What follows belongs to an exercise in optimizing a design on an open flow for small area and a short achievable clock period; a production flow would make more cautious choices.
At most, simulation tests tie the RTL to the original design; equivalence was not proved.
Not every run is shown, and edits may drop behaviour that the tests do not exercise.
Only the layout flow was run in run 6; the RTL was not checked for function there.

<file path="config.mk">
export PLATFORM = sky130hd
export DESIGN_NAME = top_module_d11
export DESIGN_NICKNAME = top_module_d11
export VERILOG_FILES = /design/flow/design.v
export SDC_FILE = /design/flow/constraint.sdc
export NUM_CORES = 4
export LEC_CHECK = 0
export CAP_MARGIN = 20
export CORE_MARGIN = 2
export CORE_UTILIZATION = 65
export CTS_CLUSTER_DIAMETER = 80
export CTS_CLUSTER_SIZE = 32
export PLACE_DENSITY = 0.72
export SLEW_MARGIN = 20
</file>
<file path="constraint.sdc">
create_clock -name core_clock -period 10.0 [get_ports {i_clk}]
set_input_delay 2.0000 -clock core_clock [delete_from_list [all_inputs] [get_ports {i_clk}]]
set_output_delay 2.0000 -clock core_clock [all_outputs]
set_load 0.01 [all_outputs]
</file>
<file path="design.v">
module M0_Share1(
    i_in1,
    o_out1
);
input wire [0:15] i_in1;
output wire [0:15] o_out1;
assign o_out1[ 0] = i_in1[4] ^ i_in1[ 8] ^ i_in1[12];
assign o_out1[ 1] = i_in1[1] ^ i_in1[ 9] ^ i_in1[13];
assign o_out1[ 2] = i_in1[2] ^ i_in1[ 6] ^ i_in1[14];
assign o_out1[ 3] = i_in1[3] ^ i_in1[ 7] ^ i_in1[11];
assign o_out1[ 4] = i_in1[0] ^ i_in1[ 4] ^ i_in1[ 8];
assign o_out1[ 5] = i_in1[5] ^ i_in1[ 9] ^ i_in1[13];
assign o_out1[ 6] = i_in1[2] ^ i_in1[10] ^ i_in1[14];
assign o_out1[ 7] = i_in1[3] ^ i_in1[ 7] ^ i_in1[15];
assign o_out1[ 8] = i_in1[0] ^ i_in1[ 4] ^ i_in1[12];
assign o_out1[ 9] = i_in1[1] ^ i_in1[ 5] ^ i_in1[ 9];
assign o_out1[10] = i_in1[6] ^ i_in1[10] ^ i_in1[14];
assign o_out1[11] = i_in1[3] ^ i_in1[11] ^ i_in1[15];
assign o_out1[12] = i_in1[0] ^ i_in1[ 8] ^ i_in1[12];
assign o_out1[13] = i_in1[1] ^ i_in1[ 5] ^ i_in1[13];
assign o_out1[14] = i_in1[2] ^ i_in1[ 6] ^ i_in1[10];
assign o_out1[15] = i_in1[7] ^ i_in1[11] ^ i_in1[15];
endmodule
module M1_Share1(
    i_in1,
    o_out1
);
input wire [0:15] i_in1;
output wire [0:15] o_out1;
assign o_out1[ 0] = i_in1[0] ^ i_in1[ 4] ^ i_in1[ 8];
assign o_out1[ 1] = i_in1[5] ^ i_in1[ 9] ^ i_in1[13];
assign o_out1[ 2] = i_in1[2] ^ i_in1[10] ^ i_in1[14];
assign o_out1[ 3] = i_in1[3] ^ i_in1[ 7] ^ i_in1[15];
assign o_out1[ 4] = i_in1[0] ^ i_in1[ 4] ^ i_in1[12];
assign o_out1[ 5] = i_in1[1] ^ i_in1[ 5] ^ i_in1[ 9];
assign o_out1[ 6] = i_in1[6] ^ i_in1[10] ^ i_in1[14];
assign o_out1[ 7] = i_in1[3] ^ i_in1[11] ^ i_in1[15];
assign o_out1[ 8] = i_in1[0] ^ i_in1[ 8] ^ i_in1[12];
assign o_out1[ 9] = i_in1[1] ^ i_in1[ 5] ^ i_in1[13];
assign o_out1[10] = i_in1[2] ^ i_in1[ 6] ^ i_in1[10];
assign o_out1[11] = i_in1[7] ^ i_in1[11] ^ i_in1[15];
assign o_out1[12] = i_in1[4] ^ i_in1[ 8] ^ i_in1[12];
assign o_out1[13] = i_in1[1] ^ i_in1[ 9] ^ i_in1[13];
assign o_out1[14] = i_in1[2] ^ i_in1[ 6] ^ i_in1[14];
assign o_out1[15] = i_in1[3] ^ i_in1[ 7] ^ i_in1[11];
endmodule
module Mprime_cir(
    in,
    out
);
input wire [0:63] in;
output wire [0:63] out;
M0_Share1 m00_Share1(
    .i_in1 (in[0:15]),
    .o_out1 (out[0:15])
);
M1_Share1 m10_Share1(
    .i_in1 (in[16:31]),
    .o_out1 (out[16:31])
);
M1_Share1 m11_Share1(
    .i_in1 (in[32:47]),
    .o_out1 (out[32:47])
);
M0_Share1 m01_Share1(
    .i_in1 (in[48:63]),
    .o_out1 (out[48:63])
);
endmodule
module affine_2sh(
    in1,
    in2,
    out1,
    out2
);
parameter N=64;
input wire [N - 1 : 0] in1;
input wire [N - 1 : 0] in2;
output wire [N - 1 : 0] out1;
output wire [N - 1 : 0] out2;
genvar i;
generate
for (i=0; i<16; i= i + 1) begin : SHARE1
    affine_share1 sh1(
        .i_in1 (in1[3 + i * 4  : i * 4]),
        .o_out1 (out1[3 + i * 4  : i * 4])
    );
end
endgenerate
generate
for (i=0; i<16; i= i + 1) begin : SHARE2
    affine_share2 sh2(
        .i_in2 (in2[3 + i * 4  : i * 4]),
        .o_out2 (out2[3 + i * 4  : i * 4])
    );
end
endgenerate
endmodule
module affine_share1 (
    i_in1,
    o_out1
);        
    input wire [0:3] i_in1;
    output wire [0:3] o_out1;
    wire x1, w1, v1, u1;
    assign x1 = i_in1[0];
    assign w1 = i_in1[1];
    assign v1 = i_in1[2];
    assign u1 = i_in1[3];
    assign o_out1[3] = 1 ^ v1 ;
    assign o_out1[2] = u1 ^ v1 ^ w1 ;
    assign o_out1[1] = 1 ^ x1 ;
    assign o_out1[0] = w1 ;
endmodule
module affine_share2 (
    i_in2,
    o_out2
);         
    input wire [0:3] i_in2;
    output wire [0:3] o_out2;
    wire x2, w2, v2, u2;
    assign x2 = i_in2[0];
    assign w2 = i_in2[1];
    assign v2 = i_in2[2];
    assign u2 = i_in2[3];
    assign o_out2[3] = v2 ;
    assign o_out2[2] = u2 ^ v2 ^ w2 ;
    assign o_out2[1] = x2 ;
    assign o_out2[0] = w2 ;
endmodule
module inv_sr_2sh(
    in1,
    in2,
    out1,
    out2
);
    parameter N = 64;
    input wire [N - 1 : 0] in1;
    input wire [N - 1 : 0] in2;
    output wire [N - 1 : 0] out1;
    output wire [N - 1 : 0] out2;
    inv_sr_cir sh1(
        .in   (in1),
        .out (out1)
    );
    inv_sr_cir sh2(
        .in   (in2),
        .out (out2)
    );
endmodule
module inv_sr_cir(
    in,
    out
);
input wire [0 : 63] in;
output wire [0 : 63] out;
genvar  i;
generate
  for  ( i  =  0 ;  i  <  16 ;  i  =  i + 1 )
    begin  :  mix
       assign  out[((20*i) % 64):((20*i) % 64) + 3] = in[i*4 : i*4 + 3];
    end
endgenerate
endmodule
module mprime_cir_2sh(
    in1,
    in2,
    out1,
    out2
);
    parameter N = 64;
    input wire [N - 1 : 0] in1;
    input wire [N - 1 : 0] in2;
    output wire [N - 1 : 0] out1;
    output wire [N - 1 : 0] out2;
    Mprime_cir sh1(
        .in   (in1),
        .out (out1)
    );
    Mprime_cir sh2(
        .in   (in2),
        .out (out2)
    );
endmodule
module mux_cir(
    sel,
    a,
    b,
    out
);
parameter N = 64;
input wire sel;
input wire [N - 1 : 0] a;
input wire [N - 1 : 0] b;
output wire [N - 1 : 0] out;
assign out = sel? a : b;
endmodule
module mux_cir_2sh(
    sel,
    a1,
    a2,
    b1,
    b2,
    out1,
    out2
);
    parameter N = 64;
    input wire sel;
    input wire [N - 1 : 0] a1;
    input wire [N - 1 : 0] a2;
    input wire [N - 1 : 0] b1;
    input wire [N - 1 : 0] b2;
    output wire [N - 1 : 0] out1;
    output wire [N - 1 : 0] out2;
    mux_cir sh1(
        .sel (sel),
        .a   (a1),
        .b   (b1),
        .out (out1)
    );
    mux_cir sh2(
        .sel (sel),
        .a   (a2),
        .b   (b2),
        .out (out2)
    );
endmodule
module out_key_share_flip(
    in_key,
    out_key
);
input wire [63 : 0] in_key;
output wire [63 : 0] out_key;
assign out_key = {in_key[0], in_key[63 : 2], in_key[1] ^ in_key[63]};
endmodule
module s (
  in1,
  in2,
  out1,
  out2,
  out3,
  out4
);
    input wire [3:0] in1;
    input wire [3:0] in2;
    output wire [7:0] out1;
    output wire [7:0] out2;
    output wire [7:0] out3;
    output wire [7:0] out4;
    s_bit1 sb1_inst (
      .in1 (in1),
      .in2 (in2),
      .out (out1)
    );
    s_bit2 sb2_inst (
      .in1 (in1),
      .in2 (in2),
      .out (out2)
    );
    s_bit3 sb3_inst (
      .in1 (in1),
      .in2 (in2),
      .out (out3)
    );
    s_bit4 sb4_inst (
      .in1 (in1),
      .in2 (in2),
      .out (out4)
    );
endmodule
module s_bit1 (
  in1,
  in2,
  out
);
    input wire [3:0] in1;
    input wire [3:0] in2;
    output wire [7:0] out;
    wire x1, y1, z1, w1;
    wire x2, y2, z2, w2;
    assign x1 = in1[3];
    assign x2 = in2[3];
    assign y1 = in1[2];
    assign y2 = in2[2];
    assign z1 = in1[1];
    assign z2 = in2[1];
    assign w1 = in1[0];
    assign w2 = in2[0];
    s_bit1_sh1 s_bit11_inst (
      .w1 (w1),
      .z1 (z1),
      .y1 (y1),
      .x1 (x1),
      .out1 (out[0])
    );
    s_bit1_sh2 s_bit12_inst (
      .w2 (w2),
      .z2 (z2),
      .y1 (y1),
      .x1 (x1),
      .out2 (out[1])
    );
    s_bit1_sh3 s_bit13_inst (
      .y2 (y2),
      .z1 (z1),
      .w2 (w2),
      .x1 (x1),
      .out3 (out[2])
    );
    s_bit1_sh4 s_bit14_inst (
      .y2 (y2),
      .w1 (w1),
      .z2 (z2),
      .out4 (out[3])
    );
    s_bit1_sh5 s_bit15_inst (
      .x2 (x2),
      .w2 (w2),
      .y1 (y1),
      .z1 (z1),
      .out5 (out[4])
    );
    s_bit1_sh6 s_bit16_inst (
      .x2 (x2),
      .w1 (w1),
      .y1 (y1),
      .z2 (z2),
      .out6 (out[5])
    );
    s_bit1_sh7 s_bit17_inst (
      .x2 (x2),
      .y2 (y2),
      .w1 (w1),
      .z1 (z1),
      .out7 (out[6])
    );
    s_bit1_sh8 s_bit18_inst (
      .y2 (y2),
      .w2 (w2),
      .z2 (z2),
      .out8 (out[7])
    );
endmodule
module s_bit1_sh1 (
  w1,
  z1,
  y1,
  x1,
  out1
);
    input wire w1;
    input wire z1;
    input wire y1;
    input wire x1;
    output wire out1;
    assign out1 = 1'b1 ^ y1 ^ x1 ^ z1 & w1 ^ y1 & z1 ^ x1 & w1 ^ x1 & y1 ^ y1 & z1 & w1 ;
endmodule
module s_bit1_sh2 (
  w2,
  z2,
  y1,
  x1,
  out2
);
    input wire w2;
    input wire z2;
    input wire y1;
    input wire x1;
    output wire out2;
    assign out2 = z2 & w2 ^ y1 & z2 ^ x1 & w2 ^ y1 & z2 & w2 ;
endmodule
module s_bit1_sh3 (
  y2,
  z1,
  w2,
  x1,
  out3
);
    input wire y2;
    input wire z1;
    input wire w2;
    input wire x1;
    output wire out3;
    assign out3 = y2 ^ z1 & w2 ^ y2 & z1 ^ x1 & y2 ^ y2 & z1 & w2 ;
endmodule
module s_bit1_sh4 (
  y2,
  w1,
  z2,
  out4
);
    input wire y2;
    input wire w1;
    input wire z2;
    output wire out4;
    assign out4 = z2 & w1 ^ y2 & z2 ^ y2 & z2 & w1 ;
endmodule
module s_bit1_sh5 (
  x2,
  w2,
  y1,
  z1,
  out5
);
    input wire x2;
    input wire w2;
    input wire y1;
    input wire z1;
    output wire out5;
    assign out5 = x2 ^ x2 & w2 ^ x2 & y1 ^ y1 & z1 & w2 ;
endmodule
module s_bit1_sh6 (
  x2,
  w1,
  y1,
  z2,
  out6
);
    input wire x2;
    input wire w1;
    input wire y1;
    input wire z2;
    output wire out6;
    assign out6 = x2 & w1 ^ y1 & z2 & w1 ;
endmodule
module s_bit1_sh7 (
  x2,
  y2,
  w1,
  z1,
  out7
);
    input wire x2;
    input wire y2;
    input wire w1;
    input wire z1;
    output wire out7;
    assign out7 = x2 & y2 ^ y2 & z1 & w1 ;
endmodule
module s_bit1_sh8 (
  y2,
  w2,
  z2,
  out8
);
    input wire y2;
    input wire w2;
    input wire z2;
    output wire out8;
    assign out8 = y2 & z2 & w2 ;
endmodule
module s_bit2 (
  in1,
  in2,
  out
);
    input wire [3:0] in1;
    input wire [3:0] in2;
    output wire [7:0] out;
    wire x1, y1, z1, w1;
    wire x2, y2, z2, w2;
    assign x1 = in1[3];
    assign x2 = in2[3];
    assign y1 = in1[2];
    assign y2 = in2[2];
    assign z1 = in1[1];
    assign z2 = in2[1];
    assign w1 = in1[0];
    assign w2 = in2[0];
    s_bit2_sh1 s_bit21_inst (
      .w1 (w1),
      .z1 (z1),
      .y1 (y1),
      .x1 (x1),
      .out1 (out[0])
    );
    s_bit2_sh2 s_bit22_inst (
      .w2 (w2),
      .y1 (y1),
      .z2 (z2),
      .x1 (x1),
      .out2 (out[1])
    );
    s_bit2_sh3 s_bit23_inst (
      .y2 (y2),
      .w2 (w2),
      .z1 (z1),
      .x1 (x1),
      .out3 (out[2])
    );
    s_bit2_sh4 s_bit24_inst (
      .y2 (y2),
      .w1 (w1),
      .z2 (z2),
      .x1 (x1),
      .out4 (out[3])
    );
    s_bit2_sh5 s_bit25_inst (
      .x2 (x2),
      .z1 (z1),
      .y1 (y1),
      .w2 (w2),
      .out5 (out[4])
    );
    s_bit2_sh6 s_bit26_inst (
      .x2 (x2),
      .w1 (w1),
      .z2 (z2),
      .y1 (y1),
      .out6 (out[5])
    );
    s_bit2_sh7 s_bit27_inst (
      .x2 (x2),
      .y2 (y2),
      .w1 (w1),
      .z1 (z1),
      .out7 (out[6])
    );
    s_bit2_sh8 s_bit28_inst (
      .x2 (x2),
      .y2 (y2),
      .w2 (w2),
      .z2 (z2),
      .out8 (out[7])
    );
endmodule
module s_bit2_sh1 (
  w1,
  z1,
  y1,
  x1,
  out1
);
    input wire w1;
    input wire z1;
    input wire y1;
    input wire x1;
    output wire out1;
    assign out1 = 1'b1 ^ y1 & w1 ^ y1 & z1 ^ x1 & z1 ^ y1 & z1 & w1 ^ x1 & y1 & z1 ;
endmodule
module s_bit2_sh2 (
  w2,
  y1,
  z2,
  x1,
  out2
);
    input wire w2;
    input wire y1;
    input wire z2;
    input wire x1;
    output wire out2;
    assign out2 = y1 & w2 ^ y1 & z2 ^ x1 & z2 ^ y1 & z2 & w2 ^ x1 & y1 & z2 ;
endmodule
module s_bit2_sh3 (
  y2,
  w2,
  z1,
  x1,
  out3
);
    input wire y2;
    input wire w2;
    input wire z1;
    input wire x1;
    output wire out3;
    assign out3 = y2 & w2 ^ y2 & z1 ^ y2 & z1 & w2 ^ x1 & y2 & z1 ;
endmodule
module s_bit2_sh4 (
  y2,
  w1,
  z2,
  x1,
  out4
);
    input wire y2;
    input wire w1;
    input wire z2;
    input wire x1;
    output wire out4;
    assign out4 = y2 & w1 ^ y2 & z2 ^ y2 & z2 & w1 ^ x1 & y2 & z2 ;
endmodule
module s_bit2_sh5 (
  x2,
  z1,
  y1,
  w2,
  out5
);
    input wire x2;
    input wire z1;
    input wire y1;
    input wire w2;
    output wire out5;
    assign out5 = x2 & z1 ^ y1 & z1 & w2 ^ x2 & y1 & z1 ;
endmodule
module s_bit2_sh6 (
  x2,
  w1,
  z2,
  y1,
  out6
);
    input wire x2;
    input wire w1;
    input wire z2;
    input wire y1;
    output wire out6;
    assign out6 = x2 & z2 ^ y1 & z2 & w1 ^ x2 & y1 & z2 ;
endmodule
module s_bit2_sh7 (
  x2,
  y2,
  w1,
  z1,
  out7
);
    input wire x2;
    input wire y2;
    input wire w1;
    input wire z1;
    output wire out7;
    assign out7 = y2 & z1 & w1 ^ x2 & y2 & z1 ;
endmodule
module s_bit2_sh8 (
  x2,
  y2,
  w2,
  z2,
  out8
);
    input wire x2;
    input wire y2;
    input wire w2;
    input wire z2;
    output wire out8;
    assign out8 = y2 & z2 & w2 ^ x2 & y2 & z2 ;
endmodule
module s_bit3 (
  in1,
  in2,
  out
);
    input wire [3:0] in1;
    input wire [3:0] in2;
    output wire [7:0] out;
    wire x1, y1, z1, w1;
    wire x2, y2, z2, w2;
    assign x1 = in1[3];
    assign x2 = in2[3];
    assign y1 = in1[2];
    assign y2 = in2[2];
    assign z1 = in1[1];
    assign z2 = in2[1];
    assign w1 = in1[0];
    assign w2 = in2[0];
    s_bit3_sh1 s_bit31_inst (
      .w1 (w1),
      .z1 (z1),
      .y1 (y1),
      .x1 (x1),
      .out1 (out[0])
    );
    s_bit3_sh2 s_bit32_inst (
      .w2 (w2),
      .z2 (z2),
      .y1 (y1),
      .x1 (x1),
      .out2 (out[1])
    );
    s_bit3_sh3 s_bit33_inst (
      .y2 (y2),
      .z1 (z1),
      .w2 (w2),
      .x1 (x1),
      .out3 (out[2])
    );
    s_bit3_sh4 s_bit34_inst (
      .y2 (y2),
      .w1 (w1),
      .z2 (z2),
      .x1 (x1),
      .out4 (out[3])
    );
    s_bit3_sh5 s_bit35_inst (
      .x2 (x2),
      .w2 (w2),
      .z1 (z1),
      .y1 (y1),
      .out5 (out[4])
    );
    s_bit3_sh6 s_bit36_inst (
      .x2 (x2),
      .w1 (w1),
      .z2 (z2),
      .y1 (y1),
      .out6 (out[5])
    );
    s_bit3_sh7 s_bit37_inst (
      .x2 (x2),
      .y2 (y2),
      .w1 (w1),
      .z1 (z1),
      .out7 (out[6])
    );
    s_bit3_sh8 s_bit38_inst (
      .x2 (x2),
      .y2 (y2),
      .w2 (w2),
      .z2 (z2),
      .out8 (out[7])
    );
endmodule
module s_bit3_sh1 (
  w1,
  z1,
  y1,
  x1,
  out1
);
    input wire w1;
    input wire z1;
    input wire y1;
    input wire x1;
    output wire out1;
    assign out1 = w1 ^ x1 ^ z1 & w1 ^ x1 & w1 ^ x1 & z1 ^ x1 & z1 & w1 ^ x1 & y1 & z1 ;
endmodule
module s_bit3_sh2 (
  w2,
  z2,
  y1,
  x1,
  out2
);
    input wire w2;
    input wire z2;
    input wire y1;
    input wire x1;
    output wire out2;
    assign out2 = w2 ^ z2 & w2 ^ x1 & w2 ^ x1 & z2 ^ x1 & z2 & w2 ^ x1 & y1 & z2 ;
endmodule
module s_bit3_sh3 (
  y2,
  z1,
  w2,
  x1,
  out3
);
    input wire y2;
    input wire z1;
    input wire w2;
    input wire x1;
    output wire out3;
    assign out3 = z1 & w2 ^ x1 & z1 & w2 ^ x1 & y2 & z1 ;
endmodule
module s_bit3_sh4 (
  y2,
  w1,
  z2,
  x1,
  out4
);
    input wire y2;
    input wire w1;
    input wire z2;
    input wire x1;
    output wire out4;
    assign out4 = z2 & w1 ^ x1 & z2 & w1 ^ x1 & y2 & z2 ;
endmodule
module s_bit3_sh5 (
  x2,
  w2,
  z1,
  y1,
  out5
);
    input wire x2;
    input wire w2;
    input wire z1;
    input wire y1;
    output wire out5;
    assign out5 = x2 ^ x2 & w2 ^ x2 & z1 ^ x2 & z1 & w2 ^ x2 & y1 & z1 ;
endmodule
module s_bit3_sh6 (
  x2,
  w1,
  z2,
  y1,
  out6
);
    input wire x2;
    input wire w1;
    input wire z2;
    input wire y1;
    output wire out6;
    assign out6 = x2 & w1 ^ x2 & z2 ^ x2 & z2 & w1 ^ x2 & y1 & z2 ;
endmodule
module s_bit3_sh7 (
  x2,
  y2,
  w1,
  z1,
  out7
);
    input wire x2;
    input wire y2;
    input wire w1;
    input wire z1;
    output wire out7;
    assign out7 = x2 & z1 & w1 ^ x2 & y2 & z1 ;
endmodule
module s_bit3_sh8 (
  x2,
  y2,
  w2,
  z2,
  out8
);
    input wire x2;
    input wire y2;
    input wire w2;
    input wire z2;
    output wire out8;
    assign out8 = x2 & z2 & w2 ^ x2 & y2 & z2 ;
endmodule
module s_bit4 (
  in1,
  in2,
  out
);
    input wire [3:0] in1;
    input wire [3:0] in2;
    output wire [7:0] out;
    wire x1, y1, z1, w1;
    wire x2, y2, z2, w2;
    assign x1 = in1[3];
    assign x2 = in2[3];
    assign y1 = in1[2];
    assign y2 = in2[2];
    assign z1 = in1[1];
    assign z2 = in2[1];
    assign w1 = in1[0];
    assign w2 = in2[0];
    s_bit4_sh1 s_bit41_inst (
      .w1 (w1),
      .z1 (z1),
      .y1 (y1),
      .x1 (x1),
      .out1 (out[0])
    );
    s_bit4_sh2 s_bit42_inst (
      .w2 (w2),
      .z2 (z2),
      .y1 (y1),
      .x1 (x1),
      .out2 (out[1])
    );
    s_bit4_sh3 s_bit43_inst (
      .y2 (y2),
      .z1 (z1),
      .w2 (w2),
      .x1 (x1),
      .out3 (out[2])
    );
    s_bit4_sh4 s_bit44_inst (
      .y2 (y2),
      .w1 (w1),
      .z2 (z2),
      .x1 (x1),
      .out4 (out[3])
    );
    s_bit4_sh5 s_bit45_inst (
      .x2 (x2),
      .z1 (z1),
      .y1 (y1),
      .w2 (w2),
      .out5 (out[4])
    );
    s_bit4_sh6 s_bit46_inst (
      .x2 (x2),
      .w1 (w1),
      .y1 (y1),
      .z2 (z2),
      .out6 (out[5])
    );
    s_bit4_sh7 s_bit47_inst (
      .x2 (x2),
      .y2 (y2),
      .w1 (w1),
      .z1 (z1),
      .out7 (out[6])
    );
    s_bit4_sh8 s_bit48_inst (
      .x2 (x2),
      .y2 (y2),
      .w2 (w2),
      .z2 (z2),
      .out8 (out[7])
    );
endmodule
module s_bit4_sh1 (
  w1,
  z1,
  y1,
  x1,
  out1
);
    input wire w1;
    input wire z1;
    input wire y1;
    input wire x1;
    output wire out1;
    assign out1 = 1'b1 ^ z1 ^ x1 ^ y1 & z1 ^ x1 & y1 ^ y1 & z1 & w1 ^ x1 & z1 & w1 ^ x1 & y1 & w1 ;
endmodule
module s_bit4_sh2 (
  w2,
  z2,
  y1,
  x1,
  out2
);
    input wire w2;
    input wire z2;
    input wire y1;
    input wire x1;
    output wire out2;
    assign out2 = z2 ^ y1 & z2 ^ y1 & z2 & w2 ^ x1 & z2 & w2 ^ x1 & y1 & w2 ;
endmodule
module s_bit4_sh3 (
  y2,
  z1,
  w2,
  x1,
  out3
);
    input wire y2;
    input wire z1;
    input wire w2;
    input wire x1;
    output wire out3;
    assign out3 = y2 & z1 ^ x1 & y2 ^ y2 & z1 & w2 ^ x1 & z1 & w2 ^ x1 & y2 & w2 ;
endmodule
module s_bit4_sh4 (
  y2,
  w1,
  z2,
  x1,
  out4
);
    input wire y2;
    input wire w1;
    input wire z2;
    input wire x1;
    output wire out4;
    assign out4 = y2 & z2 ^ y2 & z2 & w1 ^ x1 & z2 & w1 ^ x1 & y2 & w1 ;
endmodule
module s_bit4_sh5 (
  x2,
  z1,
  y1,
  w2,
  out5
);
    input wire x2;
    input wire z1;
    input wire y1;
    input wire w2;
    output wire out5;
    assign out5 = x2 ^ x2 & y1 ^ y1 & z1 & w2 ^ x2 & z1 & w2 ^ x2 & y1 & w2 ;
endmodule
module s_bit4_sh6 (
  x2,
  w1,
  y1,
  z2,
  out6
);
    input wire x2;
    input wire w1;
    input wire y1;
    input wire z2;
    output wire out6;
    assign out6 = y1 & z2 & w1 ^ x2 & z2 & w1 ^ x2 & y1 & w1 ;
endmodule
module s_bit4_sh7 (
  x2,
  y2,
  w1,
  z1,
  out7
);
    input wire x2;
    input wire y2;
    input wire w1;
    input wire z1;
    output wire out7;
    assign out7 = x2 & y2 ^ y2 & z1 & w1 ^ x2 & z1 & w1 ^ x2 & y2 & w1 ;
endmodule
module s_bit4_sh8 (
  x2,
  y2,
  w2,
  z2,
  out8
);
    input wire x2;
    input wire y2;
    input wire w2;
    input wire z2;
    output wire out8;
    assign out8 = y2 & z2 & w2 ^ x2 & z2 & w2 ^ x2 & y2 & w2 ;
endmodule
module sbox_rmsk (
    in1,
    in2,
    in3,
    in4,
    in_rand,
    out1,
    out2,
    out3,
    out4
);
input wire [7 : 0] in1;
input wire [7 : 0] in2;
input wire [7 : 0] in3;
input wire [7 : 0] in4;
input wire [11 : 0] in_rand;
output wire [7 : 0] out1;
output wire [7 : 0] out2;
output wire [7 : 0] out3;
output wire [7 : 0] out4;
wire [2 : 0] r1;
wire [2 : 0] r2;
wire [2 : 0] r3;
wire [2 : 0] r4;
wire [2 : 0] r1_inv;
wire [2 : 0] r2_inv;
wire [2 : 0] r3_inv;
wire [2 : 0] r4_inv;
assign r1 = in_rand[2 : 0];
assign r2 = in_rand[5 : 3];
assign r3 = in_rand[8 : 6];
assign r4 = in_rand[11 : 9];
assign r1_inv = {r1[0],r1[1],r1[2]};
assign r2_inv = {r2[0],r2[1],r2[2]};
assign r3_inv = {r3[0],r3[1],r3[2]};
assign r4_inv = {r4[0],r4[1],r4[2]};
  assign out1 = {in1[7], in1[6:4] ^ r1, in1[3:1] ^ r1_inv, in1[0]};
  assign out2 = {in2[7], in2[6:4] ^ r2, in2[3:1] ^ r2_inv, in2[0]};
  assign out3 = {in3[7], in3[6:4] ^ r3, in3[3:1] ^ r3_inv, in3[0]};
  assign out4 = {in4[7], in4[6:4] ^ r4, in4[3:1] ^ r4_inv, in4[0]};
endmodule
module share_reg(
    i_clk,
    i_d,
    o_q
);
input wire i_clk;
input wire i_d;
output wire o_q;
reg state;
always @(posedge i_clk )
begin
        state <= i_d;
end
assign o_q = state;
endmodule
module sr_2sh(
    in1,
    in2,
    out1,
    out2
);
    parameter N = 64;
    input wire [N - 1 : 0] in1;
    input wire [N - 1 : 0] in2;
    output wire [N - 1 : 0] out1;
    output wire [N - 1 : 0] out2;
    sr_cir sh1(
        .in   (in1),
        .out (out1)
    );
    sr_cir sh2(
        .in   (in2),
        .out (out2)
    );
endmodule
module sr_cir(
    in,
    out
);
input wire [0 : 63] in;
output wire [0 : 63] out;
genvar  i;
generate
  for  ( i  =  0 ;  i  <  16 ;  i  =  i + 1 )
    begin  :  mix
       assign  out[((52*i) % 64):((52*i) % 64) + 3] = in[i*4 : i*4 + 3];
    end
endgenerate
endmodule
module xor_cir(
    a,
    b,
    out
);
parameter N = 64;
input wire [N - 1 : 0] a;
input wire [N - 1 : 0] b;
output wire [N - 1 : 0] out;
assign out = a ^ b;
endmodule
module xor_cir4(
    in1,
    in2,
    in3,
    in4,
    out
);
parameter N = 1;
input wire [N - 1 : 0] in1;
input wire [N - 1 : 0] in2;
input wire [N - 1 : 0] in3;
input wire [N - 1 : 0] in4;
output wire [N - 1 : 0] out;
  assign out = in1 ^ in2 ^ in3 ^ in4;
endmodule
module xor_cir_2sh(
    a1,
    a2,
    b1,
    b2,
    out1,
    out2
);
    parameter N = 64;
    input wire [N - 1 : 0] a1;
    input wire [N - 1 : 0] a2;
    input wire [N - 1 : 0] b1;
    input wire [N - 1 : 0] b2;
    output wire [N - 1 : 0] out1;
    output wire [N - 1 : 0] out2;
    xor_cir sh1(
        .a   (a1),
        .b   (b1),
        .out (out1)
    );
    xor_cir sh2(
        .a   (a2),
        .b   (b2),
        .out (out2)
    );
endmodule
module top_module_d11(
    i_clk,
    i_reset,
    i_start,
    i_load,
    i_enc_dec,
    i_pt1,
    i_pt2,
    i_key1,
    i_key2,
    i_r,
    o_ct1,
    o_ct2,
    o_done
);
input  i_start;
input  i_clk;
input  i_reset;
input  i_enc_dec;
input  i_load;
input  [191 : 0] i_r;
input  [63 : 0] i_pt1;
input  [63 : 0] i_pt2;
input  [127 : 0] i_key1;
input  [127 : 0] i_key2;
output wire [63 : 0] o_ct1;
output wire [63 : 0] o_ct2;
output wire o_done;
localparam [63:0] ALPHA = 64'hc0ac29b7c97c50dd;
reg        idle;
reg        halt;
reg        done_reg;
reg  [4:0] cnt;      
reg  [3:0] m_fw;     
reg  [3:0] m_bw;     
reg        enc_dec_reg;
wire load_now  = idle & i_load;
wire start_now = idle & ~i_load & i_start;
wire last      = ~idle & ~halt & (cnt == 5'd23);
always @(posedge i_clk or posedge i_reset)
begin
    if (i_reset == 1'b1) begin
        idle     <= 1'b1;
        halt     <= 1'b0;
        done_reg <= 1'b0;
    end else begin
        done_reg <= last;
        if (start_now)
            idle <= 1'b0;
        else if (halt && !i_start)
            idle <= 1'b1;
        if (last)
            halt <= 1'b1;
        else if (!i_start)
            halt <= 1'b0;
    end
end
always @(posedge i_clk)
begin
    if (idle) begin
        cnt  <= 5'd1;
        m_fw <= 4'b0011;
        m_bw <= 4'b0101;
    end else begin
        cnt  <= cnt + 5'd1;
        m_fw <= {cnt < 5'd10, cnt < 5'd11, cnt < 5'd10, cnt < 5'd11};
        m_bw <= {cnt >= 5'd12, cnt >= 5'd12, cnt >= 5'd13, cnt >= 5'd13};
    end
end
always @(posedge i_clk)
begin
    if (load_now)
        enc_dec_reg <= i_enc_dec;
end
assign o_done = done_reg;
reg  [4:0] rsel;
reg        rflip;
reg  [4:0] rsel_next;
always @(*) begin
    case (cnt[4:1])
        4'd0:  rsel_next = 5'b00001;    
        4'd1:  rsel_next = 5'b00010;    
        4'd2:  rsel_next = 5'b00100;
        4'd3:  rsel_next = 5'b01000;
        4'd4:  rsel_next = 5'b10000;    
        4'd6:  rsel_next = 5'b10000;    
        4'd7:  rsel_next = 5'b01000;
        4'd8:  rsel_next = 5'b00100;
        4'd9:  rsel_next = 5'b00010;
        default: rsel_next = 5'b00001;  
    endcase
end
always @(posedge i_clk)
begin
    rsel  <= rsel_next;
    rflip <= (cnt >= 5'd11) ^ enc_dec_reg;
end
localparam [63:0] RC1 = 64'h13198a2e03707344;
localparam [63:0] RC2 = 64'ha4093822299f31d0;
localparam [63:0] RC3 = 64'h082efa98ec4e6c89;
localparam [63:0] RC4 = 64'h452821e638d01377;
localparam [63:0] RC5 = 64'hbe5466cf34e90c6c;
wire [63:0] rc = (({64{rsel[0]}} & RC1) | ({64{rsel[1]}} & RC2) |
                  ({64{rsel[2]}} & RC3) | ({64{rsel[3]}} & RC4) |
                  ({64{rsel[4]}} & RC5)) ^ ({64{rflip}} & ALPHA);
reg  [63:0] k1_1, k1_2;
reg  [63:0] kw_1, kw_2;
wire [63:0] ik0f_1, ik0f_2;
out_key_share_flip in_ok1(.in_key(i_key1[127:64]), .out_key(ik0f_1));
out_key_share_flip in_ok2(.in_key(i_key2[127:64]), .out_key(ik0f_2));
wire [63:0] k0in_1  = i_enc_dec ? ik0f_1 : i_key1[127:64];
wire [63:0] k0in_2  = i_enc_dec ? ik0f_2 : i_key2[127:64];
wire [63:0] k0out_1 = i_enc_dec ? i_key1[127:64] : ik0f_1;
wire [63:0] k0out_2 = i_enc_dec ? i_key2[127:64] : ik0f_2;
always @(posedge i_clk)
begin
    if (load_now) begin
        k1_1 <= i_key1[63:0];
        k1_2 <= i_key2[63:0];
        kw_1 <= k0out_1 ^ i_key1[63:0] ^ (i_enc_dec ? 64'h0 : ALPHA);
        kw_2 <= k0out_2 ^ i_key2[63:0];
    end
end
reg  [63:0] st1, st2;
reg  [31:0] sreg [15:0];
wire [63:0] comp1, comp2;
genvar i;
generate
for (i = 0; i < 16; i = i + 1) begin : SB
    wire [7:0] so1, so2, so3, so4;
    wire [7:0] rm1, rm2, rm3, rm4;
    s sbox(
        .in1 (st1[4*i + 3 : 4*i]),
        .in2 (st2[4*i + 3 : 4*i]),
        .out1(so1),
        .out2(so2),
        .out3(so3),
        .out4(so4)
    );
    sbox_rmsk rmsk(
        .in1 (so1),
        .in2 (so2),
        .in3 (so3),
        .in4 (so4),
        .in_rand (i_r[11 + 12*i : 12*i]),
        .out1(rm1),
        .out2(rm2),
        .out3(rm3),
        .out4(rm4)
    );
    always @(posedge i_clk)
        sreg[i] <= {rm4, rm3, rm2, rm1};
    assign comp1[4*i + 0] = ^sreg[i][ 3: 0];
    assign comp2[4*i + 0] = ^sreg[i][ 7: 4];
    assign comp1[4*i + 1] = ^sreg[i][11: 8];
    assign comp2[4*i + 1] = ^sreg[i][15:12];
    assign comp1[4*i + 2] = ^sreg[i][19:16];
    assign comp2[4*i + 2] = ^sreg[i][23:20];
    assign comp1[4*i + 3] = ^sreg[i][27:24];
    assign comp2[4*i + 3] = ^sreg[i][31:28];
end
endgenerate
wire [63:0] rk1 = k1_1 ^ rc;
wire [63:0] rk2 = k1_2;
wire [63:0] oa1, oa2;
affine_2sh outaff(.in1(comp1), .in2(comp2), .out1(oa1), .out2(oa2));
wire [63:0] bk1, bk2;
inv_sr_2sh invsr(.in1(oa1 ^ rk1), .in2(oa2 ^ rk2), .out1(bk1), .out2(bk2));
wire [63:0] sel_bw = {{16{m_bw[3]}}, {16{m_bw[2]}}, {16{m_bw[1]}}, {16{m_bw[0]}}};
wire [63:0] sel_fw = {{16{m_fw[3]}}, {16{m_fw[2]}}, {16{m_fw[1]}}, {16{m_fw[0]}}};
wire [63:0] z1 = (sel_bw & bk1) | (~sel_bw & comp1);
wire [63:0] z2 = (sel_bw & bk2) | (~sel_bw & comp2);
wire [63:0] w1, w2;
mprime_cir_2sh mprime(.in1(z1), .in2(z2), .out1(w1), .out2(w2));
wire [63:0] ws1, ws2;
sr_2sh srows(.in1(w1), .in2(w2), .out1(ws1), .out2(ws2));
wire [63:0] wa1, wa2;
affine_2sh inaff(.in1(w1), .in2(w2), .out1(wa1), .out2(wa2));
wire [63:0] rv1 = (sel_fw & (ws1 ^ rk1)) | (~sel_fw & wa1);
wire [63:0] rv2 = (sel_fw & (ws2 ^ rk2)) | (~sel_fw & wa2);
wire [63:0] x0_1 = i_pt1 ^ k0in_1 ^ i_key1[63:0] ^ (i_enc_dec ? ALPHA : 64'h0);
wire [63:0] x0_2 = i_pt2 ^ k0in_2 ^ i_key2[63:0];
always @(posedge i_clk)
begin
    if (idle) begin
        if (i_load) begin
            st1 <= x0_1;
            st2 <= x0_2;
        end
    end else begin
        st1 <= rv1;
        st2 <= rv2;
    end
end
assign o_ct1 = oa1 ^ kw_1;
assign o_ct2 = oa2 ^ kw_2;
endmodule
</file>
<file path="flow/run.sh">
#!/bin/bash
set -euo pipefail
export BUFFER_PORTS_ARGS="-buffer_cell sky130_fd_sc_hd__buf_1"
bash standard.sh SETUP_SLACK_MARGIN=5.5 finish > standard_flow.log 2>&1
</file>
<file path="standard.sh">
#!/bin/bash
# synth_recipe.tcl (not shown) runs the flow's synth.tcl, then flattens the netlist and writes it again
# the make line also repeats each setting of config.mk as NAME=value (left out here)
make -C /OpenROAD-flow-scripts/flow DESIGN_CONFIG=/design/flow/config.mk WORK_HOME=/design/flow/orfs CLKGATE_MAP_FILE= SYNTH_SCRIPT=/design/flow/synth_recipe.tcl "${@:-finish}"
</file>
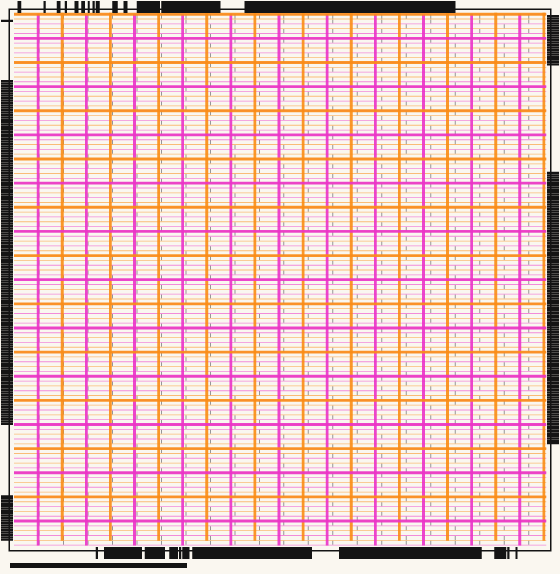
*PDN straps and rails, run 1*
Bar = 100 um. Pins as bars on the die edge. Tap cells in grey.
colour	net
magenta	VSS
orange	VDD
met5 straps	22
tap cells	1176
met4 straps	22
signal pins	710
Die X: 304.3 um
Core Area: 89740 um2
die height: 304.3 um

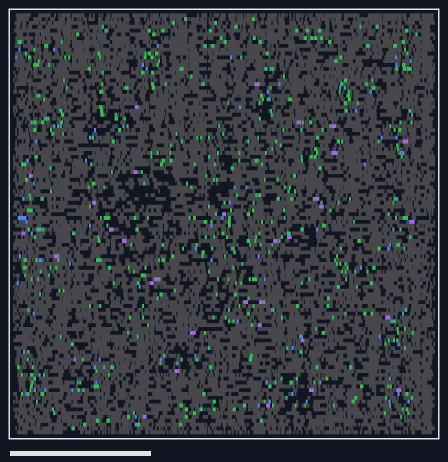
*Selected gate families, run 1*
Bar = 100 um.
colour	family	cells	where
blue	inv cells	98	spread over the die
green	nor cells	497	spread over the die
purple	non-inverting ao/oa cells	32	spread over the die
fraction of area in multi-input gates: 54.65%
most common cell after layout, fill and taps aside: xnor2_1

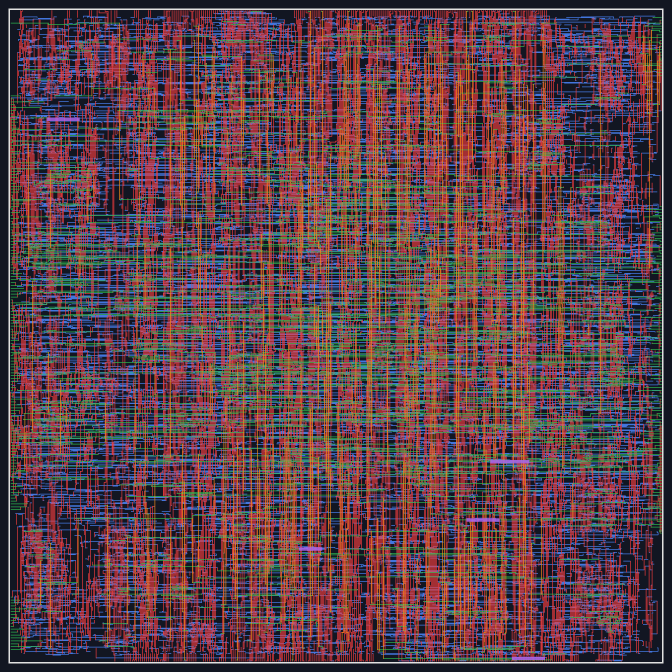
*Routed metal, one colour a layer, run 1*
colour	layer	wire length
blue	metal 1	76.2 mm
red	metal 2	92.9 mm
orange	metal 4	14900 um
green	metal 3	24.0 mm
purple	metal 5	67.2 um

==> impl_metrics.toml, run 1 <==
[critical_path]
crit_type = "flop to output pin"
cp_max_fo = 2
worstPathRequired_ns = 8.00
slowest_delay_ns = 0.51
critPathBufInv = 2

[finish]
fin_cells = 7816
regMostFlops = "sreg"
final_cell_area_um2 = 64980
area_growth_pct = 10.85
layout_common_cells = "xnor2_1 (1567), buf_1 (701), dfxtp_1 (522), xor2_1 (514), a21oi_1 (501)"
layout-drive-gt1-share_pct = 5.724
multi_input_area_um2 = 35510

[clock_tree]
cts.htree.levels = 2
clockBufferDepth = 3
cts.sinks = 919
cts-root-buf = "clkbuf_16"
cts_tree = "built"
clock_latency_ns = 0.70
clk_pin_slew_worst_paths_ns = 0.12

[synthesis]
synth-xor-area-share_pct = 36.28
synth_nets = 6679
synth.area.top_cells = "xnor2_1 (25%), edfxtp_1 (20%), dfxtp_1 (18%)"
netlist_instances = 6064
ys_seq_area_share_pct = 37.99
synthDistinctLibCells = 68
syn_area_um2 = 58620
avgSynthCellArea_um2 = 9.666
synth_top_area_share_pct = 24.61
yosys_warnings = 2
synth_top_family_by_area = "XOR/XNOR gates"
synth_compound_area_share_pct = 9.985
synth.area.mux_share_pct = 3.183
async_flop_share_pct = 0.3264

[placement]
placed_area_um2 = 61980
hpwl_mm = 161.6
post-place-ws_ns = 5.174

[drt]
ant_nets = 0
wire_per_inst_um = 26.62
drc = 0

[timing]
rsz0062_at_grt = "yes"
fin_worst_skew_ns = 0.06149
timing.fmax_mhz = 220.1
finalCritPeriodShare_pct = 45.44
tns_ns = 0
drv_slew = 0
hold_ws_ns = 0.4626
tightest_slew_ns = 1.245
fin_crit_ns = 4.544
hold_viol = 0

[run]
max_cap_viol_count = 0

[global_route]
grt.total_usage_pct = 43.38
grt_pass1_wl_mm = 293.3
first_global_vias = 44030
grt_max_degree = 181

[run_status]
outcome = "finished clean"

[min_path]
hold_path_class = "flop to flop"
==> run 1: Yosys cell counts (16+ instances only) <==
library cell / count
nor2b_1: 139
nand2_1: 437
xor3_1: 29
mux2i_1: 169
o211ai_1: 45
inv_1: 93
nor2_1: 307
nand2b_1: 51
xnor3_1: 49
a21oi_1: 501
and3_1: 32
o21ai_1: 46
and2_1: 16
edfxtp_1: 385
clkbuf_1: 298
nor3_1: 31
o22ai_1: 22
o21ai_0: 338
nand3_1: 59
ha_1: 34
dfxtp_1: 531
xnor2_2: 22
a22oi_1: 21
buf_1: 44
a211oi_1: 32
xnor2_1: 1647
xor2_1: 524
==> run 1: layout make-up <==
class                           instances  area share, %
Multi-Input combinational cell       4694          54.65
Inverter                               98         0.5854
Antenna cell                           19        0.07317
Timing Repair Buffer                  822          5.500
Sequential cell                       919          34.29
Clock buffer                           51          1.899
Clock inverter                         37         0.7317
Tap cell                             1176          2.265
==> run 1: worst paths after layout <==
check | from | endpoint | slack [ns] | depth (start not counted)
min in group asynchronous | i_reset | done_reg$_DFF_PP0_ | 1.13 | 2
hold reg to reg | enc_dec_reg$_DFFE_PP_ | rflip$_DFF_P_ | 0.46 | 1
max in group asynchronous | i_reset | idle$_DFFE_PP1P_ | 8.66 | 2
setup reg to reg | rsel[2]$_DFF_P_ | st1[38]$_DFFE_PN_ | 5.54 | 11
hold / removal | enc_dec_reg$_DFFE_PP_ | rflip$_DFF_P_ | 0.46 | 1
setup / recovery | sreg[9][0]$_DFF_P_ | o_ct1[37] | 5.46 | 6
==> run 1: per-layer routing <==
layer	part of all wire [%]	up-vias	global-route usage (%)	routed length, um
met2	45	2954	67.76	92850
met3	12	613	9.952	24020
met4	7.2	10	26.24	14940
met5	0.032	-	0	67
met1	37	22330	54.97	76210
li1	-	21110	-	-
==> run 1: repair_timing <==
| item | in CTS | in global routing |
|---|---|---|
| buffers inserted | 30 | 19 |
| setup endpoints to repair | 31 | 25 |
| pin swaps | 26 | 18 |
| resized for setup | 82 | 41 |
| hold buffers | 0 | 0 |
### Close-up of the layout, run 1

Window x 61 to 91, y 61 to 91 um. Cells in grey, sequential cells in the stronger grey; small squares are vias.
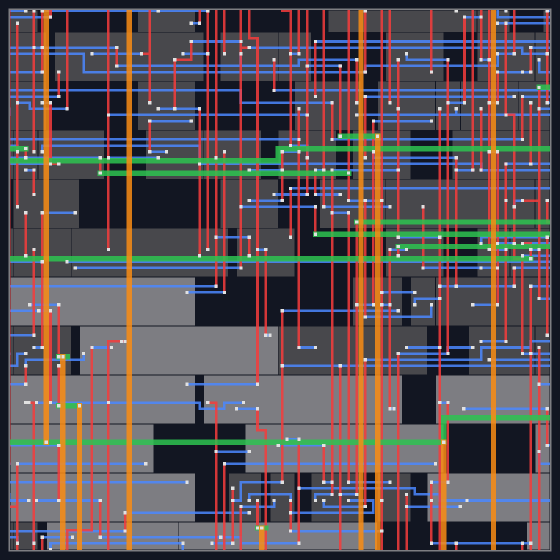

==> inputs of run 2 (changes only) <==
--- a/config.mk
+++ b/config.mk
@@ -10,5 +10,4 @@
 export CORE_UTILIZATION = 65
 export CTS_CLUSTER_DIAMETER = 80
 export CTS_CLUSTER_SIZE = 32
-export PLACE_DENSITY = 0.72
 export SLEW_MARGIN = 20
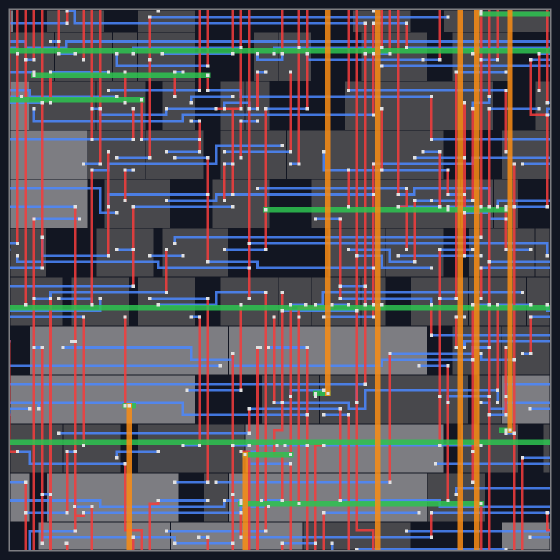
*Close-up of the layout, run 2*
Window x 61 to 91, y 61 to 91 um. Cells in grey, sequential cells in the stronger grey; small squares are vias.
colour	layer
red	metal 2
green	metal 3
blue	metal 1
orange	metal 4
sequential cells in the window	9
most frequent	xnor2_1 (16), mux2i_1 (8)
netlist names of flops here include	sreg (4), k1_1 (3), st1 (2)
cells with their middle in the window	61

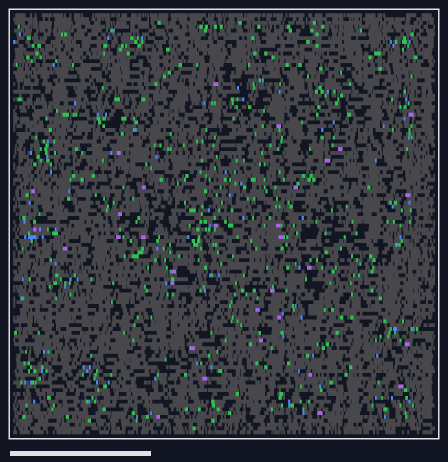
*Selected gate families, run 2*
Bar = 100 um.
colour	family	cells
blue	inv cells	98
green	nor cells	497
purple	non-inverting ao/oa cells	32

==> impl_metrics.toml, run 2 <==
[run_status]
outcome = "finished clean"

[finish]
layout_common_cells = "xnor2_1 (1551), buf_1 (704), dfxtp_1 (523), xor2_1 (517), a21oi_1 (501)"
area_growth_pct = 10.85
fin_cells = 7802
final_cell_area_um2 = 64980
layout-drive-gt1-share_pct = 5.760
layout_commonest_cell = "xnor2_1"
regMostFlops = "sreg"
nNetsFinal = 7192
fin_util_pct = 72.41

[synthesis]
synthDistinctLibCells = 68
synth_top_family_by_area = "XOR/XNOR gates"
synth_top_area_share_pct = 24.61
syn_area_um2 = 58620
synthTopCellsByCount = "xnor2_1 (1647), dfxtp_1 (531), xor2_1 (524)"
synth_seq_cells = 919
synth_adder_area_share_pct = 0.9648
ys_seq_area_share_pct = 37.99
avgSynthCellArea_um2 = 9.666
synth_nets = 6679
netlist_instances = 6064
synth.area.top_cells = "xnor2_1 (25%), edfxtp_1 (20%), dfxtp_1 (18%)"
async_flop_share_pct = 0.3264
synth.area.mux_share_pct = 3.183
yosys_warnings = 2
synth_compound_area_share_pct = 9.985
synthMostInstantiatedCell = "xnor2_1"
synth-xor-area-share_pct = 36.28

[min_path]
min_delay_path_depth = 1
hold_start = "enc_dec_reg$_DFFE_PP_"
hold_path_class = "flop to flop"
worstHoldEndpoint = "rflip$_DFF_P_"

[critical_path]
worstPathRequired_ns = 8.00
cp_max_fo = 5
r2r-end = "st1[26]$_DFFE_PN_"
rrSetupSlack_ns = 5.57
arrival_ns = 2.54
r2r_start = "rsel[0]$_DFF_P_"
crit_type = "flop to output pin"
r2r_cells = 10

[timing]
rsz0062_at_grt = "yes"
setup_ws_ns = 5.456
tns_ns = 0
hold_viol = 0
drv_slew = 0
hold_ws_ns = 0.4581
tightest_slew_ns = 1.147
finalCritPeriodShare_pct = 45.44
fin_crit_ns = 4.544
relSlewSlack_pct = 22.94
fin_worst_skew_ns = 0.05433
timing.fmax_mhz = 220.1

[global_route]
grt_pass1_wl_mm = 296.1
grt-ovfl-total = 0
first_global_vias = 43810
grt_max_degree = 130

[drt]
firstDrtPassIters = 6
ant_nets = 0
drt_iter0_drc = 6467
drc = 0

[floorplanning]
core_area_um2 = 89740
die_h_um = 304.3
fp.dieW_um = 304.3
dieArea_um2 = 92600

[clock_tree]
clock_latency_ns = 0.69
cts_buffers = 46
clockBufferDepth = 3
cts.sinks = 919
cts.htree.levels = 2
cts_tree = "built"
holdBufCountCts = 0
cts-root-buf = "clkbuf_16"
clk_pin_slew_worst_paths_ns = 0.12

[placement]
hpwl_mm = 165.2
dp_cells = 7659
gp_congestion = 1.054
post-place-ws_ns = 5.553
placed_area_um2 = 61950

[run]
max_cap_viol_count = 0
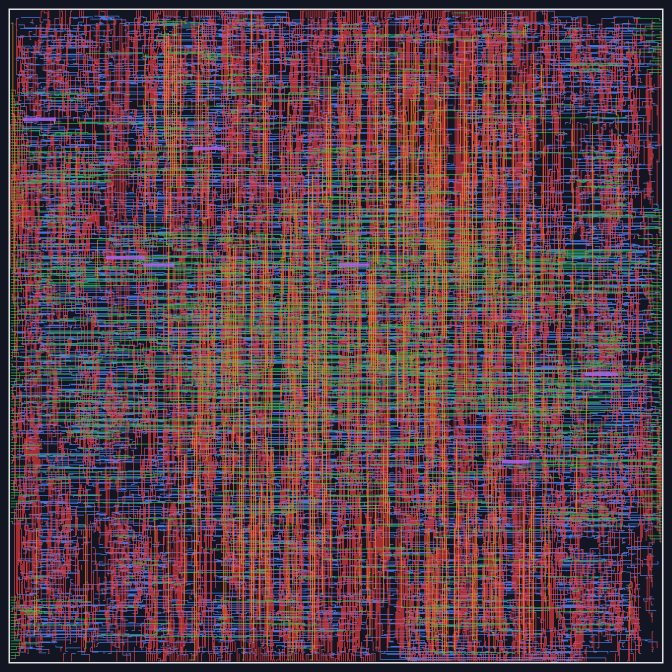
*Routed metal, one colour a layer, run 2*
All-Layer GR Usage: 44.00%
routed wire length: 211.0 mm
wire per inst: 27.05 um
DR vias: 47070

==> run 2: cell types whose count changed in the layout (fill, tap and decap cells not counted), sizes merged <==
cell,before,now
diode,19,11
clkinvlp,1,3
inv,119,110
buf,817,814
clkbuf,56,60
==> run 2: worst max-delay path, cell delays in order, from the launching register on <==
cell,delay (ns)
dfxtp_1,0.34
xnor2_1,0.42
xnor2_1,0.18
buf_4,0.23
xnor2_2,0.15
xnor2_2,0.35
buf_1,0.20
==> run 2: per-layer routing <==
metal  share of wire [%]  vias up  routed length, um  track usage, %
met2                  44     2855              93560           68.01
met5               0.045        -                 94               0
li1                    -    21110                  -               -
met1                  37    22480              78470           56.31
met3                  11      604              24240           10.65
met4                 7.0       14              14680           25.89
==> run 2: logic make-up after synthesis <==
group	count (synthesis)
multiplexers	184
AO/OA/AOI/OAI	1070
AND/OR/NAND/NOR	1117
XOR/XNOR	2275
buffers and inverters	451
adder cells (fa/ha/maj)	48
flip-flops	919
==> run 2: layout make-up <==
class / count / area [um2]
inverter: 98 / 380.4
fill: 6970 / 24760
clock buffer: 56 / 1325
tap: 1176 / 1471
antenna: 11 / 27.53
timing repair buffer: 818 / 3525
multi-input combinational: 4694 / 35550
sequential: 919 / 22280
clock inverter: 30 / 421.7
==> run 2: repair_timing <==
item | 4_1_cts | 5_1_grt
setup buffers | 28 | 18
pin swaps | 27 | 16
endpoints found under the setup margin | 31 | 25
gates resized for setup | 89 | 37
endpoints found under the hold margin | 0 | 0
==> run 2: worst max path at each step <==
stage,start,end,cells past startpoint
6_report,sreg[5][13]$_DFF_P_,o_ct2[21],6
5_1_grt,sreg[5][13]$_DFF_P_,o_ct2[21],6
4_1_cts,sreg[5][23]$_DFF_P_,o_ct2[21],6
3_5_place_dp,i_enc_dec,st2[57]$_DFFE_PN_,7
3_3_place_gp,i_enc_dec,st2[57]$_DFFE_PN_,7
2_1_floorplan,i_load,enc_dec_reg$_DFFE_PP_,2
### PDN straps and rails, run 2

Bar = 100 um. Pins as bars on the die edge. Tap cells in grey.
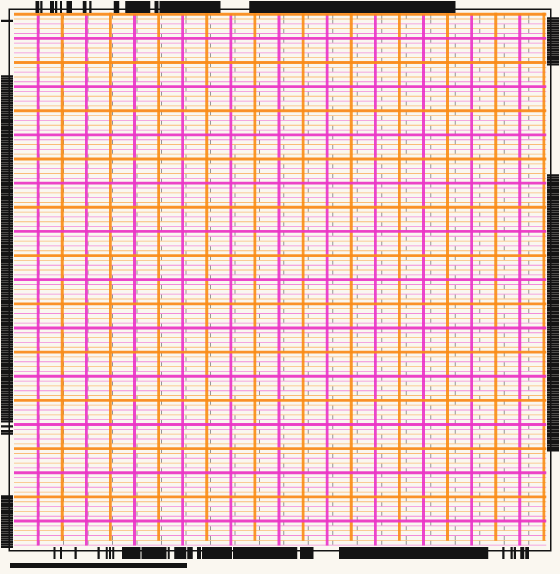

==> inputs of run 3 (changes only) <==
--- a/config.mk
+++ b/config.mk
@@ -7,7 +7,7 @@
 export LEC_CHECK = 0
 export CAP_MARGIN = 20
 export CORE_MARGIN = 2
-export CORE_UTILIZATION = 65
+export CORE_UTILIZATION = 75
 export CTS_CLUSTER_DIAMETER = 80
-export CTS_CLUSTER_SIZE = 32
+export CTS_CLUSTER_SIZE = 25
 export SLEW_MARGIN = 20
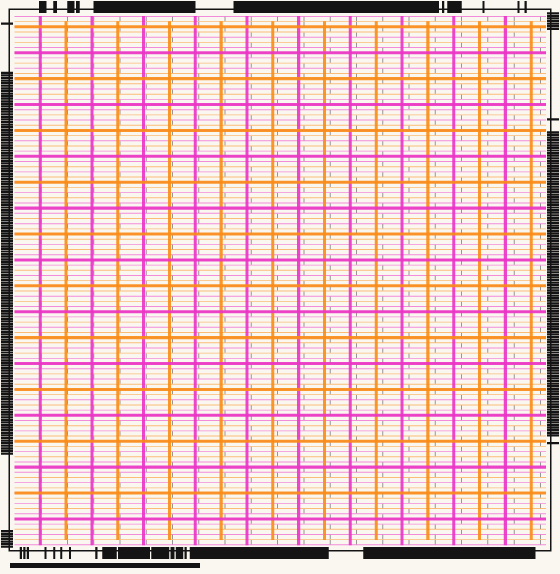
*PDN straps and rails, run 3*
Bar = 100 um. Pins as bars on the die edge. Tap cells in grey.
colour	net
orange	VDD
magenta	VSS
met1 rails	103
signal pins	710
met4 straps	20
rows	102
met5 straps	20
die height: 283.6 um

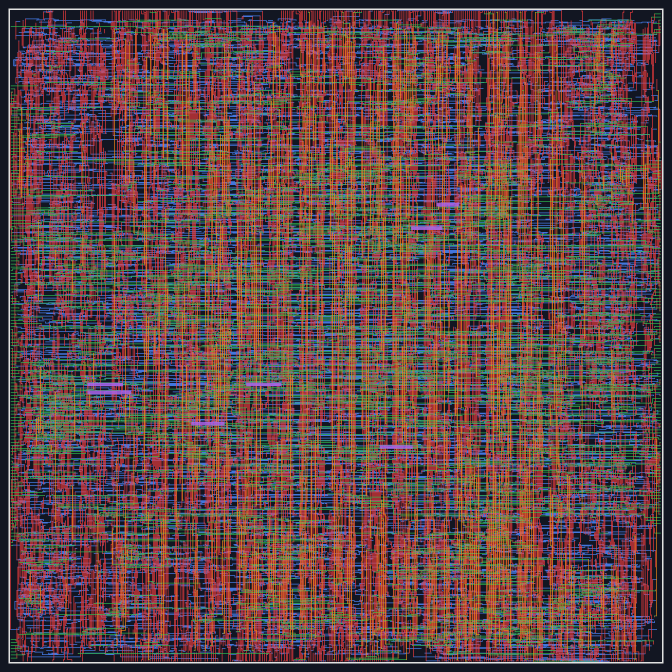
*Routed metal, one colour a layer, run 3*
colour	layer	wire length
green	metal 3	32.2 mm
purple	metal 5	91.1 um
orange	metal 4	20.6 mm
red	metal 2	91.6 mm
blue	metal 1	70.9 mm
wire per inst: 28.04 um
routed wire length: 215.3 mm

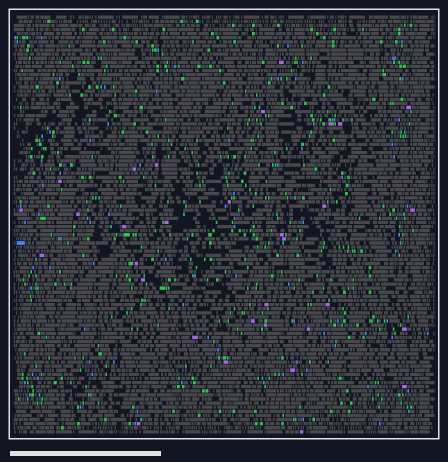
*Selected gate families, run 3*
Bar = 100 um.
Finished Layout Cells: 7680
fraction of area in multi-input gates: 54.85%

==> impl_metrics.toml, run 3 <==
[min_path]
hold_path_class = "flop to flop"

[global_route]
grt.total_usage_pct = 51.33
grt_antenna_before_repair = 25
grt_max_degree = 190
first_global_vias = 47290
grt_pass1_wl_mm = 304.9
grt-ovfl-total = 0

[finish]
largest_register_ffs = 512
nNetsFinal = 7193
layout_common_cells = "xnor2_1 (1577), buf_1 (706), dfxtp_1 (523), xor2_1 (515), a21oi_1 (501)"
final_cell_area_um2 = 64430
layout_commonest_cell = "xnor2_1"
area_growth_pct = 9.915
layout-drive-gt1-share_pct = 5.184
regMostFlops = "sreg"

[timing]
drv_slew = 0
hold_viol = 0
fin_worst_skew_ns = 0.04467
finalCritPeriodShare_pct = 46.85
tightest_slew_ns = 1.329
relSlewSlack_pct = 10.73
rsz0062_at_grt = "yes"
tns_ns = 0
fin_crit_ns = 4.685
timing.fmax_mhz = 213.4

[clock_tree]
cts.sinks = 919
clockBufferDepth = 3
cts_buffers = 47
clock_latency_ns = 0.67
cts_tree = "built"
cts-root-buf = "clkbuf_16"
cts.htree.levels = 2
clk_pin_slew_worst_paths_ns = 0.10

[placement]
placed_area_um2 = 61740
hpwl_mm = 162.9
gp_congestion = 1.080

[floorplanning]
dieArea_um2 = 80410
fp.dieW_um = 283.6
top_level_ports = 710
start_util_pct = 75.67
core_area_um2 = 77470

[synthesis]
synth.area.top_cells = "xnor2_1 (25%), edfxtp_1 (20%), dfxtp_1 (18%)"
synthTopCellsByCount = "xnor2_1 (1647), dfxtp_1 (531), xor2_1 (524)"
synthMostInstantiatedCell = "xnor2_1"
synth_largest_area_cell = "xnor2_1"
ys.flop_type = "dfxtp_1"
synth_edf_count = 385
async_flop_share_pct = 0.3264
ys_seq_area_share_pct = 37.99
synth_nets = 6679
avgSynthCellArea_um2 = 9.666
synth_seq_cells = 919
yosys_warnings = 2
synth_top_area_share_pct = 24.61
netlist_instances = 6064
syn_area_um2 = 58620
synthDistinctLibCells = 68

[drt]
ant_nets = 0
via_count = 49810
drc = 0
vias_per_cell = 6.486
drt_iter0_drc = 7671
firstDrtPassIters = 9

[critical_path]
slowest_stage = "xnor2_2"
cp_top_family = "XOR/XNOR gates"
cp_max_fo = 3
arrival_ns = 2.69
path_cells = "xnor2_1 > xnor2_2 > xnor3_1 > xor2_1 > buf_1"
crit_path_end_kind = "output pin"
cp-start-kind = "flop"
crit_type = "flop to output pin"
critPathBufInv = 1
slowest_delay_ns = 0.63
worstPathRequired_ns = 8.00

[run]
max_cap_viol_count = 0

[run_status]
outcome = "finished clean"
[run 3: per-stage QoR]
stage / util (%) / instances / setup WS [ns] / hold WS (ns)
after floorplan: - / 6064 / 3.770 / 0.4209
after global placement: 79.70 / 7518 / 5.302 / 0.4278
after detailed placement: 79.70 / 7519 / 5.249 / 0.4409
after CTS: 82.44 / 7621 / 5.260 / 0.4423
after global routing: 83.13 / 7669 / 5.335 / 0.4577
final: 83.17 / 7680 / 5.315 / 0.4364
[run 3: worst paths after layout]
check,slack [ns],depth (start not counted),endpoint,start
setup / recovery,5.31,5,o_ct1[9],sreg[2][9]$_DFF_P_
hold / removal,0.44,1,rflip$_DFF_P_,enc_dec_reg$_DFFE_PP_
setup reg to reg,5.59,10,st1[38]$_DFFE_PN_,rsel[1]$_DFF_P_
hold reg to reg,0.44,1,rflip$_DFF_P_,enc_dec_reg$_DFFE_PP_
max in group asynchronous,8.61,2,idle$_DFFE_PP1P_,i_reset
min in group asynchronous,1.17,2,done_reg$_DFF_PP0_,i_reset
[run 3: timing repair]
action                     in CTS  in global routing
hold buffers                    0                  0
pin swaps                      13                 20
setup endpoints to repair      31                 27
gates resized for setup        60                 33
setup buffers                  15                 35
[run 3: cell type report]
type	instances	area (um2)
multi-input combinational	4694	35340
sequential	919	22280
timing repair buffer	818	3521
inverter	98	380.4
fill	4551	13040
tap	1040	1301
clock inverter	15	145.1
antenna	24	60.06
clock buffer	72	1401
[run 3: metal layers]
layer / wire [um] / GRT usage, %
met1: 70860 / 62.31
met2: 91560 / 77.40
met3: 32200 / 15.46
met4: 20590 / 38.12
met5: 91 / 0
[run 3: cell families after synthesis]
logic type,share of synthesized area (%)
XOR/XNOR,36.28
AND/OR/NAND/NOR,8.658
AO/OA/AOI/OAI,9.985
flip-flops,37.99
buffers and inverters,2.937
multiplexers,3.183
adder cells (fa/ha/maj),0.9648
### Close-up of the layout, run 3

Window x 56 to 86, y 56 to 86 um. Cells in grey, sequential cells in the stronger grey; small squares are vias.
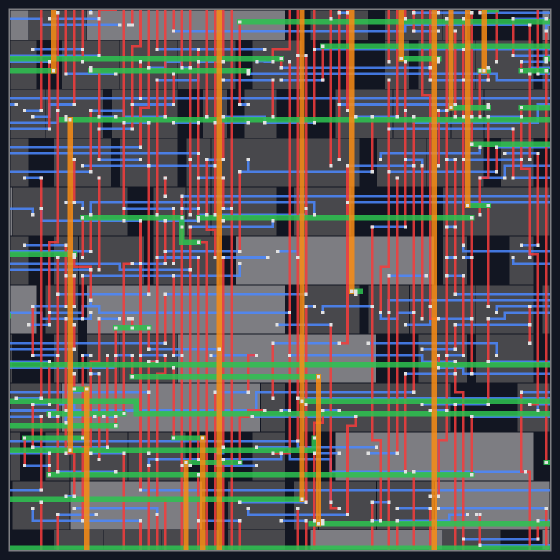

==> inputs of run 4 (changes only) <==
--- a/config.mk
+++ b/config.mk
@@ -7,7 +7,8 @@
 export LEC_CHECK = 0
 export CAP_MARGIN = 20
 export CORE_MARGIN = 2
-export CORE_UTILIZATION = 75
+export CORE_UTILIZATION = 65
 export CTS_CLUSTER_DIAMETER = 80
 export CTS_CLUSTER_SIZE = 25
 export SLEW_MARGIN = 20
+export TNS_END_PERCENT = 0
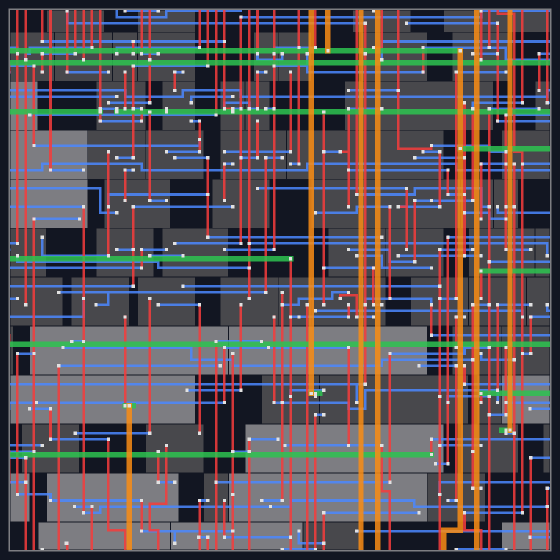
*Close-up of the layout, run 4*
Window x 61 to 91, y 61 to 91 um. Cells in grey, sequential cells in the stronger grey; small squares are vias.
colour	layer
red	metal 2
green	metal 3
orange	metal 4
blue	metal 1
netlist names of flops here include	sreg (4), k1_1 (3), st1 (2)
most frequent	xnor2_1 (18), mux2i_1 (7)
cells with their middle in the window	60
sequential cells in the window	9

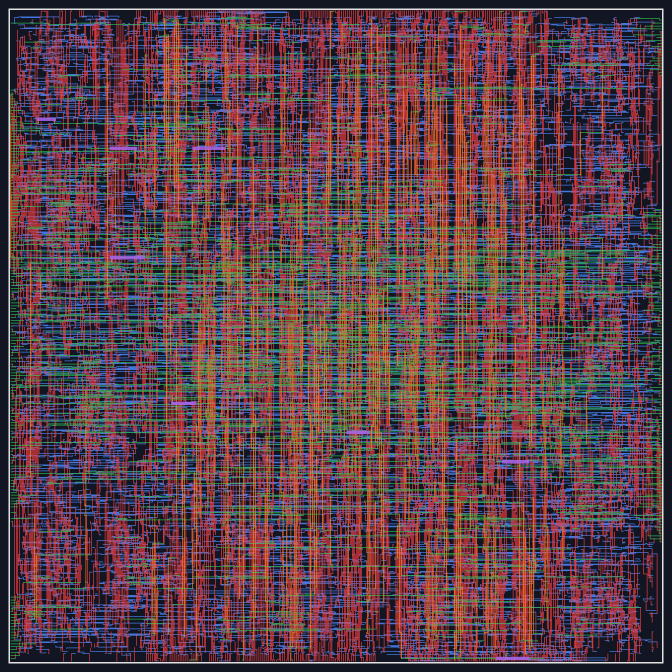
*Routed metal, one colour a layer, run 4*
colour	layer	wire length
red	metal 2	91.6 mm
green	metal 3	24.9 mm
purple	metal 5	91.1 um
orange	metal 4	15300 um
blue	metal 1	77.1 mm

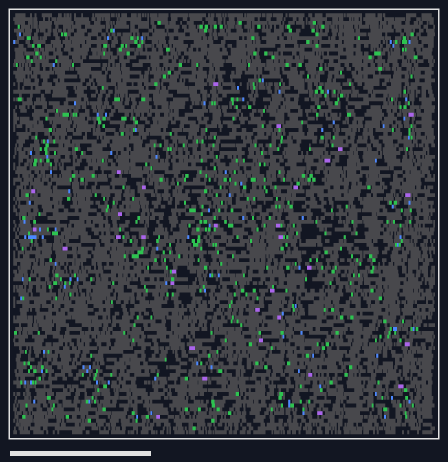
*Selected gate families, run 4*
Bar = 100 um.
Finished Layout Cells: 7761
fraction of area in multi-input gates: 54.74%

==> impl_metrics.toml, run 4 <==
[global_route]
grt_antenna_before_repair = 20
grt.total_usage_pct = 43.67
grt_max_degree = 130
first_global_vias = 43560
grt_pass1_wl_mm = 294.0

[critical_path]
cp-start-kind = "flop"
path_cells = "xnor2_1 > xnor2_1 > xnor3_1 > xnor2_1 > buf_1"
crit_path_end_kind = "output pin"
cp_max_fo = 2
slowest_stage = "xnor2_1"
crit_path_frequent_cell = "xnor2_1"

[finish]
largest_register_ffs = 512
seq_share_pct = 34.87
diodes = 12
fin_util_pct = 71.21
layout_commonest_cell = "xnor2_1"
final_cell_area_um2 = 63900
buf_share_pct = 4.962
layout_common_cells = "xnor2_1 (1614), buf_1 (708), dfxtp_1 (523), xor2_1 (521), a21oi_1 (501)"
clkCellAreaFrac_pct = 2.479
seqCellArea_um2 = 22280
area_growth_pct = 9.010
regMostFlops = "sreg"
nNetsFinal = 7149

[floorplanning]
n_tap_cell = 1176
core_area_um2 = 89740
fp.dieW_um = 304.3
die_h_um = 304.3

[synthesis]
syn_area_um2 = 58620
ys_seq_area_share_pct = 37.99
async_flop_share_pct = 0.3264
synthTopCellsByCount = "xnor2_1 (1647), dfxtp_1 (531), xor2_1 (524)"
yosys_warnings = 2
synth.area.top_cells = "xnor2_1 (25%), edfxtp_1 (20%), dfxtp_1 (18%)"

[timing]
finalCritPeriodShare_pct = 47.44
fin_worst_skew_ns = 0.02535
tns_ns = 0
rsz0062_at_grt = "yes"
relSlewSlack_pct = 17.72

[clock_tree]
holdBufCountCts = 0
cts-root-buf = "clkbuf_16"
clock_latency_ns = 0.68
clockBufferDepth = 3

[drt]
drc = 0
firstDrtPassIters = 6
drt_iter0_drc = 6228

[min_path]
hold_path_class = "flop to flop"

[run_status]
outcome = "finished clean"
-- run 4: cell counts after synthesis --
No cell type changed its count.
-- run 4: final timing paths --
check,from,to,slack (ns),cells after the start
min in group asynchronous,i_reset,done_reg$_DFF_PP0_,1.15,2
min reg2reg,enc_dec_reg$_DFFE_PP_,rflip$_DFF_P_,0.46,1
min,enc_dec_reg$_DFFE_PP_,rflip$_DFF_P_,0.46,1
max,sreg[1][3]$_DFF_P_,o_ct1[5],5.26,5
max reg2reg,rsel[0]$_DFF_P_,st1[26]$_DFFE_PN_,5.53,10
max in group asynchronous,i_reset,idle$_DFFE_PP1P_,8.64,2
-- run 4: timing repair --
action                                  4_1_cts  5_1_grt
setup buffers                                 1        0
resized for setup                            28       13
endpoints found under the setup margin       31       35
endpoints found under the hold margin         0        0
pin swaps                                     2        1
-- run 4: cells by family (layout without fill, tap and decap cells) --
| group | count (synthesis) | after routing | synth area share (%) |
|---|---|---|---|
| compound gates | 1070 | 1070 | 9.985 |
| xor+xnor | 2275 | 2275 | 36.28 |
| mux | 184 | 184 | 3.183 |
| simple gates | 1117 | 1117 | 8.658 |
| flops | 919 | 919 | 37.99 |
| other cells | 0 | 12 | 0 |
| buf+inv | 451 | 960 | 2.937 |
| fa+ha+maj | 48 | 48 | 0.9648 |
-- run 4: through the flow --
| stage | hold slack (ns) | setup slack [ns] |
|---|---|---|
| after detailed placement | 0.4540 | 5.553 |
| after CTS | 0.4642 | 5.315 |
| final | 0.4628 | 5.256 |
| after global routing | 0.5004 | 5.275 |
| after floorplan | 0.4209 | 3.770 |
| after global placement | 0.4377 | 5.633 |
-- run 4: routing by layer --
layer / vias to the layer above / global-route usage, % / routed length (um)
met3: 610 / 10.32 / 24920
met2: 2947 / 66.60 / 91630
met4: 16 / 27.16 / 15280
met5: - / 0 / 91
met1: 22330 / 56.22 / 77120
li1: 21020 / - / -
-- run 4: worst max-delay path: cells and delay by family (launching register included) --
kind / cells / cell delay [ns]
xor gates and xnor gates: 4 / 1.40
buffers and inverters: 1 / 0.35
DFF: 1 / 0.32
==> inputs of run 5 (changes only) <==
--- a/config.mk
+++ b/config.mk
@@ -11,4 +11,3 @@
 export CTS_CLUSTER_DIAMETER = 80
 export CTS_CLUSTER_SIZE = 25
 export SLEW_MARGIN = 20
-export TNS_END_PERCENT = 0
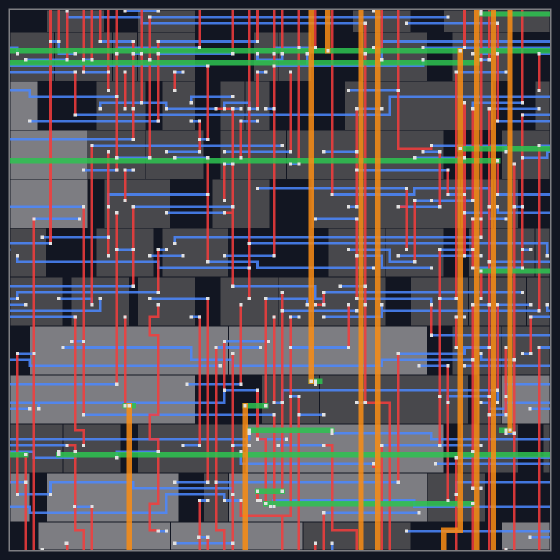
*Close-up of the layout, run 5*
Window x 61 to 91, y 61 to 91 um. Cells in grey, sequential cells in the stronger grey; small squares are vias.
colour	layer
red	metal 2
blue	metal 1
green	metal 3
orange	metal 4
sequential cells in the window	9
cells with their middle in the window	60
netlist names of flops here include	sreg (4), k1_1 (3), st1 (2)
most frequent	xnor2_1 (16), mux2i_1 (7)

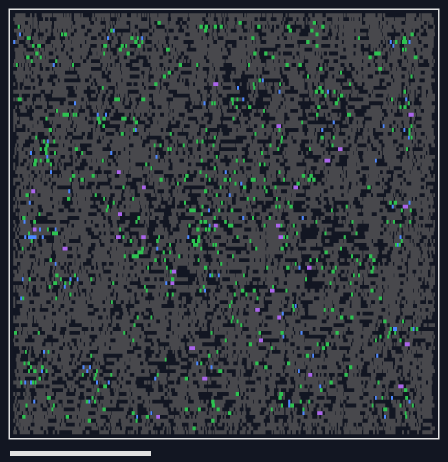
*Selected gate families, run 5*
Bar = 100 um.
colour	family	cells
green	nor cells	497
purple	non-inverting ao/oa cells	32
blue	inv cells	98
Finished Layout Cells: 7796
fraction of area in multi-input gates: 54.86%

==> impl_metrics.toml, run 5 <==
[floorplanning]
dieArea_um2 = 92600
core_area_um2 = 89740
die_h_um = 304.3
start_util_pct = 65.32
fp.dieW_um = 304.3
top_level_ports = 710

[clock_tree]
clockBufferDepth = 3
holdBufCountCts = 0
cts_buffers = 48
clk_pin_slew_worst_paths_ns = 0.11
cts_tree = "built"
cts-root-buf = "clkbuf_16"

[run]
max_cap_viol_count = 0

[critical_path]
worstPathRequired_ns = 8.00
path_cells = "xnor2_2 > xnor2_4 > xnor2_2 > xnor2_2 > xnor2_2 > buf_1"
crit_path_end_kind = "output pin"
r2r-end = "st1[26]$_DFFE_PN_"
cp_max_fo = 5
cp-start-kind = "flop"
slowest_stage = "xnor2_4"
rrSetupSlack_ns = 5.62
r2r_cells = 10
crit_type = "flop to output pin"

[run_status]
outcome = "finished clean"

[synthesis]
netlist_instances = 6064
synth_top_area_share_pct = 24.61
async_flop_share_pct = 0.3264
yosys_warnings = 2
synthTopCellsByCount = "xnor2_1 (1647), dfxtp_1 (531), xor2_1 (524)"
synth-simple-area-share_pct = 8.658
synth_edf_count = 385
synth-xor-area-share_pct = 36.28
synth_adder_area_share_pct = 0.9648
synth_largest_area_cell = "xnor2_1"
synthDistinctLibCells = 68
ys_seq_area_share_pct = 37.99
synth_seq_cells = 919
synth_top_family_by_area = "XOR/XNOR gates"

[timing]
hold_viol = 0
rsz0062_at_grt = "yes"
tightest_slew_ns = 1.158
timing.fmax_mhz = 217.6
tns_ns = 0

[placement]
hpwl_mm = 165.2
gp_congestion = 1.054
dp_cells = 7659

[global_route]
grt_max_degree = 130
grt-ovfl-total = 0

[finish]
layout_commonest_cell = "xnor2_1"
largest_register_ffs = 512
area_growth_pct = 10.41

[min_path]
min_delay_path_depth = 1
hold_path_class = "flop to flop"

[drt]
ant_nets = 0
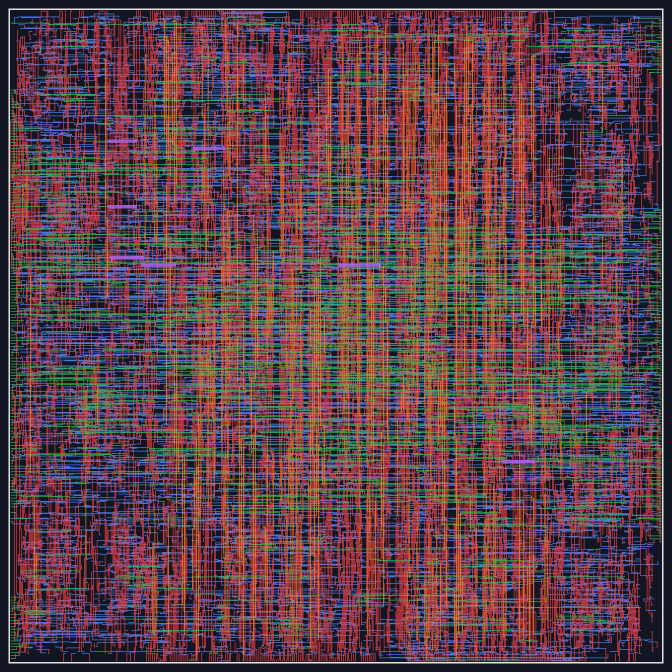
*Routed metal, one colour a layer, run 5*
routed wire length: 210.9 mm
All-Layer GR Usage: 44.02%
DR vias: 47110
wire per inst: 27.05 um

[run 5: cell counts after synthesis]
Identical to the previous run, type by type.
[run 5: per-stage QoR]
stage / area [um2] / util [%] / hold slack [ns] / setup slack, ns
after global routing: 64710 / 72.12 / 0.5005 / 5.425
final: 64720 / 72.12 / 0.4740 / 5.403
after floorplan: 58640 / - / 0.4209 / 3.770
after global placement: 61940 / 69.02 / 0.4377 / 5.633
after CTS: 64370 / 71.73 / 0.4642 / 5.332
after detailed placement: 61950 / 69.03 / 0.4540 / 5.553
[run 5: kinds of logic after synthesis]
family | Yosys count
fa+ha+maj | 48
simple gates | 1117
compound gates | 1070
buf+inv | 451
mux | 184
xor+xnor | 2275
flops | 919
[run 5: worst max-delay path: cells and delay by family, from the launching register on]
kind / cells / cell delay (ns)
XOR/XNOR: 5 / 1.37
flip-flops: 1 / 0.34
buffers and inverters: 1 / 0.20
[run 5: worst max-delay path by stage]
stage                             start                     to  slack, ns  cells after the start
global placement              i_enc_dec      st2[57]$_DFFE_PN_       5.63                      7
detailed placement            i_enc_dec      st2[57]$_DFFE_PN_       5.55                      7
global route        sreg[5][23]$_DFF_P_              o_ct2[21]       5.42                      6
finish              sreg[5][23]$_DFF_P_              o_ct2[21]       5.40                      6
CTS                 sreg[5][23]$_DFF_P_              o_ct2[21]       5.33                      6
floorplan                        i_load  enc_dec_reg$_DFFE_PP_       3.77                      2
[run 5: repair_timing]
action	4_1_cts	5_1_grt
pin swaps	25	14
gates cloned	0	0
setup endpoints to repair	31	22
resized for setup	85	38
setup buffers	27	11
[run 5: area by class of cell]
class | instances | area [um2]
Antenna cell | 10 | 25.02
Clock buffer | 65 | 1359
Clock inverter | 24 | 225.2
Fill cell | 7006 | 25020
Inverter | 98 | 380.4
Multi-Input combinational cell | 4694 | 35510
Sequential cell | 919 | 22280
Tap cell | 1176 | 1471
Timing Repair Buffer | 810 | 3471
[run 5: metal layers]
metal | GRT usage [%] | vias up | share of wire [%]
li1 | - | 21100 | -
met1 | 56.50 | 22290 | 37
met2 | 67.50 | 3092 | 44
met3 | 10.62 | 608 | 12
met4 | 26.69 | 14 | 7.1
met5 | 0 | - | 0.047
==> inputs of run 6 (changes only) <==
--- a/design.v
+++ b/design.v
@@ -1227,8 +1227,8 @@
         enc_dec_reg <= i_enc_dec;
 end
 assign o_done = done_reg;
-reg  [4:0] rsel;
-reg        rflip;
+reg  [4:0] rsel, rsel_b;
+reg        rflip, rflip_b;
 reg  [4:0] rsel_next;
 always @(*) begin
     case (cnt[4:1])
@@ -1246,17 +1246,23 @@
 end
 always @(posedge i_clk)
 begin
-    rsel  <= rsel_next;
-    rflip <= (cnt >= 5'd11) ^ enc_dec_reg;
+    rsel    <= rsel_next;
+    rflip   <= (cnt >= 5'd11) ^ enc_dec_reg;
+    rsel_b  <= cnt[0] ? rsel_next : 5'b0;
+    rflip_b <= cnt[0] & ((cnt >= 5'd11) ^ enc_dec_reg);
 end
 localparam [63:0] RC1 = 64'h13198a2e03707344;
 localparam [63:0] RC2 = 64'ha4093822299f31d0;
 localparam [63:0] RC3 = 64'h082efa98ec4e6c89;
 localparam [63:0] RC4 = 64'h452821e638d01377;
 localparam [63:0] RC5 = 64'hbe5466cf34e90c6c;
-wire [63:0] rc = (({64{rsel[0]}} & RC1) | ({64{rsel[1]}} & RC2) |
-                  ({64{rsel[2]}} & RC3) | ({64{rsel[3]}} & RC4) |
-                  ({64{rsel[4]}} & RC5)) ^ ({64{rflip}} & ALPHA);
+wire [63:0] rc_a = (({64{rsel[0]}} & RC1) | ({64{rsel[1]}} & RC2) |
+                    ({64{rsel[2]}} & RC3) | ({64{rsel[3]}} & RC4) |
+                    ({64{rsel[4]}} & RC5)) ^ ({64{rflip}} & ALPHA);
+wire [63:0] rc_b = (({64{rsel_b[0]}} & RC1) | ({64{rsel_b[1]}} & RC2) |
+                    ({64{rsel_b[2]}} & RC3) | ({64{rsel_b[3]}} & RC4) |
+                    ({64{rsel_b[4]}} & RC5)) ^ ({64{rflip_b}} & ALPHA);
+wire [63:0] rc = {rc_b[63:32], rc_a[31:0]};
 reg  [63:0] k1_1, k1_2;
 reg  [63:0] kw_1, kw_2;
 wire [63:0] ik0f_1, ik0f_2;
--- a/config.mk
+++ b/config.mk
@@ -9,5 +9,5 @@
 export CORE_MARGIN = 2
 export CORE_UTILIZATION = 65
 export CTS_CLUSTER_DIAMETER = 80
-export CTS_CLUSTER_SIZE = 25
+export CTS_CLUSTER_SIZE = 32
 export SLEW_MARGIN = 20
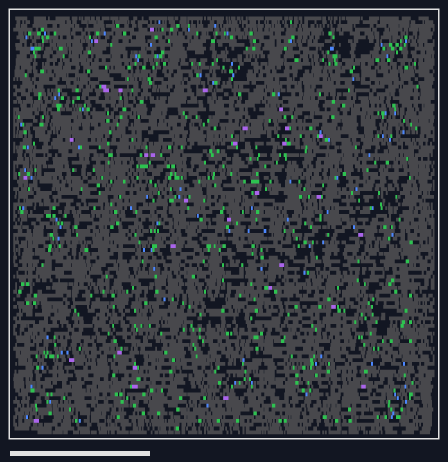
*Selected gate families, run 6*
Bar = 100 um.
colour	family	cells
purple	non-inverting ao/oa cells	32
green	nor cells	530
blue	inv cells	95

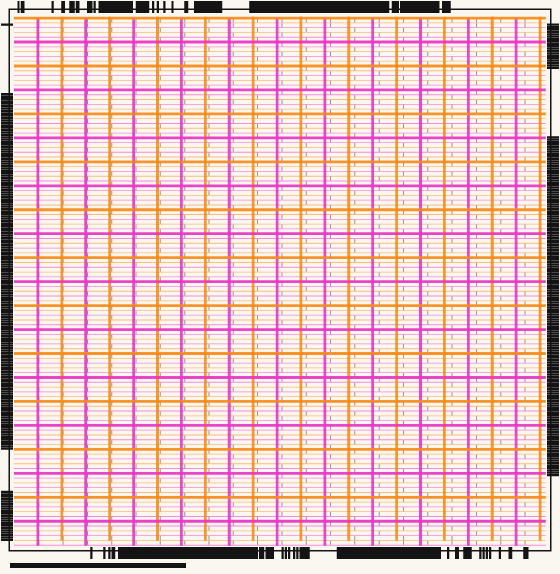
*PDN straps and rails, run 6*
Bar = 100 um. Pins as bars on the die edge. Tap cells in grey.
colour	net
orange	VDD
magenta	VSS
met4 straps	22
rows	110
tap cells	1176
signal pins	710
met1 rails	111

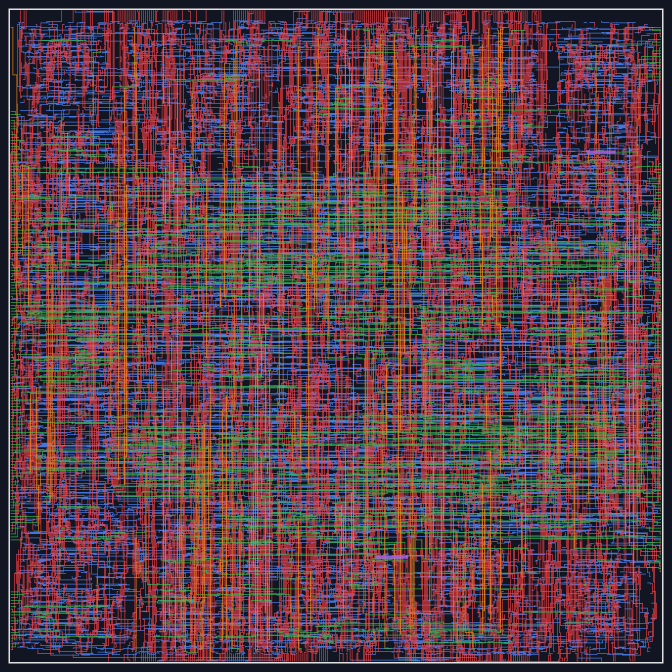
*Routed metal, one colour a layer, run 6*
colour	layer	wire length
red	metal 2	92.8 mm
orange	metal 4	14200 um
green	metal 3	26.2 mm
blue	metal 1	77.0 mm
purple	metal 5	25.8 um
routed wire length: 210.2 mm
All-Layer GR Usage: 43.34%
wire per inst: 26.90 um
DR vias: 47180

==> impl_metrics.toml, run 6 <==
[run_status]
outcome = "finished clean"

[synthesis]
synth_largest_area_cell = "xnor2_1"
avgSynthCellArea_um2 = 9.766
synthMostInstantiatedCell = "xnor2_1"
synth.area.top_cells = "xnor2_1 (24%), edfxtp_1 (19%), dfxtp_1 (18%)"
synthTopCellsByCount = "xnor2_1 (1601), dfxtp_1 (542), xor2_1 (534)"
async_flop_share_pct = 0.3226
syn_area_um2 = 59480
synthDistinctLibCells = 71
synth_top_area_share_pct = 23.58
ys_seq_area_share_pct = 37.81
synth_seq_cells = 930
synth_nets = 6705
netlist_instances = 6090
yosys_warnings = 2
synth_edf_count = 385

[finish]
nNetsFinal = 7209
layout_commonest_cell = "xnor2_1"
area_growth_pct = 10.60
regMostFlops = "sreg"
largest_register_ffs = 512
final_cell_area_um2 = 65780
layout_common_cells = "xnor2_1 (1518), buf_1 (707), dfxtp_1 (534), xor2_1 (523), a21oi_1 (497)"
layout-drive-gt1-share_pct = 5.700

[critical_path]
crit_path_end_kind = "output pin"
worstPathRequired_ns = 8.00
arrival_ns = 2.55
cp_max_fo = 3
cp-start-kind = "flop"
slowest_stage = "xor3_1"
crit_type = "flop to output pin"
crit_path_frequent_cell = "xnor2_1"
critPathBufInv = 1
cp_top_family = "XOR/XNOR gates"
path_cells = "xnor2_1 > xnor2_2 > xor3_1 > xnor2_1 > buf_1"

[placement]
hpwl_mm = 164.9
placed_area_um2 = 62710
gp_congestion = 1.049

[clock_tree]
clock_latency_ns = 0.69
holdBufCountCts = 0
cts-root-buf = "clkbuf_16"
cts_buffers = 47
clk_pin_slew_worst_paths_ns = 0.11
cts.sinks = 930
cts.htree.levels = 2

[timing]
fin_worst_skew_ns = 0.02989
finalCritPeriodShare_pct = 45.47
drv_slew = 0
hold_viol = 0
tns_ns = 0
fin_crit_ns = 4.547
tightest_slew_ns = 1.058
timing.fmax_mhz = 219.9
rsz0062_at_grt = "yes"

[drt]
firstDrtPassIters = 6
vias_per_cell = 6.039
drc = 0
ant_nets = 0
drt_iter0_drc = 6534

[min_path]
hold_path_class = "flop to flop"

[run]
max_cap_viol_count = 0

[floorplanning]
die_h_um = 306.5
start_util_pct = 65.88
core_area_um2 = 90290
top_level_ports = 710
dieArea_um2 = 93940
fp.dieW_um = 306.5

[global_route]
grt_max_degree = 167
first_global_vias = 43810
grt_antenna_before_repair = 15
run 6: final cells by class:
class,count,area (um2)
repair buffers,808,3476
flip-flops and latches,930,22500
well taps,1176,1471
multi-input cells,4712,36280
clock inverters,35,462.9
clock buffers,51,1212
diodes,6,15.01
fillers,6837,24510
inverters,95,357.8
run 6: path summary, 6_finish.rpt:
| kind | start | to | cells past startpoint |
|---|---|---|---|
| worst max-delay path | sreg[0][12]$_DFF_P_ | o_ct2[1] | 5 |
| worst min-delay path | rsel_next[4]$_SDFF_PP0_ | rsel[4]$_DFF_P_ | 0 |
| worst max register to register | rsel_b[4]$_SDFF_PN0_ | st1[32]$_DFFE_PN_ | 7 |
| worst min register to register | rsel_next[4]$_SDFF_PP0_ | rsel[4]$_DFF_P_ | 0 |
| max in group asynchronous | i_reset | idle$_DFFE_PP1P_ | 2 |
| min in group asynchronous | i_reset | done_reg$_DFF_PP0_ | 2 |
run 6: through the flow:
| stage | hold slack (ns) | std cells | setup slack, ns | utilization [%] |
|---|---|---|---|---|
| final | 0.3553 | 7813 | 5.453 | 72.86 |
| after detailed placement | 0.3297 | 7676 | 5.485 | 69.46 |
| after global routing | 0.3624 | 7812 | 5.393 | 72.85 |
| after global placement | 0.3270 | 7676 | 5.520 | 69.46 |
| after floorplan | 0.3236 | 6090 | 5.761 | - |
| after CTS | 0.3544 | 7789 | 5.326 | 72.44 |
run 6: kinds of logic after synthesis:
logic type | share of synthesized area [%]
buf+inv | 2.882
simple gates | 8.835
compound gates | 9.652
flops | 37.81
fa+ha+maj | 0.9509
mux | 3.524
xor+xnor | 36.35
run 6: what timing repair did:
action / CTS / global route
setup endpoints to repair: 34 / 19
gates resized for setup: 99 / 27
setup buffers: 27 / 18
pin swaps: 32 / 15
hold endpoints to repair: 0 / 0
run 6: metal layers:
layer	GRT usage (%)	routed length (um)	vias to the layer above	part of all wire (%)
met5	0	25	-	0.012
met4	25.72	14150	4	6.7
met3	11.66	26230	557	12
met2	66.79	92790	3087	44
met1	54.81	76970	22370	37
li1	-	-	21170	-

## what the ideal ports hide
How much do the figures lean on ideal ports? The routed layouts below were timed once more, with nothing changed but the port constraints.
Step 1, drivers: a clkbuf_16 drives i_clk and a buf_2 each remaining input, both assumed.
Step 2 also shifts input and output timing later by t, the mid clock arrival at the registers, as if the neighbouring blocks saw the same clock.
Three values: no drivers, after step 1, after step 2; two values: the first two.
run	shift t [ns]	setup WS [ns]	worst slew at a driven data input, ns	cell pins on the clock port's net
run 1	0.749	5.456 / 5.379 / 4.970	0.17	1
run 2	0.748	5.456 / 5.374 / 5.440	0.13	1
run 3	0.724	5.315 / 5.238 / 5.135	0.20	1
run 4	0.744	5.256 / 5.177 / 5.466	0.14	1
run 5	0.742	5.403 / 5.325 / 5.487	0.13	1
run 6	0.755	5.453 / 5.373 / 5.379	0.18	1
After both steps every run listed still meets setup and hold. For run 1, which loses most, drivers alone change the setup slack by -0.077 ns; drivers and shift together by -0.486 ns.
